This is an optimization exercise on Yosys and OpenROAD, whose aim is small area, a short achievable clock period and few clock cycles, not a production implementation. Where RTL was checked, it was by simulation tests only, not by an equivalence proof against the original. Some runs may be left out. An edit can pass the tests and still lose a function that they never use. For runs 2 and 3, only the layout was checked, not whether the RTL still works.

run_1/cell_classes.png
Fill, decap, tap and diode cells in grey.
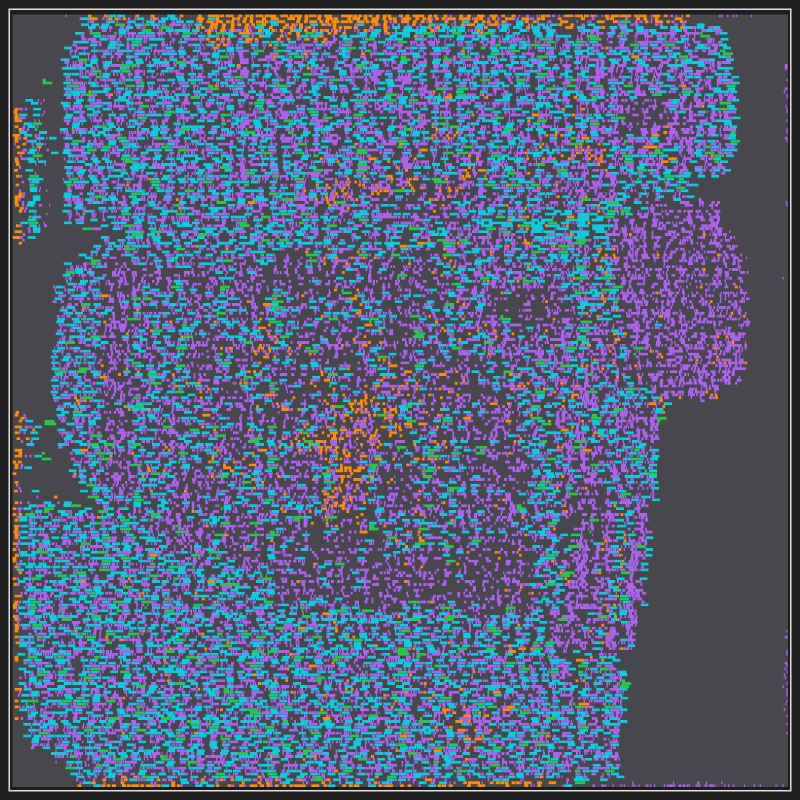
run_1/density.png
Bar = 200 microns. 36 x 36 tiles, from white (low) to dark blue (high), 0 to 100% covered.
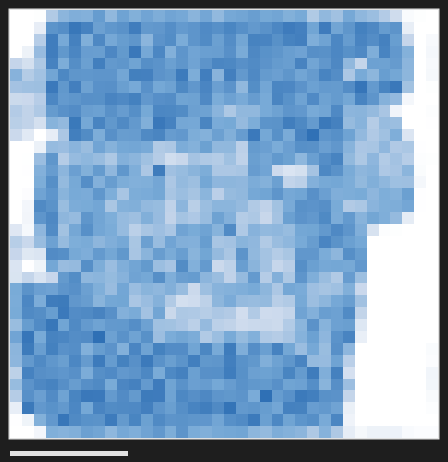
run_1/registers.png
Other sequential cells in the stronger grey, the rest of the logic in the fainter grey.
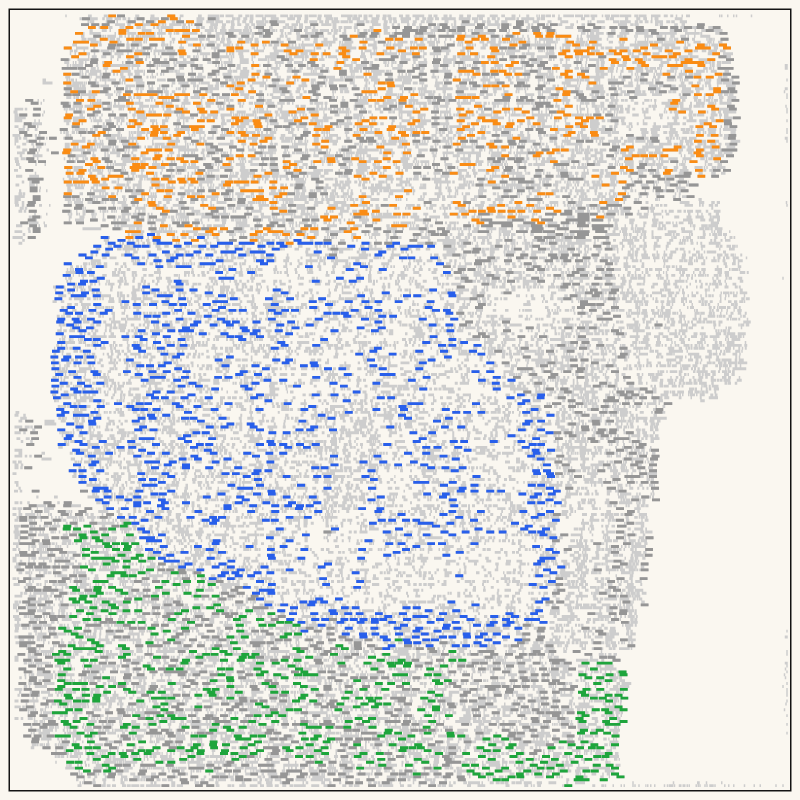
**design/flow/design.v**
```verilog
	module CHIP (	clk,
					rst_n,
					mem_read_D,
					mem_write_D,
					mem_addr_D,
					mem_wdata_D,
					mem_rdata_D,
					mem_ready_D,
					mem_read_I,
					mem_write_I,
					mem_addr_I,
					mem_wdata_I,
					mem_rdata_I,
					mem_ready_I,
					DCACHE_addr, 
					DCACHE_wdata,
					DCACHE_wen   
				);
	input			clk, rst_n;
	output			mem_read_D;
	output			mem_write_D;
	output	[31:4]	mem_addr_D;
	output	[127:0]	mem_wdata_D;
	input	[127:0]	mem_rdata_D;
	input			mem_ready_D;
	output			mem_read_I;
	output			mem_write_I;
	output	[31:4]	mem_addr_I;
	output	[127:0]	mem_wdata_I;
	input	[127:0]	mem_rdata_I;
	input			mem_ready_I;
	output	[29:0]	DCACHE_addr;
	output	[31:0]	DCACHE_wdata;
	output			DCACHE_wen;
	wire        ICACHE_ren;
	wire        ICACHE_wen;
	wire [29:0] ICACHE_addr;
	wire [31:0] ICACHE_wdata;
	wire        ICACHE_stall;
	wire [31:0] ICACHE_rdata;
	wire        DCACHE_ren;
	wire        DCACHE_wen_pipe;  
	wire [29:0] DCACHE_addr;
	wire [31:0] DCACHE_wdata;
	wire        DCACHE_stall;
	wire [31:0] DCACHE_rdata;
		RISCV_Pipeline i_RISCV(
			.clk            (clk)           , 
			.rst_n          (rst_n)         ,
			.ICACHE_ren     (ICACHE_ren)    ,
			.ICACHE_wen     (ICACHE_wen)    ,
			.ICACHE_addr    (ICACHE_addr)   ,
			.ICACHE_wdata   (ICACHE_wdata)  ,
			.ICACHE_stall   (ICACHE_stall)  ,
			.ICACHE_rdata   (ICACHE_rdata)  ,
			.DCACHE_ren     (DCACHE_ren)    ,
			.DCACHE_wen     (DCACHE_wen_pipe),
			.DCACHE_addr    (DCACHE_addr)   ,
			.DCACHE_wdata   (DCACHE_wdata)  ,
			.DCACHE_stall   (DCACHE_stall)  ,
			.DCACHE_rdata   (DCACHE_rdata)	
		);
		Dcache D_cache(
			.clk        (clk)         ,
			.proc_reset (~rst_n)      ,
			.proc_read  (DCACHE_ren)  ,
			.proc_write (DCACHE_wen_pipe),
			.proc_addr  (DCACHE_addr) ,
			.proc_rdata (DCACHE_rdata),
			.proc_wdata (DCACHE_wdata),
			.proc_stall (DCACHE_stall),
			.mem_read   (mem_read_D)  ,
			.mem_write  (mem_write_D) ,
			.mem_addr   (mem_addr_D)  ,
			.mem_wdata  (mem_wdata_D) ,
			.mem_rdata  (mem_rdata_D) ,
			.mem_ready  (mem_ready_D) 
		);
		assign DCACHE_wen = DCACHE_wen_pipe & ~DCACHE_stall & ~ICACHE_stall;
		Icache I_cache(
			.clk        (clk)         ,
			.proc_reset (~rst_n)      ,
			.proc_read  (ICACHE_ren)  ,
			.proc_write (ICACHE_wen)  ,
			.proc_addr  (ICACHE_addr) ,
			.proc_rdata (ICACHE_rdata),
			.proc_wdata (ICACHE_wdata),
			.proc_stall (ICACHE_stall),
			.mem_read   (mem_read_I)  ,
			.mem_write  (mem_write_I) ,
			.mem_addr   (mem_addr_I)  ,
			.mem_wdata  (mem_wdata_I) ,
			.mem_rdata  (mem_rdata_I) ,
			.mem_ready  (mem_ready_I)
		);
	endmodule
	module Icache(
		clk, proc_reset,
		proc_read, proc_write, proc_addr, proc_rdata, proc_wdata, proc_stall,
		mem_read, mem_write, mem_addr, mem_rdata, mem_wdata, mem_ready );
	input          clk;
	input         		proc_reset;
	input         		proc_read, proc_write;
	input	[29:0]		proc_addr;
	input   [31:0]		proc_wdata;
	output reg     		proc_stall;
	output reg [31:0]	proc_rdata;
	input  [127:0] 		mem_rdata;
	input          		mem_ready;
	output reg        	mem_read, mem_write;
	output reg [27:0]	mem_addr;
	output reg [127:0]	mem_wdata;
		parameter NUM_BLOCKS = 4;
		parameter BLOCK_ADDR_SIZE = 2;   
		parameter BLOCK_SIZE = 128;
		parameter TAG_SIZE = 28-BLOCK_ADDR_SIZE;   
		parameter BLOCK_TOTAL = 1 + BLOCK_SIZE + TAG_SIZE;
		parameter IDLE = 2'd0;
		parameter COMP = 2'd1;
		parameter ALLOC = 2'd3;
		integer i;
		wire valid1, hit1;
		wire valid2, hit2;
		wire hit;
		wire [BLOCK_ADDR_SIZE-1:0] block_addr;
		wire [TAG_SIZE-1:0] tag;
		wire [BLOCK_TOTAL-1:0] cache1_select, cache2_select;
		reg [1:0] state, state_next;
		reg [BLOCK_TOTAL-1:0] cache1 [0:NUM_BLOCKS-1];
		reg [BLOCK_TOTAL-1:0] cache1_next [0:NUM_BLOCKS-1];
		reg [BLOCK_TOTAL-1:0] cache2 [0:NUM_BLOCKS-1];
		reg [BLOCK_TOTAL-1:0] cache2_next [0:NUM_BLOCKS-1];
		reg [NUM_BLOCKS-1:0] lru, lru_next;   
		reg mem_ready_ff;
		reg [127:0] mem_rdata_ff;
		always @(*) begin
			case(state)
				IDLE: begin
					state_next = COMP;
				end
				COMP: begin
					state_next = (proc_stall==1'b0)? COMP : ALLOC;
				end
				ALLOC: begin
					state_next = mem_ready_ff? COMP : ALLOC;                
				end
				default: state_next = state;
			endcase
		end
		assign block_addr = proc_addr[1+BLOCK_ADDR_SIZE : 2];
		assign tag = proc_addr[29 : 30-TAG_SIZE];
		assign cache1_select = cache1[block_addr];
		assign cache2_select = cache2[block_addr];
		assign valid1 = cache1_select[BLOCK_TOTAL-1];
		assign valid2 = cache2_select[BLOCK_TOTAL-1];
		assign hit1 = valid1 & (cache1_select[127+TAG_SIZE : 128] == tag);
		assign hit2 = valid2 & (cache2_select[127+TAG_SIZE : 128] == tag);
		assign hit = hit1 | hit2;
		always @(*) begin
			proc_stall = ((state==COMP & hit) | !(proc_read)) ? 0 : 1;
			case ({hit1, hit2, proc_addr[1:0]})
				4'b1000: proc_rdata = cache1_select[31:0];
				4'b1001: proc_rdata = cache1_select[63:32];
				4'b1010: proc_rdata = cache1_select[95:64];
				4'b1011: proc_rdata = cache1_select[127:96];
				4'b0100: proc_rdata = cache2_select[31:0];
				4'b0101: proc_rdata = cache2_select[63:32];
				4'b0110: proc_rdata = cache2_select[95:64];
				4'b0111: proc_rdata = cache2_select[127:96];
				default: proc_rdata = 32'd0;
			endcase
			mem_read = ~mem_ready_ff && state==ALLOC;
			mem_write = 1'b0;
			mem_addr = proc_addr[29:2];
			mem_wdata = 128'd0;
		end
		always @(*) begin
			for (i=0; i<NUM_BLOCKS; i=i+1) begin
				cache1_next[i] = cache1[i];
				cache2_next[i] = cache2[i];
				lru_next[i] = lru[i];
			end
			case ({state, hit1, hit2})
				4'b0110: lru_next[block_addr] = 1'b1;
				4'b0101: lru_next[block_addr] = 1'b0;
				default: lru_next[block_addr] = lru[block_addr];
			endcase
			if (state==ALLOC & lru[block_addr]) begin
				cache2_next[block_addr][127:0] = mem_rdata_ff;
				cache2_next[block_addr][127+TAG_SIZE : 128] = tag;
				cache2_next[block_addr][BLOCK_TOTAL-1] = 1'b1;
			end else if (state==ALLOC & !lru[block_addr]) begin
				cache1_next[block_addr][127:0] = mem_rdata_ff;
				cache1_next[block_addr][127+TAG_SIZE : 128] = tag;
				cache1_next[block_addr][BLOCK_TOTAL-1] = 1'b1;
			end
		end
		always@( posedge clk ) begin
			if( proc_reset ) begin
				for (i=0; i<NUM_BLOCKS; i=i+1) begin
					cache1[i] <= {BLOCK_TOTAL{1'b0}};
					cache2[i] <= {BLOCK_TOTAL{1'b0}};
					lru[i] <= 1'b0;
				end
				state <= IDLE;
				mem_ready_ff <= 1'b0;
				mem_rdata_ff <= {BLOCK_SIZE{1'b0}};
			end else begin
				for (i=0; i<NUM_BLOCKS; i=i+1) begin
					cache1[i] <= cache1_next[i];
					cache2[i] <= cache2_next[i];
					lru[i] <= lru_next[i];
				end
				state <= state_next;
				mem_ready_ff <= mem_ready;
				mem_rdata_ff <= mem_rdata;
			end
		end
	endmodule
	module Dcache(
		clk, proc_reset,
		proc_read, proc_write, proc_addr, proc_rdata, proc_wdata, proc_stall,
		mem_read, mem_write, mem_addr, mem_rdata, mem_wdata, mem_ready );
	input          clk;
	input         		proc_reset;
	input         		proc_read, proc_write;
	input	[29:0]		proc_addr;
	input   [31:0]		proc_wdata;
	output reg     		proc_stall;
	output reg [31:0]	proc_rdata;
	input  [127:0] 		mem_rdata;
	input          		mem_ready;
	output reg        	mem_read, mem_write;
	output reg [27:0]	mem_addr;
	output reg [127:0]	mem_wdata;
		parameter NUM_BLOCKS = 4;
		parameter BLOCK_ADDR_SIZE = 2;   
		parameter BLOCK_SIZE = 128;
		parameter TAG_SIZE = 28-BLOCK_ADDR_SIZE;   
		parameter BLOCK_TOTAL = 1 + 1 + BLOCK_SIZE + TAG_SIZE;
		parameter IDLE = 2'd0;
		parameter COMP = 2'd1;
		parameter WRITE = 2'd2;
		parameter ALLOC = 2'd3;
		integer i;
		wire valid1, dirty1, hit1;
		wire valid2, dirty2, hit2;
		wire hit;
		wire [BLOCK_ADDR_SIZE-1:0] block_addr;
		wire [TAG_SIZE-1:0] tag;
		wire [BLOCK_TOTAL-1:0] cache1_select, cache2_select;
		reg [1:0] state, state_next;
		reg [BLOCK_TOTAL-1:0] cache1 [0:NUM_BLOCKS-1];
		reg [BLOCK_TOTAL-1:0] cache1_next [0:NUM_BLOCKS-1];
		reg [BLOCK_TOTAL-1:0] cache2 [0:NUM_BLOCKS-1];
		reg [BLOCK_TOTAL-1:0] cache2_next [0:NUM_BLOCKS-1];
		reg [NUM_BLOCKS-1:0] lru, lru_next;   
		reg mem_ready_ff;
		reg [127:0] mem_rdata_ff;
		always @(*) begin
			case(state)
				IDLE: begin
					state_next = COMP;
				end
				COMP: begin
					state_next = (proc_stall==1'b0)? COMP : (dirty1 & dirty2)? WRITE : ALLOC;
				end
				WRITE: begin
					state_next = mem_ready_ff? ALLOC : WRITE;
				end
				ALLOC: begin
					state_next = mem_ready_ff? COMP : ALLOC;                
				end
				default: state_next = state;
			endcase
		end
		assign block_addr = proc_addr[1+BLOCK_ADDR_SIZE : 2];
		assign tag = proc_addr[29 : 30-TAG_SIZE];
		assign cache1_select = cache1[block_addr];
		assign cache2_select = cache2[block_addr];
		assign valid1 = cache1_select[BLOCK_TOTAL-1];
		assign dirty1 = cache1_select[BLOCK_TOTAL-2];
		assign valid2 = cache2_select[BLOCK_TOTAL-1];
		assign dirty2 = cache2_select[BLOCK_TOTAL-2];
		assign hit1 = valid1 & (cache1_select[127+TAG_SIZE : 128] == tag);
		assign hit2 = valid2 & (cache2_select[127+TAG_SIZE : 128] == tag);
		assign hit = hit1 | hit2;
		always @(*) begin
			proc_stall = ((state==COMP & hit) | !(proc_read | proc_write)) ? 0 : 1;
			case ({hit1, hit2, proc_addr[1:0]})
				4'b1000: proc_rdata = cache1_select[31:0];
				4'b1001: proc_rdata = cache1_select[63:32];
				4'b1010: proc_rdata = cache1_select[95:64];
				4'b1011: proc_rdata = cache1_select[127:96];
				4'b0100: proc_rdata = cache2_select[31:0];
				4'b0101: proc_rdata = cache2_select[63:32];
				4'b0110: proc_rdata = cache2_select[95:64];
				4'b0111: proc_rdata = cache2_select[127:96];
				default: proc_rdata = 32'd0;
			endcase
			mem_read = ~mem_ready_ff && state==ALLOC;
			mem_write = ~mem_ready_ff && state==WRITE;
			case ({state, lru[block_addr]})   
				3'b100: mem_addr = {cache1_select[127+TAG_SIZE : 128], block_addr};
				3'b101: mem_addr = {cache2_select[127+TAG_SIZE : 128], block_addr};
				default: mem_addr = proc_addr[29:2];
			endcase
			mem_wdata = lru[block_addr]? cache2_select[127:0] : cache1_select[127:0];
		end
		always @(*) begin
			for (i=0; i<NUM_BLOCKS; i=i+1) begin
				cache1_next[i] = cache1[i];
				cache2_next[i] = cache2[i];
				lru_next[i] = lru[i];
			end
			case ({state, hit1, hit2})
				4'b0110: lru_next[block_addr] = 1'b1;
				4'b0101: lru_next[block_addr] = 1'b0;
				default: lru_next[block_addr] = lru[block_addr];
			endcase
			case(state)
				COMP: begin
					if (proc_write) begin
						case ({hit1, hit2, proc_addr[1:0]})
							4'b1000: cache1_next[block_addr][31:0] = proc_wdata;
							4'b1001: cache1_next[block_addr][63:32] = proc_wdata;
							4'b1010: cache1_next[block_addr][95:64] = proc_wdata;
							4'b1011: cache1_next[block_addr][127:96] = proc_wdata;
							4'b0100: cache2_next[block_addr][31:0] = proc_wdata;
							4'b0101: cache2_next[block_addr][63:32] = proc_wdata;
							4'b0110: cache2_next[block_addr][95:64] = proc_wdata;
							4'b0111: cache2_next[block_addr][127:96] = proc_wdata;
						endcase
						if (hit1) begin      
							cache1_next[block_addr][127+TAG_SIZE : 128] = tag;
							cache1_next[block_addr][BLOCK_TOTAL-1 : BLOCK_TOTAL-2] = 2'b11;
						end
						if (hit2) begin
							cache2_next[block_addr][127+TAG_SIZE : 128] = tag;
							cache2_next[block_addr][BLOCK_TOTAL-1 : BLOCK_TOTAL-2] = 2'b11;
						end
					end else begin
						cache1_next[block_addr] = cache1_select;
						cache2_next[block_addr] = cache2_select;
					end
				end
				WRITE: begin
					if (mem_ready_ff) begin
						if (lru[block_addr]) begin
							cache2_next[block_addr][BLOCK_TOTAL-1 : BLOCK_TOTAL-2] = 2'b10;
						end else begin
							cache1_next[block_addr][BLOCK_TOTAL-1 : BLOCK_TOTAL-2] = 2'b10;
						end
					end
				end
				ALLOC: begin
					if (!dirty1 & !dirty2) begin
						if (lru[block_addr]) begin
							cache2_next[block_addr][127:0] = mem_rdata_ff;
							cache2_next[block_addr][127+TAG_SIZE : 128] = tag;
							cache2_next[block_addr][BLOCK_TOTAL-1 : BLOCK_TOTAL-2] = 2'b10;
						end else begin
							cache1_next[block_addr][127:0] = mem_rdata_ff;
							cache1_next[block_addr][127+TAG_SIZE : 128] = tag;
							cache1_next[block_addr][BLOCK_TOTAL-1 : BLOCK_TOTAL-2] = 2'b10;
						end
					end else if (!dirty1) begin
						cache1_next[block_addr][127:0] = mem_rdata_ff;
						cache1_next[block_addr][127+TAG_SIZE : 128] = tag;
						cache1_next[block_addr][BLOCK_TOTAL-1 : BLOCK_TOTAL-2] = 2'b10;
					end else begin
						cache2_next[block_addr][127:0] = mem_rdata_ff;
						cache2_next[block_addr][127+TAG_SIZE : 128] = tag;
						cache2_next[block_addr][BLOCK_TOTAL-1 : BLOCK_TOTAL-2] = 2'b10;   
					end
				end
			endcase
		end
		always@( posedge clk ) begin
			if( proc_reset ) begin
				for (i=0; i<NUM_BLOCKS; i=i+1) begin
					cache1[i] <= {BLOCK_TOTAL{1'b0}};
					cache2[i] <= {BLOCK_TOTAL{1'b0}};
					lru[i] <= 1'b0;
				end
				state <= IDLE;
				mem_ready_ff <= 1'b0;
				mem_rdata_ff <= {BLOCK_SIZE{1'b0}};
			end else begin
				for (i=0; i<NUM_BLOCKS; i=i+1) begin
					cache1[i] <= cache1_next[i];
					cache2[i] <= cache2_next[i];
					lru[i] <= lru_next[i];
				end
				state <= state_next;
				mem_ready_ff <= mem_ready;
				mem_rdata_ff <= mem_rdata;
			end
		end
	endmodule
module RISCV_Pipeline(
	clk, rst_n, ICACHE_ren, ICACHE_wen, ICACHE_addr, ICACHE_wdata, ICACHE_stall, ICACHE_rdata,
				DCACHE_ren, DCACHE_wen, DCACHE_addr, DCACHE_wdata, DCACHE_stall, DCACHE_rdata
);
	input clk, rst_n;
	input ICACHE_stall, DCACHE_stall;
	input [31:0] ICACHE_rdata, DCACHE_rdata;
	output reg ICACHE_ren, ICACHE_wen, DCACHE_ren, DCACHE_wen;
	output reg [29:0] ICACHE_addr, DCACHE_addr;
	output reg [31:0] ICACHE_wdata, DCACHE_wdata;
	integer i;
	reg [31:0] PC;
	reg [31:0] PC_nxt;
	reg [31:0] PC_ID, PC_EX;
	reg [31:0] PC_B_ID, PC_jalr_ID;
	reg [31:0] PC_FA_j;
	reg PC_start;
	reg [31:0] register [0:31];
	reg [31:0] register_save [0:31];
	reg [31:0] register_save_nxt [0:31];
	wire [4:0] rs1_ID;	 
	reg [4:0] rs1_EX;	
	wire [31:0] rs1_data_ID;
	reg [31:0] rs1_data_EX;
	wire [4:0] rs2_ID;	 
	reg [4:0] rs2_EX;	
	wire [31:0] rs2_data_ID;
	reg [31:0] rs2_data_EX;
	wire [4:0] rd_ID;	 
	reg [4:0] rd_EX;	
	reg [4:0] rd_MEM;	
	reg [4:0] rd_WB;	
	reg signed [31:0] rd_w_EX;
	reg signed [31:0] rd_w_MEM_real;
	reg signed [31:0] rd_w_MEM;
	reg signed [31:0] rd_w_WB;
	reg signed [31:0] write_rd_WB;
	reg [31:0] compare_rs1;
	reg [31:0] compare_rs2;
	wire [31:0] inst_IF;
	reg [31:0] inst_ID;
	wire [6:0] op;
	wire [2:0] func3;
	wire [6:0] func7;
	reg [31:0] imme_ID;
	reg [31:0] imme_EX;
	reg signed [31:0] alu_in1;
	reg signed [31:0] alu_in2;
	reg signed [31:0] alu_in2_temp;
	reg signed [31:0] alu_out_EX;
	reg signed [31:0] alu_out_MEM;
	reg signed [31:0] alu_out_WB;
	reg [3:0]	alu_ctrl_ID;
	reg [3:0]	alu_ctrl_EX;
	reg [31:0] read_data_MEM;  
	reg [31:0] read_data_WB; 
	reg [31:0] wdata_EX;  
	reg [31:0] wdata_MEM;
	reg ctrl_jalr_ID,		ctrl_jalr_EX; 	 
	reg ctrl_jal_ID,		ctrl_jal_EX; 	
	reg ctrl_beq_ID;	 
	reg ctrl_bne_ID;	 
	reg ctrl_memread_ID,	ctrl_memread_EX, 	ctrl_memread_MEM;
	reg ctrl_memtoreg_ID,	ctrl_memtoreg_EX, 	ctrl_memtoreg_MEM, 	ctrl_memtoreg_WB;
	reg ctrl_memwrite_ID, 	ctrl_memwrite_EX, 	ctrl_memwrite_MEM; 
	reg ctrl_regwrite_ID, 	ctrl_regwrite_EX, 	ctrl_regwrite_MEM, 	ctrl_regwrite_WB;
	reg ctrl_ALUSrc_ID, 	ctrl_ALUSrc_EX;
	reg [1:0] ctrl_FA, ctrl_FB;
	reg [1:0] ctrl_FA_j, ctrl_FB_j;
	reg ctrl_lw_stall;
	reg ctrl_bj_taken;
	reg	[2:0]	inst_type;
	parameter R_type = 3'd0;
	parameter I_type = 3'd2;
	parameter S_type = 3'd1;
	parameter B_type = 3'd3;
	parameter J_type = 3'd6;
	assign inst_IF = !PC_start? 32'h00000013 : ctrl_bj_taken? 32'h00000013:ctrl_jalr_ID?32'h00000013:{ICACHE_rdata[7:0],ICACHE_rdata[15:8],ICACHE_rdata[23:16],ICACHE_rdata[31:24]};
	assign op = inst_ID[6:0];
	assign rd_ID = inst_ID[11:7];   
	assign rs1_ID = inst_ID[19:15];  
	assign rs2_ID = inst_ID[24:20];  
	assign func3 = inst_ID[14:12]; 
	assign func7 = inst_ID[31:25];
	assign rs1_data_ID = register[rs1_ID];
	assign rs2_data_ID = register[rs2_ID];
	always @(*)begin
		inst_type[2] = op[3];
		inst_type[1] = ( (!op[6])&(!op[5])) | (op[6]&op[5]) ;
		inst_type[0] = op[5] & (!op[4] & !op[2] );
	end
	always @(*)begin
		imme_ID = 0;
		ctrl_jal_ID = 0;
		ctrl_jalr_ID = 0;
		ctrl_beq_ID = 0;
		ctrl_bne_ID = 0;
		ctrl_memread_ID = 0;
		ctrl_memwrite_ID = 0;
		ctrl_memtoreg_ID = 0;
		ctrl_regwrite_ID = 0;
		ctrl_ALUSrc_ID = 0; 
		case (inst_type)
		R_type: begin  
			ctrl_regwrite_ID = 1;
			ctrl_ALUSrc_ID = 0;
		end
		I_type: begin  
			ctrl_memread_ID = !op[4] & !op[2];	 
			ctrl_memtoreg_ID = !op[4] & !op[2];	 
			ctrl_regwrite_ID = 1;
			ctrl_ALUSrc_ID = 1;	
			ctrl_jalr_ID = op[2];  
			imme_ID = { {21{inst_ID[31]}}, inst_ID[30:20]};
		end
		S_type: begin
			ctrl_memwrite_ID = 1;
			ctrl_ALUSrc_ID = 1;			
			imme_ID = { {21{inst_ID[31]}}, inst_ID[30:25], inst_ID[11:7]};  
		end
		B_type: begin
			ctrl_beq_ID = !func3[0];
			ctrl_bne_ID = func3[0];
			ctrl_ALUSrc_ID = 0;			
			imme_ID = { {20{inst_ID[31]}}, inst_ID[7], inst_ID[30:25], inst_ID[11:8], 1'b0 };  
		end
		J_type:begin
			ctrl_jal_ID = 1;
			ctrl_regwrite_ID = 1;
			ctrl_ALUSrc_ID = 1;
			imme_ID = { {12{inst_ID[31]}}, inst_ID[19:12], inst_ID[20], inst_ID[30:25], inst_ID[24:21], 1'b0 };  
		end
		default:begin
			imme_ID = 0;
			ctrl_jal_ID = 0;
			ctrl_jalr_ID = 0;
			ctrl_beq_ID = 0;
			ctrl_bne_ID = 0;
			ctrl_memread_ID = 0;
			ctrl_memwrite_ID = 0;
			ctrl_memtoreg_ID = 0;
			ctrl_regwrite_ID = 0;
			ctrl_ALUSrc_ID = 0; 
		end
		endcase
	end
	always @(*)begin
		alu_ctrl_ID[3] = !func3[1] & func3[0];
		alu_ctrl_ID[2] = (func3[2] & func3[0]) | (!func3[2] & func3[1] & op[4]);
		alu_ctrl_ID[1] = func3[2];
		alu_ctrl_ID[0] = ( (func7[5] & !func3[1]) & ((func3[2]&func3[0]) | op[5]) )  | (func3[2]&func3[1]);
	end
	always @(*)begin
		DCACHE_ren = ctrl_memread_MEM;
		DCACHE_addr = alu_out_MEM[31:2]; 
		read_data_MEM = {DCACHE_rdata[7:0],DCACHE_rdata[15:8],DCACHE_rdata[23:16],DCACHE_rdata[31:24]};
		rd_w_MEM_real = (ctrl_memread_MEM)? read_data_MEM : rd_w_MEM;  
		DCACHE_wen = ctrl_memwrite_MEM;
		wdata_EX = alu_in2_temp;  
		DCACHE_wdata = {wdata_MEM[7:0],wdata_MEM[15:8],wdata_MEM[23:16],wdata_MEM[31:24]};
		ICACHE_ren = PC_start? 1'b1:1'b0;
		ICACHE_wen = 1'b0;
		ICACHE_wdata = 0;
		ICACHE_addr = PC[31:2]; 
		case(ctrl_FA)
			2'b00: alu_in1 = rs1_data_EX;
			2'b01: alu_in1 = rd_w_MEM;
			2'b10: alu_in1 = rd_w_WB;
			default: alu_in1 = rs1_data_EX;
		endcase
		case(ctrl_FB)
			2'b00: alu_in2_temp = rs2_data_EX;
			2'b01: alu_in2_temp = rd_w_MEM;
			2'b10: alu_in2_temp = rd_w_WB;
			default:alu_in2_temp = rs2_data_EX;
		endcase
		alu_in2 = ctrl_ALUSrc_EX? imme_EX : alu_in2_temp;
		case (alu_ctrl_EX)
			4'd0: alu_out_EX = alu_in1 + alu_in2;
			4'd1: alu_out_EX = alu_in1 - alu_in2;
			4'd7: alu_out_EX = alu_in1 & alu_in2;
			4'd3: alu_out_EX = alu_in1 | alu_in2;
			4'd2: alu_out_EX = alu_in1 ^ alu_in2;
			4'd4: alu_out_EX = alu_in1 < alu_in2;
			4'd8: alu_out_EX = alu_in1 << alu_in2[4:0];
			4'd14: alu_out_EX = alu_in1 >> alu_in2[4:0];
			4'd15: alu_out_EX = alu_in1 >>> alu_in2[4:0];
			default: alu_out_EX = 0; 
		endcase
		rd_w_EX = (ctrl_jal_EX | ctrl_jalr_EX)? PC_EX+4 : alu_out_EX;
		case(ctrl_FA_j)  
			2'b00: PC_FA_j = rs1_data_ID;
			2'b10: PC_FA_j = rd_w_MEM_real;
			default: PC_FA_j = rs1_data_ID;
		endcase
		PC_jalr_ID = imme_ID + PC_FA_j;
		case(ctrl_FA_j)  
			2'b00: compare_rs1 = rs1_data_ID;
			2'b10: compare_rs1 = rd_w_MEM_real;
			default: compare_rs1 = rs1_data_ID;
		endcase
		case(ctrl_FB_j)
			2'b10: compare_rs2 = rd_w_MEM_real;
			default: compare_rs2 = rs2_data_ID;
		endcase
		PC_B_ID = PC_ID + imme_ID;
		ctrl_bj_taken = ( ((ctrl_beq_ID & compare_rs1==compare_rs2) | ctrl_bne_ID & (compare_rs1!=compare_rs2)) | ctrl_jal_ID);
		PC_nxt = ctrl_bj_taken? PC_B_ID : ctrl_jalr_ID? PC_jalr_ID : PC+4;
	end
	always @(*)begin
		write_rd_WB =  ctrl_memtoreg_WB? read_data_WB : rd_w_WB;
		register[0] = 0;
		for (i = 1; i<32; i=i+1)begin
			register[i] = (ctrl_regwrite_WB & (rd_WB==i))? write_rd_WB:register_save[i];
		end
		register_save_nxt[0] = 0;
		for (i = 1; i<32; i=i+1)begin
			register_save_nxt[i] = register[i];
		end
	end
	always @(*)begin
		if ( (ctrl_jalr_ID|ctrl_beq_ID|ctrl_bne_ID) & ctrl_regwrite_EX & rd_EX!=0 & rd_EX==rs1_ID)begin  
			ctrl_FA_j = 2'b01; 
		end
		else if ( (ctrl_jalr_ID|ctrl_beq_ID|ctrl_bne_ID) & ctrl_regwrite_MEM & rd_MEM!=0 & rd_MEM==rs1_ID)begin  
			ctrl_FA_j = 2'b10; 
		end
		else begin
			ctrl_FA_j = 2'b00;
		end
		if ( (ctrl_beq_ID|ctrl_bne_ID) & ctrl_regwrite_EX & rd_EX!=0 & rd_EX==rs2_ID)begin  
			ctrl_FB_j = 2'b01;
		end
		else if ( (ctrl_beq_ID|ctrl_bne_ID) & ctrl_regwrite_MEM & rd_MEM!=0 & rd_MEM==rs2_ID)begin  
			ctrl_FB_j = 2'b10;
		end
		else begin
			ctrl_FB_j = 2'b00;
		end
		if (ctrl_regwrite_MEM & rd_MEM!=0 & rd_MEM==rs1_EX)begin
			ctrl_FA = 2'b01; 
		end
		else if (ctrl_regwrite_WB & rd_WB!=0 & rd_WB==rs1_EX)begin
			ctrl_FA = 2'b10; 
		end
		else begin
			ctrl_FA = 2'b00;
		end
		if (ctrl_regwrite_MEM & rd_MEM!=0 & rd_MEM==rs2_EX)begin  
			ctrl_FB = 2'b01;
		end
		else if (ctrl_regwrite_WB & rd_WB!=0 & rd_WB==rs2_EX)begin
			ctrl_FB = 2'b10;
		end
		else begin
			ctrl_FB = 2'b00;
		end
		ctrl_lw_stall = (ctrl_memread_EX & (rd_EX==rs1_ID | rd_EX==rs2_ID)) | (!ctrl_FA_j[1]&ctrl_FA_j[0]) | (!ctrl_FB_j[1]&ctrl_FB_j[0]);
	end
	always @(posedge clk )begin
		if (!rst_n)begin
			for (i = 0; i<32; i=i+1)begin
				register_save[i] <= 0;
			end
			read_data_WB <= 0;			
			imme_EX <= 0 ;
			ctrl_jalr_EX <= 0;
			ctrl_jal_EX  <= 0;
			ctrl_memread_EX <= 0;
			ctrl_memread_MEM <= 0;
			ctrl_memtoreg_EX <= 0;
			ctrl_memtoreg_MEM <= 0;
			ctrl_memtoreg_WB <= 0;
			ctrl_memwrite_EX <= 0;
			ctrl_memwrite_MEM <= 0;
			ctrl_regwrite_EX <= 0;
			ctrl_regwrite_MEM <= 0;
			ctrl_regwrite_WB <= 0;
			ctrl_ALUSrc_EX <= 0;
			inst_ID <= 32'h00000013;
			alu_ctrl_EX <= 0;
			alu_out_MEM <= 0;
			alu_out_WB <= 0;
			rs1_EX <= 0;			
			rs2_EX <= 0;			
			rd_EX <= 0;
			rd_MEM <= 0;
			rd_WB <= 0;
			rs1_data_EX <= 0; 
			rs2_data_EX <= 0; 
			rd_w_MEM <= 0;
			rd_w_WB <= 0;
			PC_ID <= 0;
			PC_EX <= 0;
			PC <= 0;
			PC_start <= 0;
		end
		else if (!ICACHE_stall & !DCACHE_stall ) begin
			for (i = 0; i<32; i=i+1)begin
				register_save[i] <= register_save_nxt[i];
			end
			read_data_WB <= read_data_MEM;
			imme_EX <= (!ctrl_lw_stall)? imme_ID : 0;
			ctrl_jalr_EX <= (!ctrl_lw_stall)? ctrl_jalr_ID : 0; 
			ctrl_jal_EX  <= (!ctrl_lw_stall)? ctrl_jal_ID : 0; 
			ctrl_memread_EX <= (!ctrl_lw_stall)? ctrl_memread_ID : 0;
			ctrl_memread_MEM <= ctrl_memread_EX;
			ctrl_memtoreg_EX <= (!ctrl_lw_stall)? ctrl_memtoreg_ID : 0;
			ctrl_memtoreg_MEM <= ctrl_memtoreg_EX;
			ctrl_memtoreg_WB <= ctrl_memtoreg_MEM;
			ctrl_memwrite_EX <= (!ctrl_lw_stall)? ctrl_memwrite_ID : 0;
			ctrl_memwrite_MEM <= ctrl_memwrite_EX;
			ctrl_regwrite_EX <= (!ctrl_lw_stall)? ctrl_regwrite_ID : 0;
			ctrl_regwrite_MEM <= ctrl_regwrite_EX;
			ctrl_regwrite_WB <= ctrl_regwrite_MEM;
			ctrl_ALUSrc_EX <= (!ctrl_lw_stall)? ctrl_ALUSrc_ID : 0;
			wdata_MEM <= wdata_EX;
			inst_ID <= (!ctrl_lw_stall)? inst_IF : inst_ID;
			alu_out_MEM <= alu_out_EX;
			alu_out_WB <= alu_out_MEM;
			alu_ctrl_EX <= (!ctrl_lw_stall)? alu_ctrl_ID : 0;
			rs1_EX <= (!ctrl_lw_stall)? rs1_ID : 0;			
			rs2_EX <= (!ctrl_lw_stall)? rs2_ID : 0;			
			rd_EX  <= (!ctrl_lw_stall)? rd_ID : 0;
			rs1_data_EX <= (!ctrl_lw_stall)? rs1_data_ID : 0; 
			rs2_data_EX <= (!ctrl_lw_stall)? rs2_data_ID : 0; 
			rd_MEM <= rd_EX;
			rd_WB <= rd_MEM;
			rd_w_MEM <= rd_w_EX;
			rd_w_WB <= rd_w_MEM_real; 
			PC_ID <= (!ctrl_lw_stall)? PC : PC_ID;
			PC_EX <= (!ctrl_lw_stall)? PC_ID : 0;
			PC_start <= 1;
			PC <= (!ctrl_lw_stall)? PC_nxt : PC;
		end
		else begin 
			for (i = 0; i<32; i=i+1)begin
				register_save[i] <= register_save[i];
			end
			read_data_WB <= read_data_WB;
			ctrl_jalr_EX <= ctrl_jalr_EX;
			ctrl_jal_EX  <= ctrl_jal_EX; 
			ctrl_memread_EX <= ctrl_memread_EX;
			ctrl_memread_MEM <= ctrl_memread_MEM;
			ctrl_memtoreg_EX <= ctrl_memtoreg_EX;
			ctrl_memtoreg_MEM <= ctrl_memtoreg_MEM;
			ctrl_memtoreg_WB <= ctrl_memtoreg_WB;
			ctrl_memwrite_EX <= ctrl_memwrite_EX;
			ctrl_memwrite_MEM <= ctrl_memwrite_MEM;
			ctrl_regwrite_EX <= ctrl_regwrite_EX;
			ctrl_regwrite_MEM <= ctrl_regwrite_MEM;
			ctrl_regwrite_WB <= ctrl_regwrite_WB;
			ctrl_ALUSrc_EX <= ctrl_ALUSrc_EX;
			inst_ID <= inst_ID;
			imme_EX <= imme_EX;
			alu_ctrl_EX <= alu_ctrl_EX;
			alu_out_MEM <= alu_out_MEM;
			alu_out_WB <= alu_out_WB;
			rs1_EX <= rs1_EX;			
			rs2_EX <= rs2_EX;			
			rd_EX <= rd_EX;
			rd_MEM <= rd_MEM;
			rd_WB <= rd_WB;
			rs1_data_EX <= rs1_data_EX; 
			rs2_data_EX <= rs2_data_EX; 
			rd_w_MEM <= rd_w_MEM;
			rd_w_WB <= rd_w_WB;
			PC_ID <= PC_ID;
			PC_EX <= PC_EX;
			PC <= PC;
			PC_start <= PC_start;
		end
	end
endmodule
```
**design/flow/run.sh**
```bash
#!/bin/bash
# synth_recipe.tcl (not shown) runs the flow's synth.tcl, then flattens the netlist and writes it again
# the make line also repeats each setting of config.mk as NAME=value (left out here)
make -C /OpenROAD-flow-scripts/flow DESIGN_CONFIG=/design/flow/config.mk WORK_HOME=/design/flow/orfs CLKGATE_MAP_FILE= SYNTH_SCRIPT=/design/flow/synth_recipe.tcl finish
```
**design/flow/config.mk**
```make
export PLATFORM = sky130hd
export DESIGN_NAME = CHIP
export DESIGN_NICKNAME = CHIP
export VERILOG_FILES = /design/flow/design.v
export SDC_FILE = /design/flow/constraint.sdc
export NUM_CORES = 8
export LEC_CHECK = 0
export CAP_MARGIN = 20
export CORE_MARGIN = 2
export CORE_UTILIZATION = 40
export SLEW_MARGIN = 20
```
**design/flow/constraint.sdc**
```tcl
create_clock -name core_clock -period 11.0 [get_ports {clk}]
set_input_delay 2.2000 -clock core_clock [delete_from_list [all_inputs] [get_ports {clk}]]
set_output_delay 2.2000 -clock core_clock [all_outputs]
set_load 0.01 [all_outputs]
```
==> results.yml, run 1 <==
run_status:
  run_status: "timing/DRC/antenna clean"
routing:
  met3_wirelength_mm: 184
  routedLengthMet1_mm: 431
  ant_nets: 0
  top_signal_layer_used: "met5"
  detailedRoute.firstIterationViolations: 37672
worst_setup_path:
  timing.critical_path.from_type: "register"
  cp_max_fo: 13
  timing.reg2reg.setup_slack_ps: 1250
  crit_path_cell_trace: "buf_4, nor4b_4, nand2_1, buf_4, a21oi_1, o22ai_1, nor4_1, and4_1, o211ai_1, ha_1, nor2b_1, o21ai_0, a2111oi_0, nor2_1, a211oi_1, a211o_1, a21oi_1, o31ai_1, nor2_1, a2111oi_0, nor4_1, a211oi_1"
  cell_with_the_largest_stage_delay_on_the_worst_path: "nand2_1"
  path_length_in_cells_of_the_critical_path: 22
synthesis:
  ys.flop_type: "dfxtp_1"
  seq_area_frac_synth_pct: 39.2
  ys_async_sr_fraction_pct: 0
  warnings_synthesis: 14
  synth_top_area_cell: "dfxtp_1"
  yosysTopAreaCellShare_pct: 38.8
  synthesized_netlist_cell_count: 26612
sta:
  endpoints_failing_setup: 0
  fin_crit_period_ps: 9750
  tightest_slew_ps: 1440
  timing.final.hold_violations: 0
placed_design:
  globalplace.congestion: 1.06
  place_ws_ps: 1880
  portBuffers: 501
floorplanning:
  fp.dieW_microns: 728
  ios: 639
  die_footprint_sq_mm: 0.529
global_routing:
  grt_pass1_wl_mm: 1560
  most_crowded_layer_after_global_routing: "met2"
  gr-usage-met1_pct: 52.9
  grt.met3_usage_pct: 19.5
  grtUsageMet2_pct: 55.1
  grt.overflow.total: 0
clock_tree:
  cts_setup_buffers: 0
  cts.root.buffer_cell: "clkbuf_16"
  cts_repair_resize_count: 0
worst_hold_path:
  holdCritPathClass: "register to register"
  whs_endpoint: "i_RISCV.imme_EX[30]"
Testbench counts for the RTL of run 1, summed over its fixed seeds: cycles 286,284.
## Picture notes: cell_classes.png
colour	class	cells	share of their area
orange	other buffers and delay cells	1348	5.4%
cyan	flip-flops	4088	36%
green	clock drivers and dummy loads	830	6.8%
purple	all other logic	19838	52%
core utilization of the finished layout: 45.4%
Row Count: 265
placeable core region: 0.521 sq mm
sequential cell area share: 34.7%

## Picture notes: density.png
fullest tile	74%
mean over tiles	43%
nearly empty tiles	13%
emptiest ninth of the die	bottom right
starting density of the core: 40.2%

## Picture notes: registers.png
colour	netlist name	sequential cells
orange	D_cache.cache2	624
green	I_cache.cache2	588
blue	i_RISCV.register_save	992
register area: 0.0822 sq mm

-- run 1: flip-flops by register name, summed over array words and instances, names as in the netlist, 120 cells and up --
signal                 count
i_RISCV.register_save    992
D_cache.cache1           624
D_cache.cache2           624
I_cache.cache1           588
I_cache.cache2           588
D_cache.mem_rdata_ff     128
I_cache.mem_rdata_ff     120
-- run 1: kinds of logic (layout without fill, tap and decap cells) --
kind of cell | Yosys count | count (layout) | synth area share (%)
multiplexers | 1110 | 1110 | 9.36
flip-flops | 4088 | 4088 | 39.2
XOR/XNOR | 337 | 337 | 1.41
AND/OR/NAND/NOR | 10118 | 10118 | 20.1
adder cells (fa/ha/maj) | 168 | 168 | 1.02
other | 1 | 277 | 0.00179
AO/OA/AOI/OAI | 7717 | 7717 | 22.6
buffers and inverters | 3073 | 2437 | 6.22
-- run 1: stage by stage --
stage          instances  utilization, %  hold WS (ps)  area, sq um
3_5_place_dp       32211            42.3           443       221000
3_3_place_gp       32204            42.3           438       221000
5_1_grt            33069            45.4           463       236000
6_report           33194            45.4           450       237000
2_1_floorplan      26740               -           417       210000
4_1_cts            33041            45.3           451       236000
-- run 1: worst max path at each step --
stage / start / slack [ps] / to
final: i_RISCV.rd_WB[4] / 1250 / i_RISCV.PC[30]
after global routing: i_RISCV.alu_out_MEM[5] / 1090 / i_RISCV.PC[30]
after CTS: i_RISCV.alu_out_MEM[5] / 1790 / i_RISCV.PC[30]
after detailed placement: i_RISCV.alu_out_MEM[4] / 1880 / i_RISCV.PC[30]
after global placement: i_RISCV.alu_out_MEM[5] / 1910 / i_RISCV.PC[30]
after floorplan: i_RISCV.rd_WB[0] / 3900 / i_RISCV.rd_w_MEM[30]
-- run 1: layout make-up --
type                    instances  area, sq um
inverters                     259          987
repair buffers               1348        12300
clock inverters               172         2310
well taps                    6942         8690
multi-input cells           19579       117000
clock buffers                 658        13100
flip-flops and latches       4088        82200
fillers                     51701       285000
diodes                        148          370
--- run 2 (changed files replaced; the others as in run 1) ---
==> design/flow/design.v <==
module CHIP (	clk,
				rst_n,
				mem_read_D,
				mem_write_D,
				mem_addr_D,
				mem_wdata_D,
				mem_rdata_D,
				mem_ready_D,
				mem_read_I,
				mem_write_I,
				mem_addr_I,
				mem_wdata_I,
				mem_rdata_I,
				mem_ready_I,
				DCACHE_addr,
				DCACHE_wdata,
				DCACHE_wen
			);
	input			clk, rst_n;
	output			mem_read_D;
	output			mem_write_D;
	output	[31:4]	mem_addr_D;
	output	[127:0]	mem_wdata_D;
	input	[127:0]	mem_rdata_D;
	input			mem_ready_D;
	output			mem_read_I;
	output			mem_write_I;
	output	[31:4]	mem_addr_I;
	output	[127:0]	mem_wdata_I;
	input	[127:0]	mem_rdata_I;
	input			mem_ready_I;
	output	[29:0]	DCACHE_addr;
	output	[31:0]	DCACHE_wdata;
	output			DCACHE_wen;
	integer k;
	function [31:0] bswap;
		input [31:0] w;
		bswap = {w[7:0], w[15:8], w[23:16], w[31:24]};
	endfunction
	function [27:0] pdec;
		input [31:0] w;
		reg [2:0] t;
		begin
			case (w[6:0])
				7'b0110011: t = 3'd0;
				7'b0010011: t = 3'd1;
				7'b0000011: t = 3'd2;
				7'b0100011: t = 3'd3;
				7'b1100011: t = 3'd4;
				7'b1101111: t = 3'd5;
				7'b1100111: t = 3'd6;
				default:    t = 3'd7;
			endcase
			pdec = {w[31:7], t};
		end
	endfunction
	function [27:0] wsel;
		input [111:0] l;
		input [1:0] w;
		case (w)
			2'd0: wsel = l[27:0];
			2'd1: wsel = l[55:28];
			2'd2: wsel = l[83:56];
			default: wsel = l[111:84];
		endcase
	endfunction
	function [31:0] rev32;
		input [31:0] x;
		integer j;
		for (j = 0; j < 32; j = j + 1) rev32[j] = x[31-j];
	endfunction
	reg  [29:0] pc;                  
	reg         id_v;
	reg  [29:0] id_pc;
	reg  [27:0] id_c;
	reg         ex_v;
	reg  [31:0] ex_a, ex_b, ex_imm;
	reg  [29:0] ex_aux;              
	reg  [4:0]  ex_rd;
	reg         ex_wr, ex_ld, ex_st, ex_br, ex_bne, ex_pred, ex_jr, ex_useimm;
	reg         ex_fa_m, ex_fa_w, ex_fb_m, ex_fb_w;
	reg         ex_add, ex_sub, ex_slt, ex_xor, ex_or, ex_and, ex_sll, ex_srl, ex_sra, ex_link;
	reg         mem_v;
	reg  [31:0] mem_res, mem_sd;
	reg  [4:0]  mem_rd;
	reg         mem_wr, mem_ld, mem_st;
	reg         wb_v, wb_st;
	reg  [31:0] wb_data, wb_sd;
	reg  [4:0]  wb_rd;
	reg         wb_wr;
	reg  [31:0] rf [1:31];
	wire mem_stall;
	wire id_stall;
	wire redirect_ex;
	wire [29:0] ex_tgt;
	reg  [111:0] ic_d0 [0:7];
	reg  [111:0] ic_d1 [0:7];
	reg  [24:0]  ic_t0 [0:7];
	reg  [24:0]  ic_t1 [0:7];
	reg  [7:0]   ic_v0, ic_v1, ic_lru;    
	reg          sb_v;
	reg  [27:0]  sb_line;
	reg  [111:0] sb_d;
	reg          i_req, i_busy;
	reg  [27:0]  i_addr;
	wire [27:0] f_line = pc[29:2];
	wire [2:0]  f_set  = pc[4:2];
	wire [24:0] f_tag  = pc[29:5];
	wire [1:0]  f_wd   = pc[1:0];
	wire [111:0] il0 = ic_d0[f_set];
	wire [111:0] il1 = ic_d1[f_set];
	wire ih0 = ic_v0[f_set] & (ic_t0[f_set] == f_tag);
	wire ih1 = ic_v1[f_set] & (ic_t1[f_set] == f_tag);
	wire ihsb = sb_v & (sb_line == f_line);
	wire i_rdy = i_busy & mem_ready_I;
	wire ihby = i_rdy & (i_addr == f_line);
	wire [111:0] i_pd = {pdec(bswap(mem_rdata_I[127:96])), pdec(bswap(mem_rdata_I[95:64])),
	                     pdec(bswap(mem_rdata_I[63:32])),  pdec(bswap(mem_rdata_I[31:0]))};
	wire        f_ok = ih0 | ih1 | ihsb | ihby;
	wire [27:0] f_inst = ih0 ? wsel(il0, f_wd) : ih1 ? wsel(il1, f_wd) :
	                     ihsb ? wsel(sb_d, f_wd) : wsel(i_pd, f_wd);
	wire i_fill = ihsb & ~ih0 & ~ih1;                
	wire [2:0] sb_set = sb_line[2:0];
	wire i_fway = ic_lru[sb_set];
	wire i_free = (~i_req & ~i_busy) | i_rdy;
	wire i_pend = (i_req | i_busy) & (i_addr == f_line);
	wire id_redir_raw;
	wire ex_redir_raw;
	wire want_dem = ~f_ok & ~i_pend & ~id_redir_raw & ~ex_redir_raw;
	wire want_pf  = i_fill | ihby;
	assign mem_read_I  = i_req;
	assign mem_write_I = 1'b0;
	assign mem_addr_I  = i_addr;
	assign mem_wdata_I = 128'd0;
	always @(posedge clk) begin
		if (!rst_n) begin
			i_req  <= 1'b0;
			i_busy <= 1'b0;
			sb_v   <= 1'b0;
			ic_v0  <= 8'd0;
			ic_v1  <= 8'd0;
			ic_lru <= 8'd0;
		end else begin
			i_req <= 1'b0;
			if (i_req) i_busy <= 1'b1;
			else if (i_rdy) i_busy <= 1'b0;
			if (i_free & (want_dem | want_pf)) begin
				i_req  <= 1'b1;
				i_addr <= want_dem ? f_line : f_line + 28'd1;
			end
			if (i_rdy) begin
				sb_v    <= 1'b1;
				sb_line <= i_addr;
				sb_d    <= i_pd;
			end
			if (i_fill) begin
				if (i_fway) begin
					ic_d1[sb_set] <= sb_d;
					ic_t1[sb_set] <= sb_line[27:3];
					ic_v1[sb_set] <= 1'b1;
				end else begin
					ic_d0[sb_set] <= sb_d;
					ic_t0[sb_set] <= sb_line[27:3];
					ic_v0[sb_set] <= 1'b1;
				end
				ic_lru[sb_set] <= ~i_fway;
			end else if (ih0) begin
				ic_lru[f_set] <= 1'b1;
			end else if (ih1) begin
				ic_lru[f_set] <= 1'b0;
			end
		end
	end
	wire [31:0] I = {id_c[27:3], 7'd0};
	wire [2:0]  id_t = id_c[2:0];
	wire isR  = (id_t == 3'd0);
	wire isI  = (id_t == 3'd1);
	wire isL  = (id_t == 3'd2);
	wire isS  = (id_t == 3'd3);
	wire isB  = (id_t == 3'd4);
	wire isJ  = (id_t == 3'd5);
	wire isJR = (id_t == 3'd6);
	wire [4:0] rd  = I[11:7];
	wire [4:0] rs1 = I[19:15];
	wire [4:0] rs2 = I[24:20];
	wire [2:0] f3  = I[14:12];
	wire b30 = I[30];
	wire [31:0] immI = {{20{I[31]}}, I[31:20]};
	wire [31:0] immS = {{20{I[31]}}, I[31:25], I[11:7]};
	wire [29:0] immB = {{19{I[31]}}, I[31], I[7], I[30:25], I[11:9]};       
	wire [29:0] immJ = {{11{I[31]}}, I[31], I[19:12], I[20], I[30:22]};     
	wire use1 = isR | isI | isL | isS | isB | isJR;
	wire use2 = isR | isS | isB;
	wire id_wr = (isR | isI | isL | isJ | isJR) & (rd != 5'd0);
	wire pred_t = isB & I[31];
	wire [29:0] id_tgt = id_pc + (isJ ? immJ : immB);
	wire [29:0] id_pc1 = id_pc + 30'd1;
	assign id_stall = id_v & ex_v & ex_ld & ex_wr &
	                  ((use1 & (ex_rd == rs1)) | (use2 & (ex_rd == rs2)));
	assign id_redir_raw = id_v & (isJ | pred_t);
	wire redirect_id = id_redir_raw & ~id_stall & ~mem_stall & ~redirect_ex;
	wire wb_we = wb_v & wb_wr;
	wire [31:0] rf1 = (rs1 == 5'd0) ? 32'd0 : (wb_we & (wb_rd == rs1)) ? wb_data : rf[rs1];
	wire [31:0] rf2 = (rs2 == 5'd0) ? 32'd0 : (wb_we & (wb_rd == rs2)) ? wb_data : rf[rs2];
	wire fa_m = ex_v & ex_wr & (ex_rd == rs1);
	wire fa_w = mem_v & mem_wr & (mem_rd == rs1);
	wire fb_m = ex_v & ex_wr & (ex_rd == rs2);
	wire fb_w = mem_v & mem_wr & (mem_rd == rs2);
	wire [31:0] A  = ex_fa_m ? mem_res : ex_fa_w ? wb_data : ex_a;
	wire [31:0] R2 = ex_fb_m ? mem_res : ex_fb_w ? wb_data : ex_b;
	wire [31:0] Bop = ex_useimm ? ex_imm : R2;
	wire sub = ex_sub | ex_slt;
	wire [31:0] sum = A + (Bop ^ {32{sub}}) + {31'd0, sub};
	wire slt = (A[31] ^ Bop[31]) ? A[31] : sum[31];
	wire [4:0] shamt = Bop[4:0];
	wire [31:0] shin = ex_sll ? rev32(A) : A;
	wire [32:0] shx = {ex_sra & A[31], shin};
	wire [32:0] shr = $signed(shx) >>> shamt;
	wire [31:0] shres = ex_sll ? rev32(shr[31:0]) : shr[31:0];
	wire [31:0] ex_res = ({32{ex_add | ex_sub}} & sum) |
	                     {31'd0, ex_slt & slt} |
	                     ({32{ex_xor}} & (A ^ Bop)) |
	                     ({32{ex_or}}  & (A | Bop)) |
	                     ({32{ex_and}} & (A & Bop)) |
	                     ({32{ex_sll | ex_srl | ex_sra}} & shres) |
	                     ({32{ex_link}} & {ex_aux, 2'b00});
	wire eq = (A == R2);
	wire taken = ex_bne ? ~eq : eq;
	assign ex_redir_raw = ex_v & ((ex_br & (taken ^ ex_pred)) | ex_jr);
	assign redirect_ex = ex_redir_raw & ~mem_stall;
	assign ex_tgt = ex_jr ? sum[31:2] : ex_aux;
	reg  [127:0] dc_d0 [0:3];
	reg  [127:0] dc_d1 [0:3];
	reg  [25:0]  dc_t0 [0:3];
	reg  [25:0]  dc_t1 [0:3];
	reg  [3:0]   dc_v0, dc_v1, dc_dt0, dc_dt1, dc_lru;
	reg          d_req, d_isw, d_busy, d_rdpend;
	reg  [27:0]  d_addr;
	reg          wbf_v;
	reg  [27:0]  wbf_addr;
	reg  [127:0] wbf_d;
	wire [1:0]  d_set = mem_res[5:4];
	wire [25:0] d_tag = mem_res[31:6];
	wire [1:0]  d_wd  = mem_res[3:2];
	wire [127:0] dl0 = dc_d0[d_set];
	wire [127:0] dl1 = dc_d1[d_set];
	wire dh0 = dc_v0[d_set] & (dc_t0[d_set] == d_tag);
	wire dh1 = dc_v1[d_set] & (dc_t1[d_set] == d_tag);
	wire dacc = mem_v & (mem_ld | mem_st);
	assign mem_stall = dacc & ~dh0 & ~dh1;
	wire [31:0]  dw0 = dl0[d_wd*32 +: 32];
	wire [31:0]  dw1 = dl1[d_wd*32 +: 32];
	wire [31:0]  ld_word = bswap(dh0 ? dw0 : dw1);
	wire d_rdy  = d_busy & mem_ready_D;
	wire d_free = (~d_req & ~d_busy) | d_rdy;
	wire wbf_busy = wbf_v & ~(d_rdy & d_isw);
	wire d_vw = dc_lru[d_set];
	wire d_vdirty = d_vw ? (dc_v1[d_set] & dc_dt1[d_set]) : (dc_v0[d_set] & dc_dt0[d_set]);
	wire d_issue_rd = mem_stall & ~d_rdpend & d_free & ~wbf_busy;
	wire d_fill = d_rdy & ~d_isw;
	wire [1:0] f_dset = d_addr[1:0];
	wire f_dway = dc_lru[f_dset];
	assign mem_read_D  = d_req & ~d_isw;
	assign mem_write_D = d_req & d_isw;
	assign mem_addr_D  = d_addr;
	assign mem_wdata_D = wbf_d;
	wire [31:0] st_word = bswap(mem_sd);
	wire st_hit = mem_v & mem_st & (dh0 | dh1);
	always @(posedge clk) begin
		if (!rst_n) begin
			d_req    <= 1'b0;
			d_busy   <= 1'b0;
			d_rdpend <= 1'b0;
			wbf_v    <= 1'b0;
			dc_v0    <= 4'd0;
			dc_v1    <= 4'd0;
			dc_lru   <= 4'd0;
		end else begin
			d_req <= 1'b0;
			if (d_req) d_busy <= 1'b1;
			else if (d_rdy) d_busy <= 1'b0;
			if (d_rdy & d_isw) wbf_v <= 1'b0;
			if (d_issue_rd) begin
				d_req    <= 1'b1;
				d_isw    <= 1'b0;
				d_addr   <= mem_res[31:4];
				d_rdpend <= 1'b1;
				if (d_vdirty) begin
					wbf_v    <= 1'b1;
					wbf_d    <= d_vw ? dl1 : dl0;
					wbf_addr <= {d_vw ? dc_t1[d_set] : dc_t0[d_set], d_set};
				end
			end else if (d_free & wbf_v & ~(d_rdy & d_isw)) begin
				d_req  <= 1'b1;
				d_isw  <= 1'b1;
				d_addr <= wbf_addr;
			end
			if (d_fill) begin
				d_rdpend <= 1'b0;
				if (f_dway) begin
					dc_d1[f_dset] <= mem_rdata_D;
					dc_t1[f_dset] <= d_addr[27:2];
					dc_v1[f_dset] <= 1'b1;
					dc_dt1[f_dset] <= 1'b0;
				end else begin
					dc_d0[f_dset] <= mem_rdata_D;
					dc_t0[f_dset] <= d_addr[27:2];
					dc_v0[f_dset] <= 1'b1;
					dc_dt0[f_dset] <= 1'b0;
				end
			end
			if (st_hit) begin
				if (dh0) begin
					dc_d0[d_set][d_wd*32 +: 32] <= st_word;
					dc_dt0[d_set] <= 1'b1;
				end else begin
					dc_d1[d_set][d_wd*32 +: 32] <= st_word;
					dc_dt1[d_set] <= 1'b1;
				end
			end
			if (dacc & (dh0 | dh1)) dc_lru[d_set] <= dh0;
		end
	end
	wire adv_id = ~mem_stall & ~id_stall;
	always @(posedge clk) begin
		if (!rst_n) begin
			pc    <= 30'd1;
			id_v  <= 1'b0;
			ex_v  <= 1'b0;
			mem_v <= 1'b0;
			wb_v  <= 1'b0;
			wb_st <= 1'b0;
		end else begin
			if (redirect_ex) pc <= ex_tgt;
			else if (adv_id) begin
				if (redirect_id) pc <= id_tgt;
				else if (f_ok) pc <= pc + 30'd1;
			end
			if (redirect_ex) id_v <= 1'b0;
			else if (adv_id) begin
				id_v  <= f_ok & ~redirect_id;
				id_c  <= f_inst;
				id_pc <= pc;
			end
			if (~mem_stall) begin
				ex_v    <= id_v & ~id_stall & ~redirect_ex;
				ex_a    <= rf1;
				ex_b    <= rf2;
				ex_imm  <= isS ? immS : immI;
				ex_aux  <= (isB & ~pred_t) ? id_tgt : id_pc1;
				ex_rd   <= rd;
				ex_wr   <= id_wr;
				ex_ld   <= isL;
				ex_st   <= isS;
				ex_br   <= isB;
				ex_bne  <= f3[0];
				ex_pred <= pred_t;
				ex_jr   <= isJR;
				ex_useimm <= isI | isL | isS | isJR;
				ex_fa_m <= fa_m;
				ex_fa_w <= fa_w;
				ex_fb_m <= fb_m;
				ex_fb_w <= fb_w;
				ex_add  <= ((isR & ~b30 | isI) & (f3 == 3'd0)) | isL | isS;
				ex_sub  <= isR & b30 & (f3 == 3'd0);
				ex_slt  <= (isR | isI) & (f3 == 3'd2);
				ex_xor  <= (isR | isI) & (f3 == 3'd4);
				ex_or   <= (isR | isI) & (f3 == 3'd6);
				ex_and  <= (isR | isI) & (f3 == 3'd7);
				ex_sll  <= (isR | isI) & (f3 == 3'd1);
				ex_srl  <= (isR | isI) & (f3 == 3'd5) & ~b30;
				ex_sra  <= (isR | isI) & (f3 == 3'd5) & b30;
				ex_link <= isJ | isJR;
			end else begin
				ex_a    <= A;
				ex_b    <= R2;
				ex_fa_m <= 1'b0;
				ex_fa_w <= 1'b0;
				ex_fb_m <= 1'b0;
				ex_fb_w <= 1'b0;
			end
			if (~mem_stall) begin
				mem_v   <= ex_v;
				mem_res <= ex_res;
				mem_sd  <= R2;
				mem_rd  <= ex_rd;
				mem_wr  <= ex_wr;
				mem_ld  <= ex_ld;
				mem_st  <= ex_st;
			end
			wb_v  <= mem_v & ~mem_stall;
			wb_st <= mem_v & mem_st & ~mem_stall;
		end
		wb_data <= mem_ld ? ld_word : mem_res;
		wb_sd   <= st_word;
		wb_rd   <= mem_rd;
		wb_wr   <= mem_wr;
		if (wb_we) rf[wb_rd] <= wb_data;
	end
	assign DCACHE_wen   = wb_st;
	assign DCACHE_addr  = wb_data[31:2];
	assign DCACHE_wdata = wb_sd;
endmodule
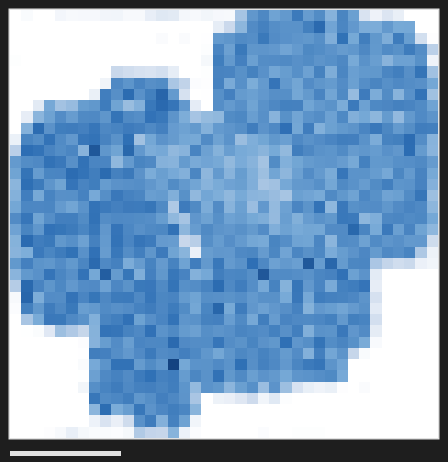
run_2/density.png
Bar = 200 microns. 38 x 38 tiles, from white (low) to dark blue (high), 0 to 100% covered.
fullest tile	92%
mean over tiles	43%
emptiest ninth of the die	bottom right
nearly empty tiles	22%
tiles over 75% full	1.7%
densest ninth of the die	left middle

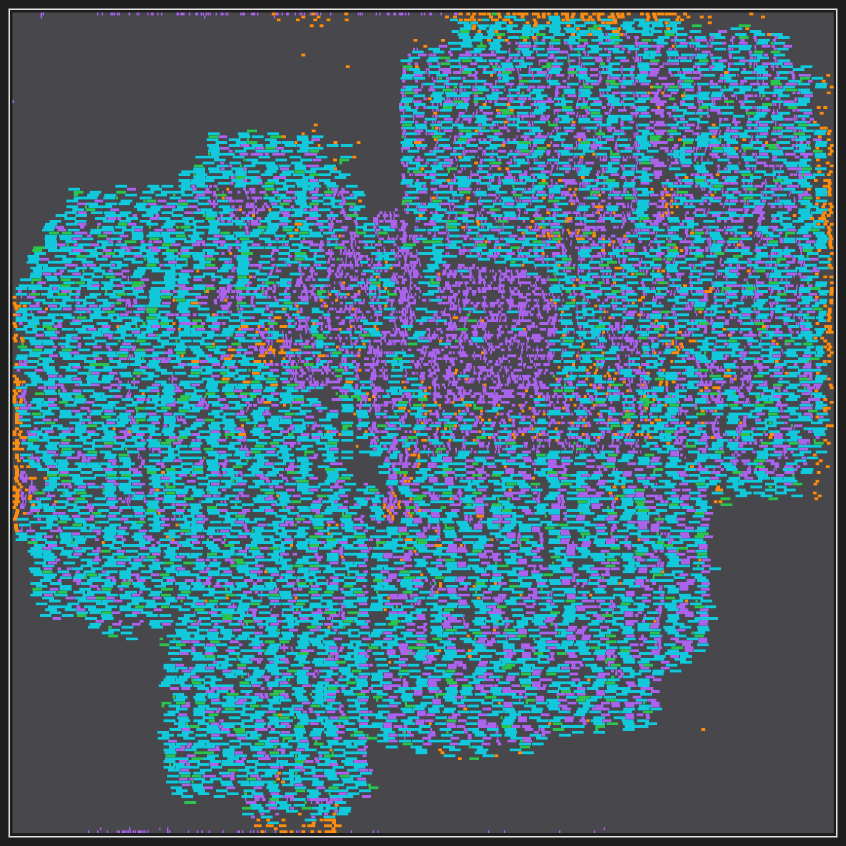
run_2/cell_classes.png
Fill, decap, tap and diode cells in grey.
colour	class	cells	share of their area
orange	other buffers and delay cells	907	3.3%
purple	all other logic	8158	29%
cyan	flip-flops	5203	60%
green	clock drivers and dummy loads	1006	7.0%

==> results.yml, run 2 <==
clock_tree:
  cts.sinks: 5203
  cts_repair_resize_count: 0
  number_of_buffers_added_to_fix_hold_violations_after_cts: 0
  cts_setup_buffers: 0
  path_clk_slew_ps: 60
  cts.root.buffer_cell: "clkbuf_16"
synthesis:
  synth_top_area_cell: "edfxtp_1"
  warnings_synthesis: 1
  synth_fa_ha_area_share_pct: 0.764
  synth.area.mux_share_pct: 18.8
  combinational_family_with_the_most_area_after_synthesis: "multiplexers"
  synth-xor-area-share_pct: 1.42
  synth_compound_area_share_pct: 5.75
  seq_area_frac_synth_pct: 66.0
  ys.flop_type: "edfxtp_1"
  synth_simple_gate_area_share_pct: 4.52
  yosysTopAreaCellShare_pct: 64.6
  ys_top_cells_by_area: "edfxtp_1 (65%), mux4_2 (14%), nand2_1 (2.6%)"
  syn_avg_cell_area_sq_um: 16.1
  postSynthRegisterBits: 5203
  synthesized_netlist_cell_count: 14517
  ys_async_sr_fraction_pct: 0
  yosysUniqueCellTypes: 95
worst_hold_path:
  whs_endpoint: "wb_wr"
  holdCritPathClass: "register to register"
placed_design:
  placedInstanceArea_sq_mm: 0.248
  place_ws_ps: 4010
  globalplace.congestion: 0.926
  portBuffers: 509
  place_hpwl_mm: 441
cells_and_area:
  post-route-util_pct: 45.6
  fillerInstances: 50053
  postLayoutCellArea_sq_mm: 0.266
  largest_reg_flops: 992
  largest_registers: "rf x992, ic_d0 x896, ic_d1 x896"
  sequential_cell_area_sq_mm: 0.155
  footprint_of_the_multi_input_gates_sq_mm: 0.0745
  registers.top_by_ff_count: "rf"
routing:
  detailedRoute.firstIterationViolations: 18249
  ant_nets: 0
  detailroute.via_count: 137104
sta:
  timing.final.hold_violations: 0
  setup_ws_ps: 3920
  tightest_slew_ps: 1300
  finalMaxSlewViolations: 0
  endpoints_failing_setup: 0
  fin_crit_period_ps: 7080
floorplanning:
  placementRows: 281
  fp.dieW_microns: 769
  die_footprint_sq_mm: 0.592
  initial_utilization_pct: 40.1
  core_sq_mm: 0.585
  ios: 639
worst_setup_path:
  cell_with_the_largest_stage_delay_on_the_worst_path: "nor2_4"
  critPathMaxStageDelay_ps: 890
  path_common_cell: "buf_12"
  worstRegToRegCells: 14
  timing.reg2reg.setup_slack_ps: 3920
  crit_path_cell_trace: "buf_12, mux4_2, mux2i_1, xnor2_1, nor4_1, nand4_1, a2111o_2, buf_4, nor2b_1, nand2_1, nor2_1, nand3_1, nor2_4, buf_12"
  path_length_in_cells_of_the_critical_path: 14
  cp_max_fo: 126
  crit-reg2reg-capture: "ic_d0[7][20]"
  worstSetupEndpointType: "register"
  timing.critical_path.from_type: "register"
  worst_ep_arrival_time_ps: 7720
global_routing:
  grt.overflow.total: 0
  vias_in_the_first_global_route: 132767
  grt_pass1_wl_mm: 1010
  grt_max_degree: 128
run_status:
  run_status: "timing/DRC/antenna clean"
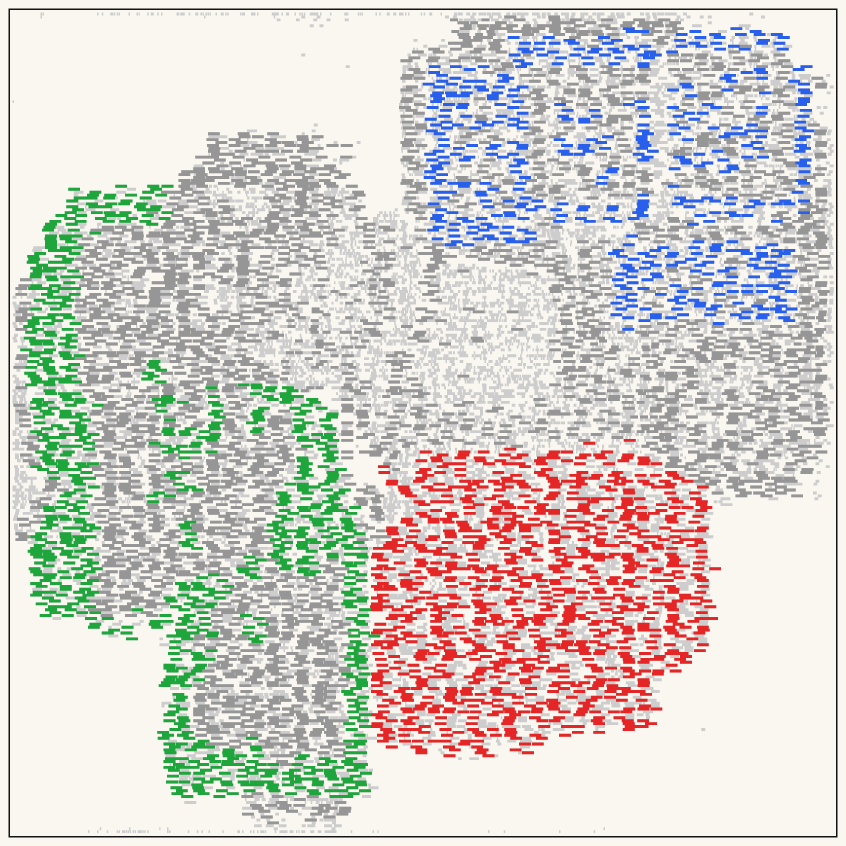
run_2/registers.png
Other sequential cells in the stronger grey, the rest of the logic in the fainter grey.
colour	netlist name	sequential cells
red	rf	992
blue	dc_d1	512
green	ic_d0	896

==> run 2: changes by cell type after synthesis, moves of 281 or more <==
cell / change
a211oi_1: -1339
mux4_2: +845
nand2_1: -4102
o21ai_0: +662
nor3_1: -661
o22ai_1: -300
dfxtp_1: -3893
edfxtp_1: +5008
clkbuf_1: -1347
nor2_1: -1918
a21oi_1: -3763
mux2i_1: +281
==> run 2: routing by layer <==
metal  share of wire [%]  vias up  GRT usage (%)
li1                    -    57789              -
met1                  40    71058           32.8
met2                  46     7053           37.0
met3                 9.6     1188           4.67
met4                 4.3       16           9.13
met5               0.014        -              0
==> run 2: area by class of cell <==
| cell class | instances | share of cell area [%] |
|---|---|---|
| Timing Repair Buffer | 907 | 3.19 |
| Multi-Input combinational cell | 7930 | 28.0 |
| Clock inverter | 301 | 1.08 |
| Tap cell | 7782 | 3.65 |
| Sequential cell | 5203 | 58.1 |
| Clock buffer | 705 | 5.70 |
| Antenna cell | 42 | 0.0394 |
| Inverter | 228 | 0.322 |
==> run 2: worst max-delay path by stage <==
| stage | startpoint | end | slack [ps] |
|---|---|---|---|
| after global routing | register | ic_d1[6][64] | 3640 |
| after global placement | register | ic_d1[6][12] | 3990 |
| after floorplan | register | wbf_addr[0] | 760 |
| final | register | ic_d0[7][20] | 3920 |
| after CTS | register | ic_d1[3][104] | 3970 |
| after detailed placement | register | ic_d1[3][12] | 4010 |
==> run 2: cells by family after synthesis <==
group | Yosys count
AOI/OAI and AO/OA | 2278
adders and majority gates | 142
xor gates and xnor gates | 381
muxes | 2467
other | 1
DFF | 5203
buffers and inverters | 1512
and+or+nand+nor | 2533
==> run 2: through the flow <==
stage | instances | hold WS, ps
finish | 23098 | 387
global route | 23069 | 400
CTS | 23055 | 395
detailed placement | 22049 | 371
global placement | 22044 | 373
floorplan | 14645 | 349
## Run 3: what changed since run 2
--- a/design/flow/config.mk
+++ b/design/flow/config.mk
@@ -5,7 +5,9 @@
 export SDC_FILE = /design/flow/constraint.sdc
 export NUM_CORES = 8
 export LEC_CHECK = 0
+export ABC_CLOCK_PERIOD_IN_PS = 4000
 export CAP_MARGIN = 20
 export CORE_MARGIN = 2
 export CORE_UTILIZATION = 40
+export SETUP_SLACK_MARGIN = 5
 export SLEW_MARGIN = 20
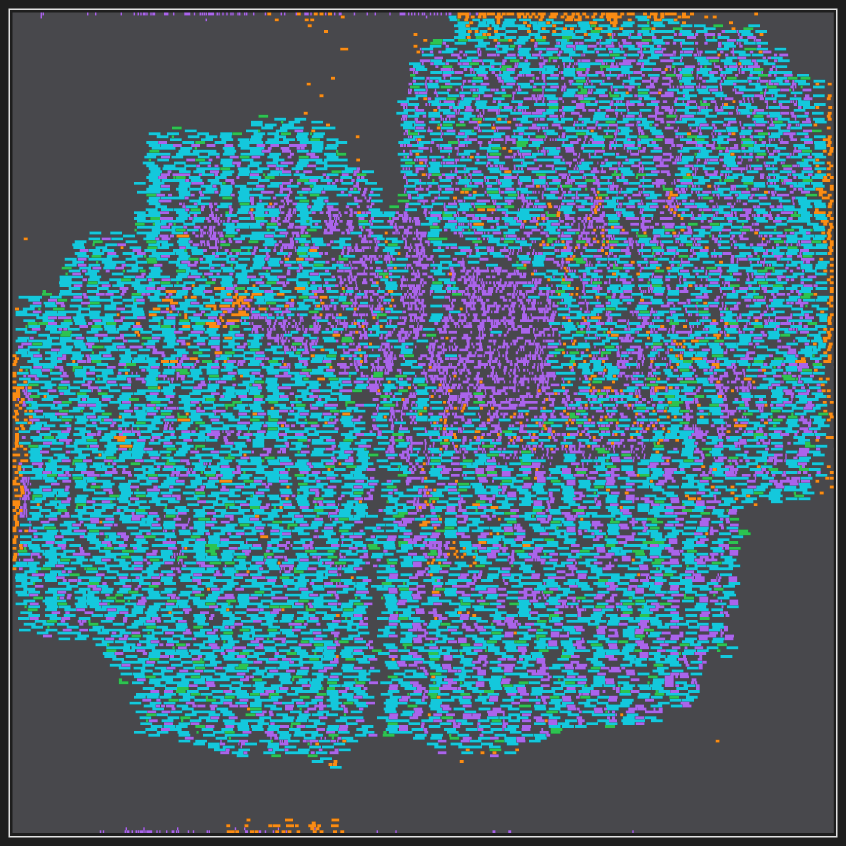
run_3/cell_classes.png
Fill, decap, tap and diode cells in grey.
colour	class	cells	share of their area
cyan	flip-flops	5203	60%
green	clock drivers and dummy loads	984	6.8%
purple	all other logic	8164	29%
orange	other buffers and delay cells	921	3.6%

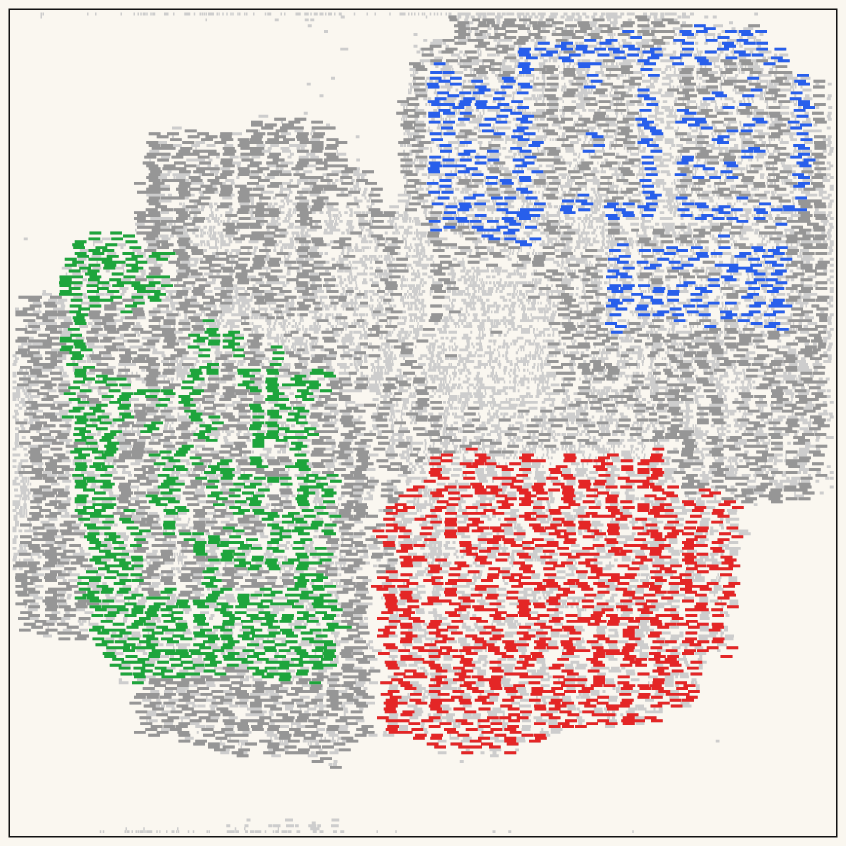
run_3/registers.png
Other sequential cells in the stronger grey, the rest of the logic in the fainter grey.
colour	netlist name	sequential cells
red	rf	992
blue	dc_d1	512
green	ic_d0	896
not coloured	2803

==> results.yml, run 3 <==
run_status:
  run_status: "timing/DRC/antenna clean"
routing:
  detailedRoute.firstIterationViolations: 19294
  detailroute.via_count: 138343
worst_setup_path:
  cp_max_fo: 136
  worst_ep_arrival_time_ps: 6560
  crit_path_cell_trace: "buf_6, mux4_2, xnor2_1, o2111ai_1, nor3_1, nor4b_4, buf_12, o21bai_2, or2_4, nor3_2, buf_4, nand2_2, nor2_4, buf_16"
  cell_with_the_largest_stage_delay_on_the_worst_path: "mux4_2"
synthesis:
  synth.area.mux_share_pct: 18.8
  seq_area_frac_synth_pct: 66.0
  ys.flop_type: "edfxtp_1"
  syn_avg_cell_area_sq_um: 16.1
  synthesized_netlist_cell_count: 14517
  synth_simple_gate_area_share_pct: 4.52
  synth_fa_ha_area_share_pct: 0.764
  synth_compound_area_share_pct: 5.75
  synth-xor-area-share_pct: 1.42
  yosysUniqueCellTypes: 95
  ys_async_sr_fraction_pct: 0
  yosysTopAreaCellShare_pct: 64.6
  ys_top_cells_by_area: "edfxtp_1 (65%), mux4_2 (14%), nand2_1 (2.6%)"
  combinational_family_with_the_most_area_after_synthesis: "multiplexers"
floorplanning:
  placementRows: 281
  initial_utilization_pct: 40.1
  core_sq_mm: 0.585
sta:
  finalMaxSlewViolations: 0
  fin_crit_period_ps: 6040
  tightest_slew_ps: 1260
  timing.final.hold_violations: 0
  final.hold.worst_slack_ps: 412
clock_tree:
  cts.sinks: 5203
  cts.root.buffer_cell: "clkbuf_16"
  path_clk_slew_ps: 60
cells_and_area:
  largest_registers: "rf x992, ic_d0 x896, ic_d1 x896"
  fillerInstances: 50070
  sequential_cell_area_sq_mm: 0.155
  footprint_of_the_multi_input_gates_sq_mm: 0.0748
  largest_reg_flops: 992
  registers.top_by_ff_count: "rf"
placed_design:
  portBuffers: 509
global_routing:
  grt_pass1_wl_mm: 1020
  grt.overflow.total: 0
worst_hold_path:
  holdCritPathClass: "register to register"
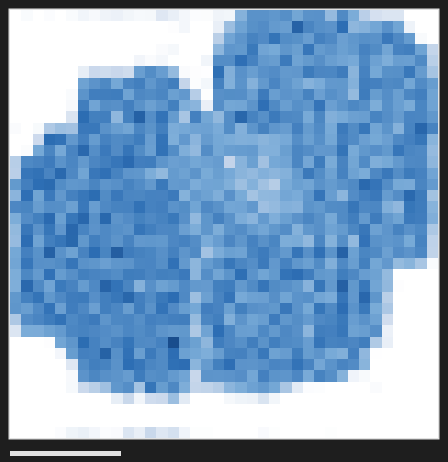
run_3/density.png
Bar = 200 microns. 38 x 38 tiles, from white (low) to dark blue (high), 0 to 100% covered.
tiles over 75% full	2.6%
mean over tiles	43%
nearly empty tiles	22%
densest ninth of the die	left middle
fullest tile	88%

[run 3: cell counts after synthesis]
No cell type changed its count.
[run 3: worst paths after layout]
kind | startpoint | endpoint | slack, ps | depth (start not counted)
hold reg to reg | mem_wr | wb_wr | 410 | 0
hold / removal | mem_wr | wb_wr | 410 | 0
setup / recovery | register | wbf_d[107] | 4960 | 14
setup reg to reg | register | wbf_d[107] | 4960 | 14
[run 3: critical path: cells and delay by family (launching register included)]
family	cells	cell delay (ps)
xor gates and xnor gates	1	250
buffers and inverters	4	1270
and+or+nand+nor	6	1710
AOI/OAI and AO/OA	2	580
DFF	1	570
muxes	1	580
[run 3: final cells by class]
cell class	count	area share (%)
flip-flops and latches	5203	57.9
diodes	59	0.0553
clock inverters	254	1.02
multi-input cells	7936	28.0
inverters	228	0.321
repair buffers	921	3.45
clock buffers	730	5.56
well taps	7782	3.65
[run 3: metrics by stage]
stage | area, sq um | instances | setup WS, ps | util [%]
6_report | 267000 | 23113 | 4960 | 45.7
5_1_grt | 267000 | 23068 | 5000 | 45.6
4_1_cts | 267000 | 23046 | 5010 | 45.6
3_5_place_dp | 248000 | 22036 | 3920 | 42.5
3_3_place_gp | 248000 | 22030 | 3790 | 42.4
2_1_floorplan | 235000 | 14645 | 3940 | -
[run 3: timing repair]
| item | in CTS | in global routing |
|---|---|---|
| endpoints found under the setup margin | 3373 | 1124 |
| hold buffers | 0 | 0 |
| gates cloned | 13 | 0 |
| hold endpoints to repair | 0 | 0 |
| pin swaps | 9 | 2 |
| resized for setup | 60 | 25 |
| setup buffers | 13 | 7 |
[run 3: cell families after synthesis]
logic type	after synthesis
other cells	1
flops	5203
fa+ha+maj	142
buf+inv	1512
mux	2467
simple gates	2533
xor+xnor	381
compound gates	2278
[run 3: routing by layer]
layer	part of all wire (%)	vias up	GRT usage (%)
met4	4.4	18	9.60
li1	-	57877	-
met5	0.015	-	0
met2	46	7559	37.0
met3	9.6	1262	4.25
met1	40	71627	33.4
--- run 4 (changed files replaced; the others as in run 3) ---
removed: design/flow/run.sh
==> design/flow/design.v <==
module CHIP (	clk,
				rst_n,
				mem_read_D,
				mem_write_D,
				mem_addr_D,
				mem_wdata_D,
				mem_rdata_D,
				mem_ready_D,
				mem_read_I,
				mem_write_I,
				mem_addr_I,
				mem_wdata_I,
				mem_rdata_I,
				mem_ready_I,
				DCACHE_addr,
				DCACHE_wdata,
				DCACHE_wen
			);
	input			clk, rst_n;
	output			mem_read_D;
	output			mem_write_D;
	output	[31:4]	mem_addr_D;
	output	[127:0]	mem_wdata_D;
	input	[127:0]	mem_rdata_D;
	input			mem_ready_D;
	output			mem_read_I;
	output			mem_write_I;
	output	[31:4]	mem_addr_I;
	output	[127:0]	mem_wdata_I;
	input	[127:0]	mem_rdata_I;
	input			mem_ready_I;
	output	[29:0]	DCACHE_addr;
	output	[31:0]	DCACHE_wdata;
	output			DCACHE_wen;
	integer k;
	function [31:0] bswap;
		input [31:0] w;
		bswap = {w[7:0], w[15:8], w[23:16], w[31:24]};
	endfunction
	function [27:0] pdec;
		input [31:0] w;
		reg [2:0] t;
		begin
			case (w[6:0])
				7'b0110011: t = 3'd0;
				7'b0010011: t = 3'd1;
				7'b0000011: t = 3'd2;
				7'b0100011: t = 3'd3;
				7'b1100011: t = 3'd4;
				7'b1101111: t = 3'd5;
				7'b1100111: t = 3'd6;
				default:    t = 3'd7;
			endcase
			pdec = {w[31:7], t};
		end
	endfunction
	function [27:0] wsel;
		input [111:0] l;
		input [1:0] w;
		case (w)
			2'd0: wsel = l[27:0];
			2'd1: wsel = l[55:28];
			2'd2: wsel = l[83:56];
			default: wsel = l[111:84];
		endcase
	endfunction
	function [31:0] rev32;
		input [31:0] x;
		integer j;
		for (j = 0; j < 32; j = j + 1) rev32[j] = x[31-j];
	endfunction
	reg  [29:0] pc;                  
	reg         id_v;
	reg  [29:0] id_pc;
	reg  [27:0] id_c;
	reg         ex_v;
	reg  [31:0] ex_a, ex_b;
	reg  [29:0] ex_aux;              
	reg  [4:0]  ex_rd;
	reg         ex_wr, ex_ld, ex_st, ex_br, ex_bne, ex_pred, ex_jr;
	reg         ex_fa_m, ex_fb_m;
	reg         ex_add, ex_sub, ex_slt, ex_xor, ex_or, ex_and, ex_sll, ex_srl, ex_sra, ex_link;
	reg         mem_v;
	reg  [31:0] mem_res, mem_sd;
	reg  [4:0]  mem_rd;
	reg         mem_wr, mem_ld, mem_st;
	reg         wb_v, wb_st;
	reg  [31:0] wb_data, wb_sd;
	reg  [4:0]  wb_rd;
	reg         wb_wr;
	reg  [31:0] rf [1:31];
	wire mem_stall;
	wire id_stall;
	wire redirect_ex;
	wire [29:0] ex_tgt;
	reg  [111:0] ic_d0 [0:7];
	reg  [111:0] ic_d1 [0:7];
	reg  [24:0]  ic_t0 [0:7];
	reg  [24:0]  ic_t1 [0:7];
	reg  [7:0]   ic_v0, ic_v1, ic_lru;    
	reg          sb_v;
	reg  [27:0]  sb_line;
	reg  [111:0] sb_d;
	reg          i_req, i_busy;
	reg  [27:0]  i_addr;
	wire [27:0] f_line = pc[29:2];
	wire [2:0]  f_set  = pc[4:2];
	wire [24:0] f_tag  = pc[29:5];
	wire [1:0]  f_wd   = pc[1:0];
	wire [111:0] il0 = ic_d0[f_set];
	wire [111:0] il1 = ic_d1[f_set];
	wire ih0 = ic_v0[f_set] & (ic_t0[f_set] == f_tag);
	wire ih1 = ic_v1[f_set] & (ic_t1[f_set] == f_tag);
	wire ihsb = sb_v & (sb_line == f_line);
	wire i_rdy = i_busy & mem_ready_I;
	wire ihby = i_rdy & (i_addr == f_line);
	wire [111:0] i_pd = {pdec(bswap(mem_rdata_I[127:96])), pdec(bswap(mem_rdata_I[95:64])),
	                     pdec(bswap(mem_rdata_I[63:32])),  pdec(bswap(mem_rdata_I[31:0]))};
	wire        f_ok = ih0 | ih1 | ihsb | ihby;
	wire [27:0] f_inst = ih0 ? wsel(il0, f_wd) : ih1 ? wsel(il1, f_wd) :
	                     ihsb ? wsel(sb_d, f_wd) : wsel(i_pd, f_wd);
	reg  i_fill;
	wire i_sbuse = ihsb & ~ih0 & ~ih1 & ~i_fill;
	wire [2:0] sb_set = sb_line[2:0];
	wire i_fway = ic_lru[sb_set];
	wire i_free = (~i_req & ~i_busy) | i_rdy;
	wire i_pend = (i_req | i_busy) & (i_addr == f_line);
	wire id_redir_raw;
	wire ex_redir_raw;
	wire want_dem = ~f_ok & ~i_pend & ~id_redir_raw & ~ex_redir_raw;
	wire want_pf  = i_sbuse | ihby;
	assign mem_read_I  = i_req;
	assign mem_write_I = 1'b0;
	assign mem_addr_I  = i_addr;
	assign mem_wdata_I = 128'd0;
	always @(posedge clk) begin
		if (!rst_n) begin
			i_req  <= 1'b0;
			i_busy <= 1'b0;
			i_fill <= 1'b0;
			sb_v   <= 1'b0;
			ic_v0  <= 8'd0;
			ic_v1  <= 8'd0;
			ic_lru <= 8'd0;
		end else begin
			i_req <= 1'b0;
			i_fill <= i_sbuse & ~i_rdy;
			if (i_req) i_busy <= 1'b1;
			else if (i_rdy) i_busy <= 1'b0;
			if (i_free & (want_dem | want_pf)) begin
				i_req  <= 1'b1;
				i_addr <= want_dem ? f_line : f_line + 28'd1;
			end
			if (i_rdy) begin
				sb_v    <= 1'b1;
				sb_line <= i_addr;
				sb_d    <= i_pd;
			end
			if (i_fill) begin
				if (i_fway) begin
					ic_d1[sb_set] <= sb_d;
					ic_t1[sb_set] <= sb_line[27:3];
					ic_v1[sb_set] <= 1'b1;
				end else begin
					ic_d0[sb_set] <= sb_d;
					ic_t0[sb_set] <= sb_line[27:3];
					ic_v0[sb_set] <= 1'b1;
				end
				ic_lru[sb_set] <= ~i_fway;
			end else if (ih0) begin
				ic_lru[f_set] <= 1'b1;
			end else if (ih1) begin
				ic_lru[f_set] <= 1'b0;
			end
		end
	end
	wire [31:0] I = {id_c[27:3], 7'd0};
	wire [2:0]  id_t = id_c[2:0];
	wire isR  = (id_t == 3'd0);
	wire isI  = (id_t == 3'd1);
	wire isL  = (id_t == 3'd2);
	wire isS  = (id_t == 3'd3);
	wire isB  = (id_t == 3'd4);
	wire isJ  = (id_t == 3'd5);
	wire isJR = (id_t == 3'd6);
	wire [4:0] rd  = I[11:7];
	wire [4:0] rs1 = I[19:15];
	wire [4:0] rs2 = I[24:20];
	wire [2:0] f3  = I[14:12];
	wire b30 = I[30];
	wire [31:0] immI = {{20{I[31]}}, I[31:20]};
	wire [31:0] immS = {{20{I[31]}}, I[31:25], I[11:7]};
	wire [29:0] immB = {{19{I[31]}}, I[31], I[7], I[30:25], I[11:9]};       
	wire [29:0] immJ = {{11{I[31]}}, I[31], I[19:12], I[20], I[30:22]};     
	wire use1 = isR | isI | isL | isS | isB | isJR;
	wire use2 = isR | isS | isB;
	wire id_wr = (isR | isI | isL | isJ | isJR) & (rd != 5'd0);
	wire pred_t = isB & I[31];
	wire [29:0] id_tgt = id_pc + (isJ ? immJ : immB);
	wire [29:0] id_pc1 = id_pc + 30'd1;
	assign id_stall = id_v & ex_v & ex_ld & ex_wr &
	                  ((use1 & (ex_rd == rs1)) | (use2 & (ex_rd == rs2)));
	assign id_redir_raw = id_v & (isJ | pred_t);
	wire redirect_id = id_redir_raw & ~id_stall & ~mem_stall & ~redirect_ex;
	wire wb_we = wb_v & wb_wr;
	wire [31:0] rf1 = (rs1 == 5'd0) ? 32'd0 : (wb_we & (wb_rd == rs1)) ? wb_data : rf[rs1];
	wire [31:0] rf2 = (rs2 == 5'd0) ? 32'd0 : (wb_we & (wb_rd == rs2)) ? wb_data : rf[rs2];
	wire fa_m = ex_v & ex_wr & (ex_rd == rs1);
	wire fa_w = mem_v & mem_wr & (mem_rd == rs1);
	wire fb_m = ex_v & ex_wr & (ex_rd == rs2);
	wire fb_w = mem_v & mem_wr & (mem_rd == rs2);
	wire [31:0] mem_fwd;
	wire [31:0] opa  = fa_w ? mem_fwd : rf1;
	wire [31:0] rs2v = fb_w ? mem_fwd : rf2;
	wire id_useimm = isI | isL | isS | isJR;
	wire id_sub = (isR & b30 & (f3 == 3'd0)) | ((isR | isI) & (f3 == 3'd2));
	wire [31:0] opb = id_useimm ? (isS ? immS : immI) : rs2v;
	reg  [31:0] ex_bop;                
	reg         ex_fbop_m, ex_subm;
	wire [31:0] A  = ex_fa_m ? mem_res : ex_a;
	wire [31:0] R2 = ex_fb_m ? mem_res : ex_b;
	wire [31:0] Bx = ex_fbop_m ? (mem_res ^ {32{ex_subm}}) : ex_bop;
	wire [31:0] sum = A + Bx + {31'd0, ex_subm};
	wire slt = (A[31] == Bx[31]) ? A[31] : sum[31];
	wire [4:0] shamt = Bx[4:0];
	wire [31:0] shin = ex_sll ? rev32(A) : A;
	wire signed [32:0] shx = {ex_sra & A[31], shin};
	wire signed [32:0] shr = shx >>> shamt;
	wire [31:0] shres = ex_sll ? rev32(shr[31:0]) : shr[31:0];
	wire [31:0] ex_res = ({32{ex_add | ex_sub}} & sum) |
	                     {31'd0, ex_slt & slt} |
	                     ({32{ex_xor}} & (A ^ Bx)) |
	                     ({32{ex_or}}  & (A | Bx)) |
	                     ({32{ex_and}} & (A & Bx)) |
	                     ({32{ex_sll | ex_srl | ex_sra}} & shres) |
	                     ({32{ex_link}} & {ex_aux, 2'b00});
	wire eq = (A == R2);
	wire taken = ex_bne ? ~eq : eq;
	wire [31:0] jt = A + ex_bop;        
	assign ex_redir_raw = ex_v & ((ex_br & (taken ^ ex_pred)) | ex_jr);
	assign redirect_ex = ex_redir_raw & ~mem_stall;
	assign ex_tgt = ex_jr ? jt[31:2] : ex_aux;
	localparam DN = 8;
	reg  [127:0] dc_d [0:DN-1];
	reg  [27:0]  dc_t [0:DN-1];
	reg  [DN-1:0] dc_v, dc_dt;
	reg  [2:0]   dc_ptr;               
	reg          d_req, d_isw, d_busy, d_rdpend;
	reg  [27:0]  d_addr;
	reg          wbf_v;
	reg  [27:0]  wbf_addr;
	reg  [127:0] wbf_d;
	wire [27:0] d_line = mem_res[31:4];
	wire [1:0]  d_wd   = mem_res[3:2];
	reg  [DN-1:0] dh;
	reg  [31:0] dword;
	integer s, j;
	always @(*) begin
		dword = 32'd0;
		for (s = 0; s < DN; s = s + 1) begin
			dh[s] = dc_v[s] & (dc_t[s] == d_line);
			dword = dword | ({32{dh[s]}} & dc_d[s][d_wd*32 +: 32]);
		end
	end
	wire dhit = |dh;
	wire dacc = mem_v & (mem_ld | mem_st);
	wire d_fill;
	assign mem_stall = dacc & ~dhit & ~d_fill;
	wire [31:0] ld_word = bswap(d_fill ? mem_rdata_D[d_wd*32 +: 32] : dword);
	assign mem_fwd = mem_ld ? ld_word : mem_res;
	wire d_rdy  = d_busy & mem_ready_D;
	wire d_free = (~d_req & ~d_busy) | d_rdy;
	wire wbf_busy = wbf_v & ~(d_rdy & d_isw);
	wire d_vdirty = dc_v[dc_ptr] & dc_dt[dc_ptr];
	wire d_issue_rd = mem_stall & ~d_rdpend & d_free & ~wbf_busy;
	assign d_fill = d_rdy & ~d_isw;
	assign mem_read_D  = d_req & ~d_isw;
	assign mem_write_D = d_req & d_isw;
	assign mem_addr_D  = d_addr;
	assign mem_wdata_D = wbf_d;
	wire [31:0] st_word = bswap(mem_sd);
	wire st_hit = mem_v & mem_st & dhit;
	always @(posedge clk) begin
		if (!rst_n) begin
			d_req    <= 1'b0;
			d_busy   <= 1'b0;
			d_rdpend <= 1'b0;
			wbf_v    <= 1'b0;
			dc_v     <= {DN{1'b0}};
			dc_ptr   <= 3'd0;
		end else begin
			d_req <= 1'b0;
			if (d_req) d_busy <= 1'b1;
			else if (d_rdy) d_busy <= 1'b0;
			if (d_rdy & d_isw) wbf_v <= 1'b0;
			if (d_issue_rd) begin
				d_req    <= 1'b1;
				d_isw    <= 1'b0;
				d_addr   <= d_line;
				d_rdpend <= 1'b1;
				if (d_vdirty) begin
					wbf_v    <= 1'b1;
					wbf_d    <= dc_d[dc_ptr];
					wbf_addr <= dc_t[dc_ptr];
				end
			end else if (d_free & wbf_v & ~(d_rdy & d_isw)) begin
				d_req  <= 1'b1;
				d_isw  <= 1'b1;
				d_addr <= wbf_addr;
			end
			if (d_fill) begin
				d_rdpend <= 1'b0;
				dc_t[dc_ptr]  <= d_addr;
				dc_v[dc_ptr]  <= 1'b1;
				dc_dt[dc_ptr] <= mem_st;
				dc_ptr <= dc_ptr + 3'd1;
			end
			if (st_hit) dc_dt <= dc_dt | dh;
		end
	end
	reg  [127:0] dc_win;
	always @(*)
		for (j = 0; j < 4; j = j + 1)
			dc_win[j*32 +: 32] = (d_fill & ~(mem_st & (d_wd == j))) ? mem_rdata_D[j*32 +: 32] : st_word;
	always @(posedge clk) begin
		for (s = 0; s < DN; s = s + 1)
			for (j = 0; j < 4; j = j + 1)
				if ((d_fill & (dc_ptr == s)) | (st_hit & dh[s] & (d_wd == j)))
					dc_d[s][j*32 +: 32] <= dc_win[j*32 +: 32];
	end
	wire adv_id = ~mem_stall & ~id_stall;
	always @(posedge clk) begin
		if (!rst_n) begin
			pc    <= 30'd1;
			id_v  <= 1'b0;
			ex_v  <= 1'b0;
			mem_v <= 1'b0;
			wb_v  <= 1'b0;
			wb_st <= 1'b0;
		end else begin
			if (redirect_ex) pc <= ex_tgt;
			else if (adv_id) begin
				if (redirect_id) pc <= id_tgt;
				else if (f_ok) pc <= pc + 30'd1;
			end
			if (redirect_ex) id_v <= 1'b0;
			else if (adv_id) id_v <= f_ok & ~redirect_id;
			if (~mem_stall) begin
				ex_v    <= id_v & ~id_stall & ~redirect_ex;
				ex_a    <= opa;
				ex_b    <= rs2v;
				ex_bop  <= opb ^ {32{id_sub}};
				ex_subm <= id_sub;
				ex_fbop_m <= fb_m & isR;
				ex_aux  <= (isB & ~pred_t) ? id_tgt : id_pc1;
				ex_rd   <= rd;
				ex_wr   <= id_wr;
				ex_ld   <= isL;
				ex_st   <= isS;
				ex_br   <= isB;
				ex_bne  <= f3[0];
				ex_pred <= pred_t;
				ex_jr   <= isJR;
				ex_fa_m <= fa_m & use1;
				ex_fb_m <= fb_m & use2;
				ex_add  <= ((isR & ~b30 | isI) & (f3 == 3'd0)) | isL | isS;
				ex_sub  <= isR & b30 & (f3 == 3'd0);
				ex_slt  <= (isR | isI) & (f3 == 3'd2);
				ex_xor  <= (isR | isI) & (f3 == 3'd4);
				ex_or   <= (isR | isI) & (f3 == 3'd6);
				ex_and  <= (isR | isI) & (f3 == 3'd7);
				ex_sll  <= (isR | isI) & (f3 == 3'd1);
				ex_srl  <= (isR | isI) & (f3 == 3'd5) & ~b30;
				ex_sra  <= (isR | isI) & (f3 == 3'd5) & b30;
				ex_link <= isJ | isJR;
			end
			if (~mem_stall) begin
				mem_v   <= ex_v;
				mem_res <= ex_res;
				mem_sd  <= R2;
				mem_rd  <= ex_rd;
				mem_wr  <= ex_wr;
				mem_ld  <= ex_ld;
				mem_st  <= ex_st;
			end
			wb_v  <= mem_v & ~mem_stall;
			wb_st <= mem_v & mem_st & ~mem_stall;
		end
		if (adv_id) begin
			id_c  <= f_inst;
			id_pc <= pc;
		end
		wb_data <= mem_fwd;
		wb_sd   <= st_word;
		wb_rd   <= mem_rd;
		wb_wr   <= mem_wr;
		if (wb_we) rf[wb_rd] <= wb_data;
	end
	assign DCACHE_wen   = wb_st;
	assign DCACHE_addr  = wb_data[31:2];
	assign DCACHE_wdata = wb_sd;
endmodule
==> design/flow/flow/run.sh <==
#!/bin/bash
set -uo pipefail
bash standard.sh SETUP_SLACK_MARGIN=7 finish > standard_make.log 2>&1
==> design/flow/standard.sh <==
#!/bin/bash
# synth_recipe.tcl (not shown) runs the flow's synth.tcl, then flattens the netlist and writes it again
# the make line also repeats each setting of config.mk as NAME=value (left out here)
make -C /OpenROAD-flow-scripts/flow DESIGN_CONFIG=/design/flow/config.mk WORK_HOME=/design/flow/orfs CLKGATE_MAP_FILE= SYNTH_SCRIPT=/design/flow/synth_recipe.tcl "${@:-finish}"
==> design/flow/config.mk <==
export PLATFORM = sky130hd
export DESIGN_NAME = CHIP
export DESIGN_NICKNAME = CHIP
export VERILOG_FILES = /design/flow/design.v
export SDC_FILE = /design/flow/constraint.sdc
export NUM_CORES = 8
export LEC_CHECK = 0
export CAP_MARGIN = 20
export CORE_MARGIN = 2
export CORE_UTILIZATION = 40
export SLEW_MARGIN = 20
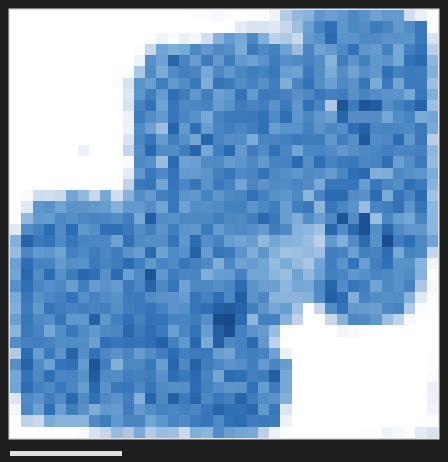
run_4/density.png
Bar = 200 microns. 38 x 38 tiles, from white (low) to dark blue (high), 0 to 100% covered.
tiles over 75% full	6.1%
nearly empty tiles	23%
mean over tiles	46%
starting density of the core: 40.1%
core utilization of the finished layout: 48.1%

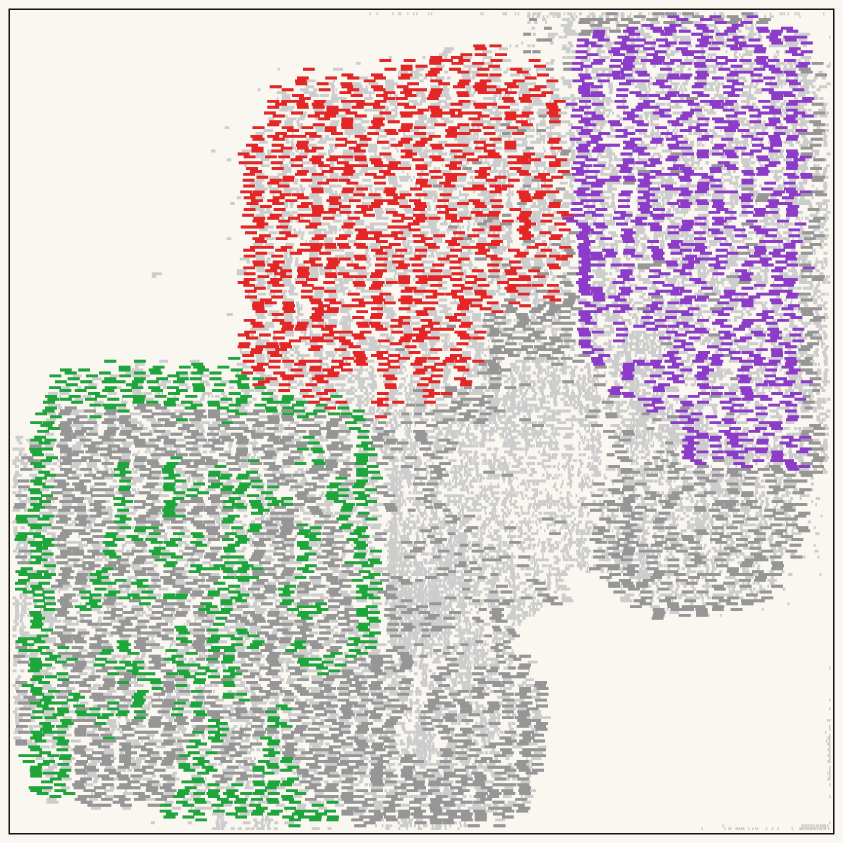
run_4/registers.png
Other sequential cells in the stronger grey, the rest of the logic in the fainter grey.
colour	netlist name	sequential cells
purple	dc_d	1024
red	rf	992
green	ic_d0	896

==> results.yml, run 4 <==
global_routing:
  grt_max_degree: 126
  vias_in_the_first_global_route: 139859
  grt.met3_usage_pct: 7.35
  gr-usage-met1_pct: 36.3
  grtUsageMet2_pct: 41.1
  grt.overflow.total: 0
  grt_pass1_wl_mm: 1130
  most_crowded_layer_after_global_routing: "met2"
routing:
  detailedRoute.firstIterationViolations: 23043
  met2WireLength_mm: 369
  drt-total-wl_mm: 829
  drc: 0
  met3_wirelength_mm: 103
  wl_per_cell_microns: 36.2
  ant_nets: 0
  top_signal_layer_used: "met5"
  detailroute.via_count: 146294
  detail_route.vias_per_cell: 6.39
  routedLengthMet1_mm: 310
cells_and_area:
  largest_reg_flops: 1024
  registers.top_by_ff_count: "dc_d"
  final_cell_mix: "edfxtp_1 (5075), mux4_2 (1367), nand2_1 (610)"
  sequential_cell_area_sq_mm: 0.156
  fillerInstances: 48206
  stdcell_count: 22885
  footprint_of_the_multi_input_gates_sq_mm: 0.0763
  largest_registers: "dc_d x1024, rf x992"
clock_tree:
  cts.root.buffer_cell: "clkbuf_16"
  path_clk_slew_ps: 60
  cts_tree: "done"
  clk_latency_worst_skew_pair_ps: 1140
  clockBufferDepth: 4
  cts.sinks: 5236
worst_setup_path:
  worst_ep_arrival_time_ps: 5030
  worstSetupEndpointType: "register"
  timing.critical_path.from_type: "register"
  cp_max_fo: 6
sta:
  endpoints_failing_setup: 0
  finalMaxSlewViolations: 0
  timing.final.hold_violations: 0
  timing.clock.skew_ps: 116
  tightest_slew_ps: 1390
  fin_crit_period_ps: 4230
synthesis:
  warnings_synthesis: 2
  yosysUniqueCellTypes: 98
  yosysTopAreaCellShare_pct: 65.5
  ys.flop_type: "edfxtp_1"
  ys_top_cells_by_area: "edfxtp_1 (66%), mux4_2 (13%), mux2_2 (2.3%)"
  post_synth_instance_area_sq_mm: 0.233
  synth_top_area_cell: "edfxtp_1"
  yosys.cell_count.top_type: "edfxtp_1"
  syn_avg_cell_area_sq_um: 17.2
  seq_area_frac_synth_pct: 66.9
  leading_post_synthesis_cells_by_instance_count: "edfxtp_1 (5075), mux4_2 (1367), clkbuf_1 (646)"
  postSynthRegisterBits: 5236
  ys_async_sr_fraction_pct: 0
  synthesized_netlist_cell_count: 13489
floorplanning:
  core_sq_mm: 0.580
  placementRows: 280
  die_footprint_sq_mm: 0.587
  ios: 639
  fp.dieW_microns: 766
placed_design:
  portBuffers: 509
  place_inst: 21180
  place_hpwl_mm: 466
  globalplace.congestion: 0.936
run_status:
  run_status: "timing/DRC/antenna clean"
worst_hold_path:
  holdCritPathClass: "register to register"
Testbench counts for the RTL of run 4, summed over its fixed seeds: cycles 163,005.
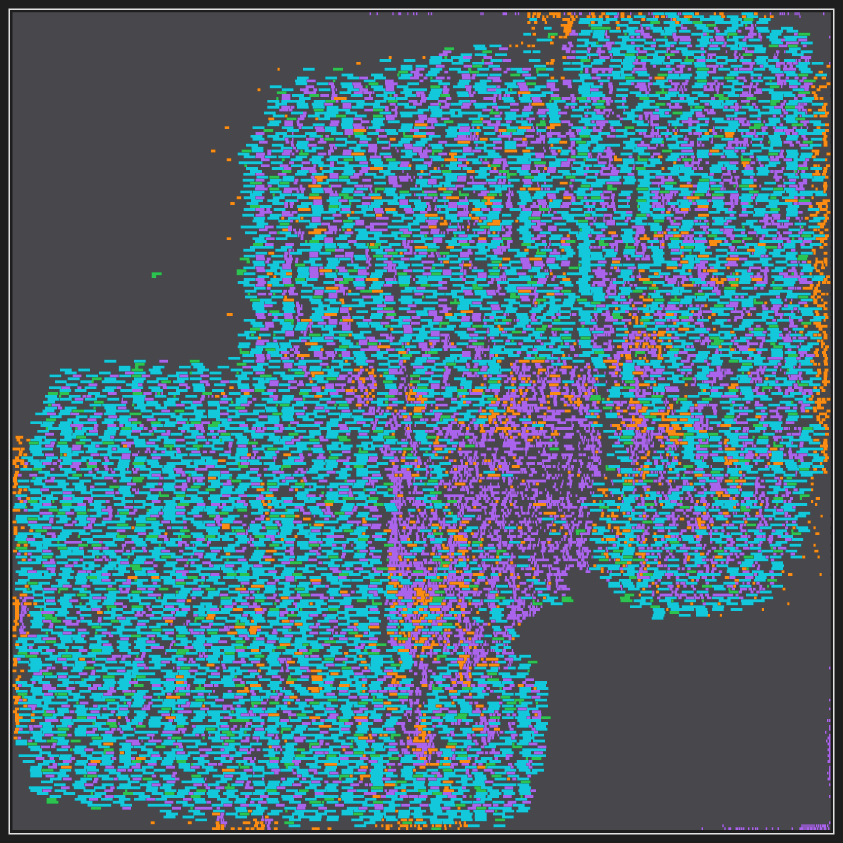
run_4/cell_classes.png
Fill, decap, tap and diode cells in grey.
colour	class	cells	share of their area
purple	all other logic	7293	29%
cyan	flip-flops	5236	58%
green	clock drivers and dummy loads	1008	6.7%
orange	other buffers and delay cells	1553	6.8%

==> run 4: final timing paths <==
kind,slack [ps],start,end,cells after the start
min,390,mem_wr,wb_wr,0
max reg2reg,6770,register,i_addr[9],16
max,6770,register,i_addr[9],16
min reg2reg,390,mem_wr,wb_wr,0
==> run 4: layout make-up <==
type | instances | area share [%]
antenna | 40 | 0.0359
clock buffer | 702 | 5.34
clock inverter | 306 | 1.13
inverter | 161 | 0.237
multi-input combinational | 7130 | 27.4
sequential | 5236 | 55.9
tap | 7755 | 3.48
timing repair buffer | 1553 | 6.55
timing repair inverter | 2 | 0.00538
==> run 4: logic make-up (layout without fill, tap and decap cells) <==
group,after synthesis,after routing,synth area share (%)
DFF,5236,5236,66.9
muxes,2263,2263,17.4
AOI/OAI and AO/OA,2212,2213,6.88
and+or+nand+nor,1797,1812,3.50
buffers and inverters,1267,2724,2.41
xor gates and xnor gates,567,567,2.14
adders and majority gates,146,146,0.795
other,1,169,0.00161
==> run 4: critical path: stages (launching register included) <==
cell	delay [ps]
dfxtp_4	460
buf_12	170
buf_16	120
mux4_2	520
mux2i_4	220
xor2_2	180
o211ai_1	110
or4b_4	580
nor4_4	270
buf_4	190
or2_4	160
nand4bb_4	160
nand4_1	190
buf_4	210
buf_6	110
nand2b_4	140
xnor2_2	150
==> run 4: what timing repair did <==
item / in CTS / in global routing
pin swaps: 123 / 164
gates resized for setup: 1614 / 461
cloned: 87 / 35
setup endpoints to repair: 4825 / 1394
hold buffers: 0 / 0
buffers inserted: 366 / 169
==> run 4: through the flow <==
stage	hold WS (ps)	util (%)	setup slack, ps	instance area, sq um
finish	393	48.1	6770	279000
global route	401	48.1	6700	279000
CTS	389	47.3	6790	274000
detailed placement	368	42.7	4290	248000
global placement	357	42.7	4320	248000
floorplan	348	-	3670	233000
## Run 5: what changed since run 4
--- a/design/flow/design.v
+++ b/design/flow/design.v
@@ -103,6 +103,12 @@
 	reg  [111:0] sb_d;
 	reg          i_req, i_busy;
 	reg  [27:0]  i_addr;
+	reg  [7:0]  btb_v;
+	reg  [5:0]  btb_tag [0:7];
+	reg  [11:0] btb_tgt [0:7];
+	reg         id_bp;               
+	wire bt_hit = btb_v[pc[2:0]] & (btb_tag[pc[2:0]] == pc[8:3]);
+	wire [29:0] bt_pc = {pc[29:12], btb_tgt[pc[2:0]]};
 	wire [27:0] f_line = pc[29:2];
 	wire [2:0]  f_set  = pc[4:2];
 	wire [24:0] f_tag  = pc[29:5];
@@ -195,12 +201,17 @@
 	wire use1 = isR | isI | isL | isS | isB | isJR;
 	wire use2 = isR | isS | isB;
 	wire id_wr = (isR | isI | isL | isJ | isJR) & (rd != 5'd0);
-	wire pred_t = isB & I[31];
+	reg  [1:0] bht [0:15];
+	reg  [1:0] id_bc;
+	reg  [3:0] ex_bidx;
+	wire pred_t = isB & (I[31] ? (id_bc != 2'd0) : id_bc[1]);
 	wire [29:0] id_tgt = id_pc + (isJ ? immJ : immB);
 	wire [29:0] id_pc1 = id_pc + 30'd1;
 	assign id_stall = id_v & ex_v & ex_ld & ex_wr &
 	                  ((use1 & (ex_rd == rs1)) | (use2 & (ex_rd == rs2)));
-	assign id_redir_raw = id_v & (isJ | pred_t);
+	wire want_redir = isJ | pred_t;
+	assign id_redir_raw = id_v & (want_redir ? ~(id_bp & (pc == id_tgt)) : id_bp);
+	wire [29:0] id_npc = want_redir ? id_tgt : id_pc1;
 	wire redirect_id = id_redir_raw & ~id_stall & ~mem_stall & ~redirect_ex;
 	wire wb_we = wb_v & wb_wr;
 	wire [31:0] rf1 = (rs1 == 5'd0) ? 32'd0 : (wb_we & (wb_rd == rs1)) ? wb_data : rf[rs1];
@@ -328,6 +339,23 @@
 				if ((d_fill & (dc_ptr == s)) | (st_hit & dh[s] & (d_wd == j)))
 					dc_d[s][j*32 +: 32] <= dc_win[j*32 +: 32];
 	end
+	always @(posedge clk) begin
+		if (!rst_n) btb_v <= 8'd0;
+		else if (redirect_id) begin
+			btb_v[id_pc[2:0]] <= want_redir;
+			btb_tag[id_pc[2:0]] <= id_pc[8:3];
+			btb_tgt[id_pc[2:0]] <= id_tgt[11:0];
+		end
+	end
+	wire [1:0] bc = bht[ex_bidx];
+	always @(posedge clk) begin
+		if (!rst_n) begin
+			for (s = 0; s < 16; s = s + 1) bht[s] <= 2'd1;
+		end else if (ex_v & ex_br & ~mem_stall) begin
+			if (taken) bht[ex_bidx] <= (bc == 2'd3) ? 2'd3 : bc + 2'd1;
+			else       bht[ex_bidx] <= (bc == 2'd0) ? 2'd0 : bc - 2'd1;
+		end
+	end
 	wire adv_id = ~mem_stall & ~id_stall;
 	always @(posedge clk) begin
 		if (!rst_n) begin
@@ -340,8 +368,8 @@
 		end else begin
 			if (redirect_ex) pc <= ex_tgt;
 			else if (adv_id) begin
-				if (redirect_id) pc <= id_tgt;
-				else if (f_ok) pc <= pc + 30'd1;
+				if (redirect_id) pc <= id_npc;
+				else if (f_ok) pc <= bt_hit ? bt_pc : pc + 30'd1;
 			end
 			if (redirect_ex) id_v <= 1'b0;
 			else if (adv_id) id_v <= f_ok & ~redirect_id;
@@ -360,6 +388,7 @@
 				ex_br   <= isB;
 				ex_bne  <= f3[0];
 				ex_pred <= pred_t;
+				ex_bidx <= id_pc[3:0];
 				ex_jr   <= isJR;
 				ex_fa_m <= fa_m & use1;
 				ex_fb_m <= fb_m & use2;
@@ -389,6 +418,8 @@
 		if (adv_id) begin
 			id_c  <= f_inst;
 			id_pc <= pc;
+			id_bc <= bht[pc[3:0]];
+			id_bp <= bt_hit;
 		end
 		wb_data <= mem_fwd;
 		wb_sd   <= st_word;
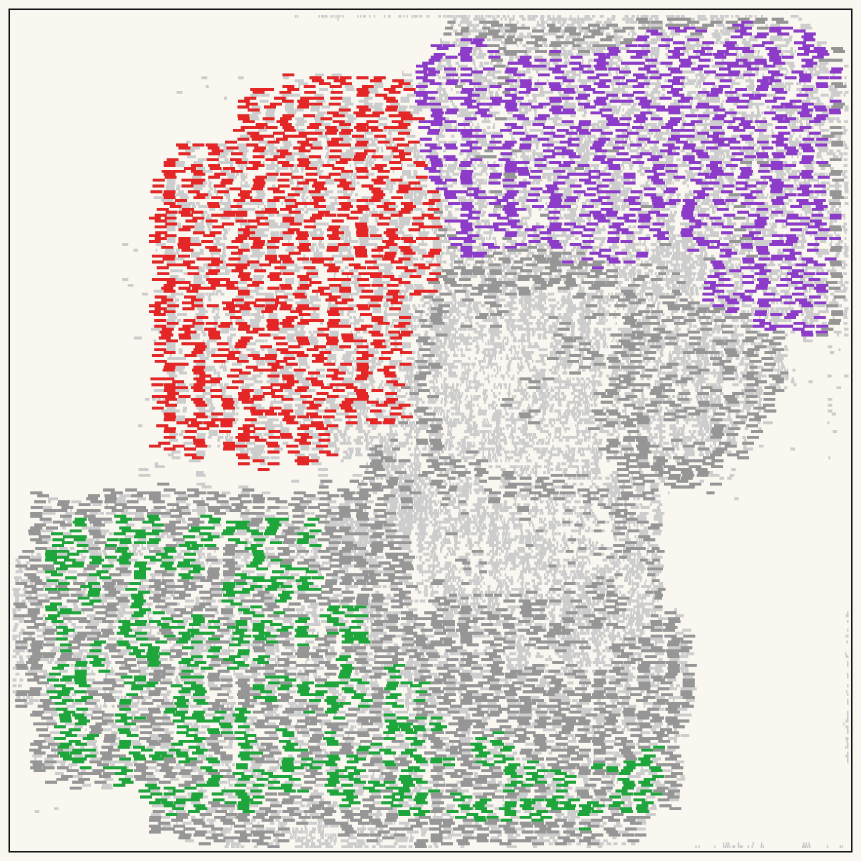
run_5/registers.png
Other sequential cells in the stronger grey, the rest of the logic in the fainter grey.
colour	netlist name	sequential cells
red	rf	992
green	ic_d0	896
purple	dc_d	1024
not coloured	2521

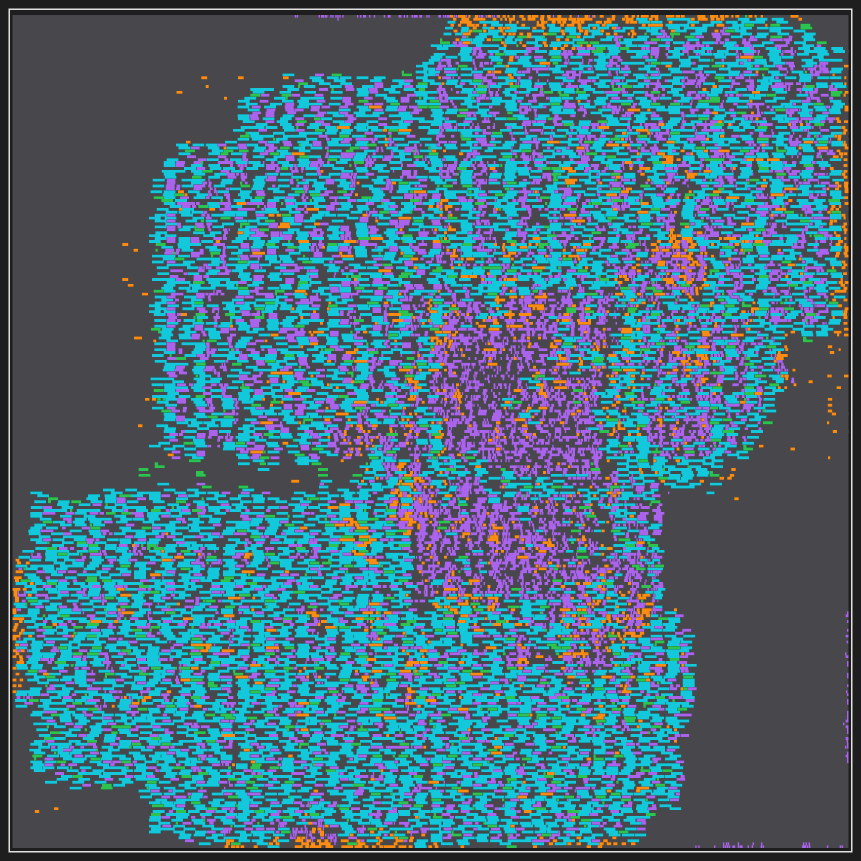
run_5/cell_classes.png
Fill, decap, tap and diode cells in grey.
colour	class	cells	share of their area
purple	all other logic	7738	29%
cyan	flip-flops	5433	57%
green	clock drivers and dummy loads	1035	6.6%
orange	other buffers and delay cells	1653	6.9%

==> results.yml, run 5 <==
global_routing:
  vias_in_the_first_global_route: 146631
  grt_max_degree: 105
  grt_pass1_wl_mm: 1180
clock_tree:
  cts.root.buffer_cell: "clkbuf_16"
  clk_latency_worst_skew_pair_ps: 1170
  cts_tree: "done"
  path_clk_slew_ps: 60
  cts.sinks: 5433
  clockBufferDepth: 4
placed_design:
  portBuffers: 509
  globalplace.congestion: 0.954
  placedInstanceArea_sq_mm: 0.258
  place_ws_ps: 4210
worst_setup_path:
  crit-reg2reg-capture: "btb_tag[3][3]"
  cp_max_fo: 5
  timing.rr.start: "id_c[1]"
  crit_buf_inv: 5
  worst_ep_arrival_time_ps: 5590
  timing.reg2reg.setup_slack_ps: 6210
  crit_path_cell_trace: "nor2b_4, buf_4, nand2_4, nand2_2, nand2_2, ha_4, buf_12, a211oi_4, o31ai_4, a211o_1, a211oi_4, xnor2_2, xor2_1, a311oi_1, and4_4, nand3_4, o21a_4, nand2_8, buf_4, nor4_4, buf_4, clkbuf_16"
  timing.critical_path.from_type: "register"
  path_common_cell: "buf_4"
  path_delay_family: "compound AO/OA/AOI/OAI gates"
floorplanning:
  placementRows: 285
  initial_utilization_pct: 40.2
  ios: 639
  die_footprint_sq_mm: 0.612
  fp.dieW_microns: 783
cells_and_area:
  largest_reg_flops: 1024
  final_cell_mix: "edfxtp_1 (5258), mux4_2 (1464), buf_4 (661)"
  footprint_of_the_multi_input_gates_sq_mm: 0.0800
  postLayoutCellArea_sq_mm: 0.291
  largest_registers: "dc_d x1024, rf x992"
  registers.top_by_ff_count: "dc_d"
  sequential_cell_area_sq_mm: 0.162
  fillerInstances: 49903
synthesis:
  warnings_synthesis: 2
  yosys.cell_count.top_type: "edfxtp_1"
  syn_avg_cell_area_sq_um: 17.1
  leading_post_synthesis_cells_by_instance_count: "edfxtp_1 (5258), mux4_2 (1464), clkbuf_1 (698)"
  postSynthRegisterBits: 5433
  synth_top_area_cell: "edfxtp_1"
  post_synth_instance_area_sq_mm: 0.242
routing:
  ant_nets: 0
  detailedRoute.firstIterationViolations: 23438
  detail_route.vias_per_cell: 6.38
  drt-total-wl_mm: 865
  detailroute.via_count: 152618
sta:
  tightest_slew_ps: 1190
  setup_ws_ps: 6210
  finalMaxSlewViolations: 0
  timing.clock.skew_ps: 123
  fin_crit_period_ps: 4790
  endpoints_failing_setup: 0
worst_hold_path:
  hold_path_depth: 0
run_status:
  run_status: "timing/DRC/antenna clean"
Testbench counts for the RTL of run 5, summed over its fixed seeds: cycles 150,948.
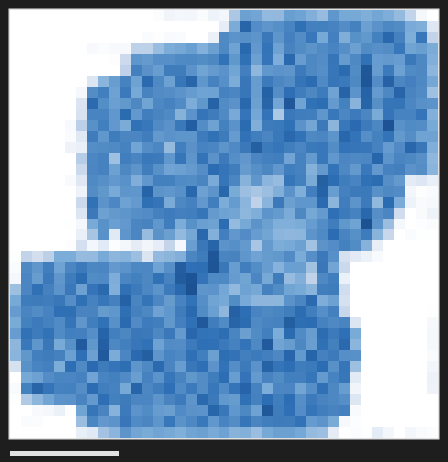
run_5/density.png
Bar = 200 microns. 39 x 39 tiles, from white (low) to dark blue (high), 0 to 100% covered.
emptiest ninth of the die	top left
nearly empty tiles	21%
tiles over 75% full	6.4%
fullest tile	87%
mean over tiles	46%

run 5: logic make-up (layout without fill, tap and decap cells):
logic type               Yosys count  count (layout)  share of synthesized area, %
flip-flops                      5433            5433                          66.6
AND/OR/NAND/NOR                 1863            1868                          3.53
adder cells (fa/ha/maj)          149             149                         0.778
XOR/XNOR                         630             630                          2.32
other                              1             145                       0.00155
AO/OA/AOI/OAI                   2313            2315                          6.81
multiplexers                    2304            2304                          17.3
buffers and inverters           1498            3031                          2.68
run 5: how the worst max path moves through the flow:
stage / slack, ps / to
2_1_floorplan: 3420 / ic_d1[0][0]
4_1_cts: 6440 / register
3_5_place_dp: 4210 / mem_res[6]
5_1_grt: 6110 / register
6_report: 6210 / btb_tag[3][3]
3_3_place_gp: 4250 / ex_b[6]
run 5: timing repair:
item | CTS | global route
hold buffers | 0 | 0
buffers inserted | 420 | 163
endpoints found under the hold margin | 0 | 0
gates cloned | 99 | 24
endpoints found under the setup margin | 4869 | 2012
pin swaps | 137 | 142
gates resized for setup | 1989 | 518
run 5: layer usage:
metal,vias to the layer above,part of all wire (%),GRT usage (%)
li1,60425,-,-
met1,79468,38,37.0
met2,10627,44,40.7
met3,2066,12,7.25
met4,32,5.7,12.9
met5,-,0.026,0
run 5: layout make-up:
type	count	area share [%]
diodes	16	0.0137
clock buffers	739	5.35
clock inverters	296	1.05
inverters	339	0.465
multi-input cells	7395	27.5
flip-flops and latches	5433	55.5
well taps	8036	3.45
repair buffers	1653	6.70
repair inverters	4	0.00859
run 5: through the flow:
stage | hold WS, ps | instances
after floorplan | 348 | 14319
after global placement | 369 | 22149
after detailed placement | 379 | 22149
after CTS | 408 | 23703
after global routing | 429 | 23898
final | 412 | 23911

what the ideal ports hide:
The flow's constraints put no driver on any port. The routed layouts listed below were extracted and timed again, unchanged, in two steps.
Step 1 assumes that a clkbuf_16 drives the clock port and a buf_2 every other input.
Step 2 also shifts input and output timing later by t, the mid clock arrival at the registers, as if the neighbouring blocks saw the same clock.
Slacks: ideal / step 1 / step 2; pairs: ideal / step 1.
| run | t, ns | slack for setup (ns) | worst setup path after step 2 | slew at the worst register clock pin (ns) |
|---|---|---|---|---|
| run 1 | 1.213 | 1.248 / 1.248 / 1.248 | register to register | 0.07 / 0.07 |
| run 2 | 1.183 | 3.919 / 3.919 / 3.919 | register to register | 0.07 / 0.07 |
| run 3 | 1.167 | 4.965 / 4.965 / 4.892 | input to register | 0.07 / 0.07 |
| run 4 | 1.195 | 6.774 / 6.680 / 5.727 | input to register | 0.08 / 0.08 |
| run 5 | 1.232 | 6.211 / 6.211 / 5.512 | input to register | 0.07 / 0.07 |
After both steps every run listed still meets setup and hold. The setup slack of run 4, which loses most, moves by -0.094 ns with the drivers and by -1.047 ns with both steps.
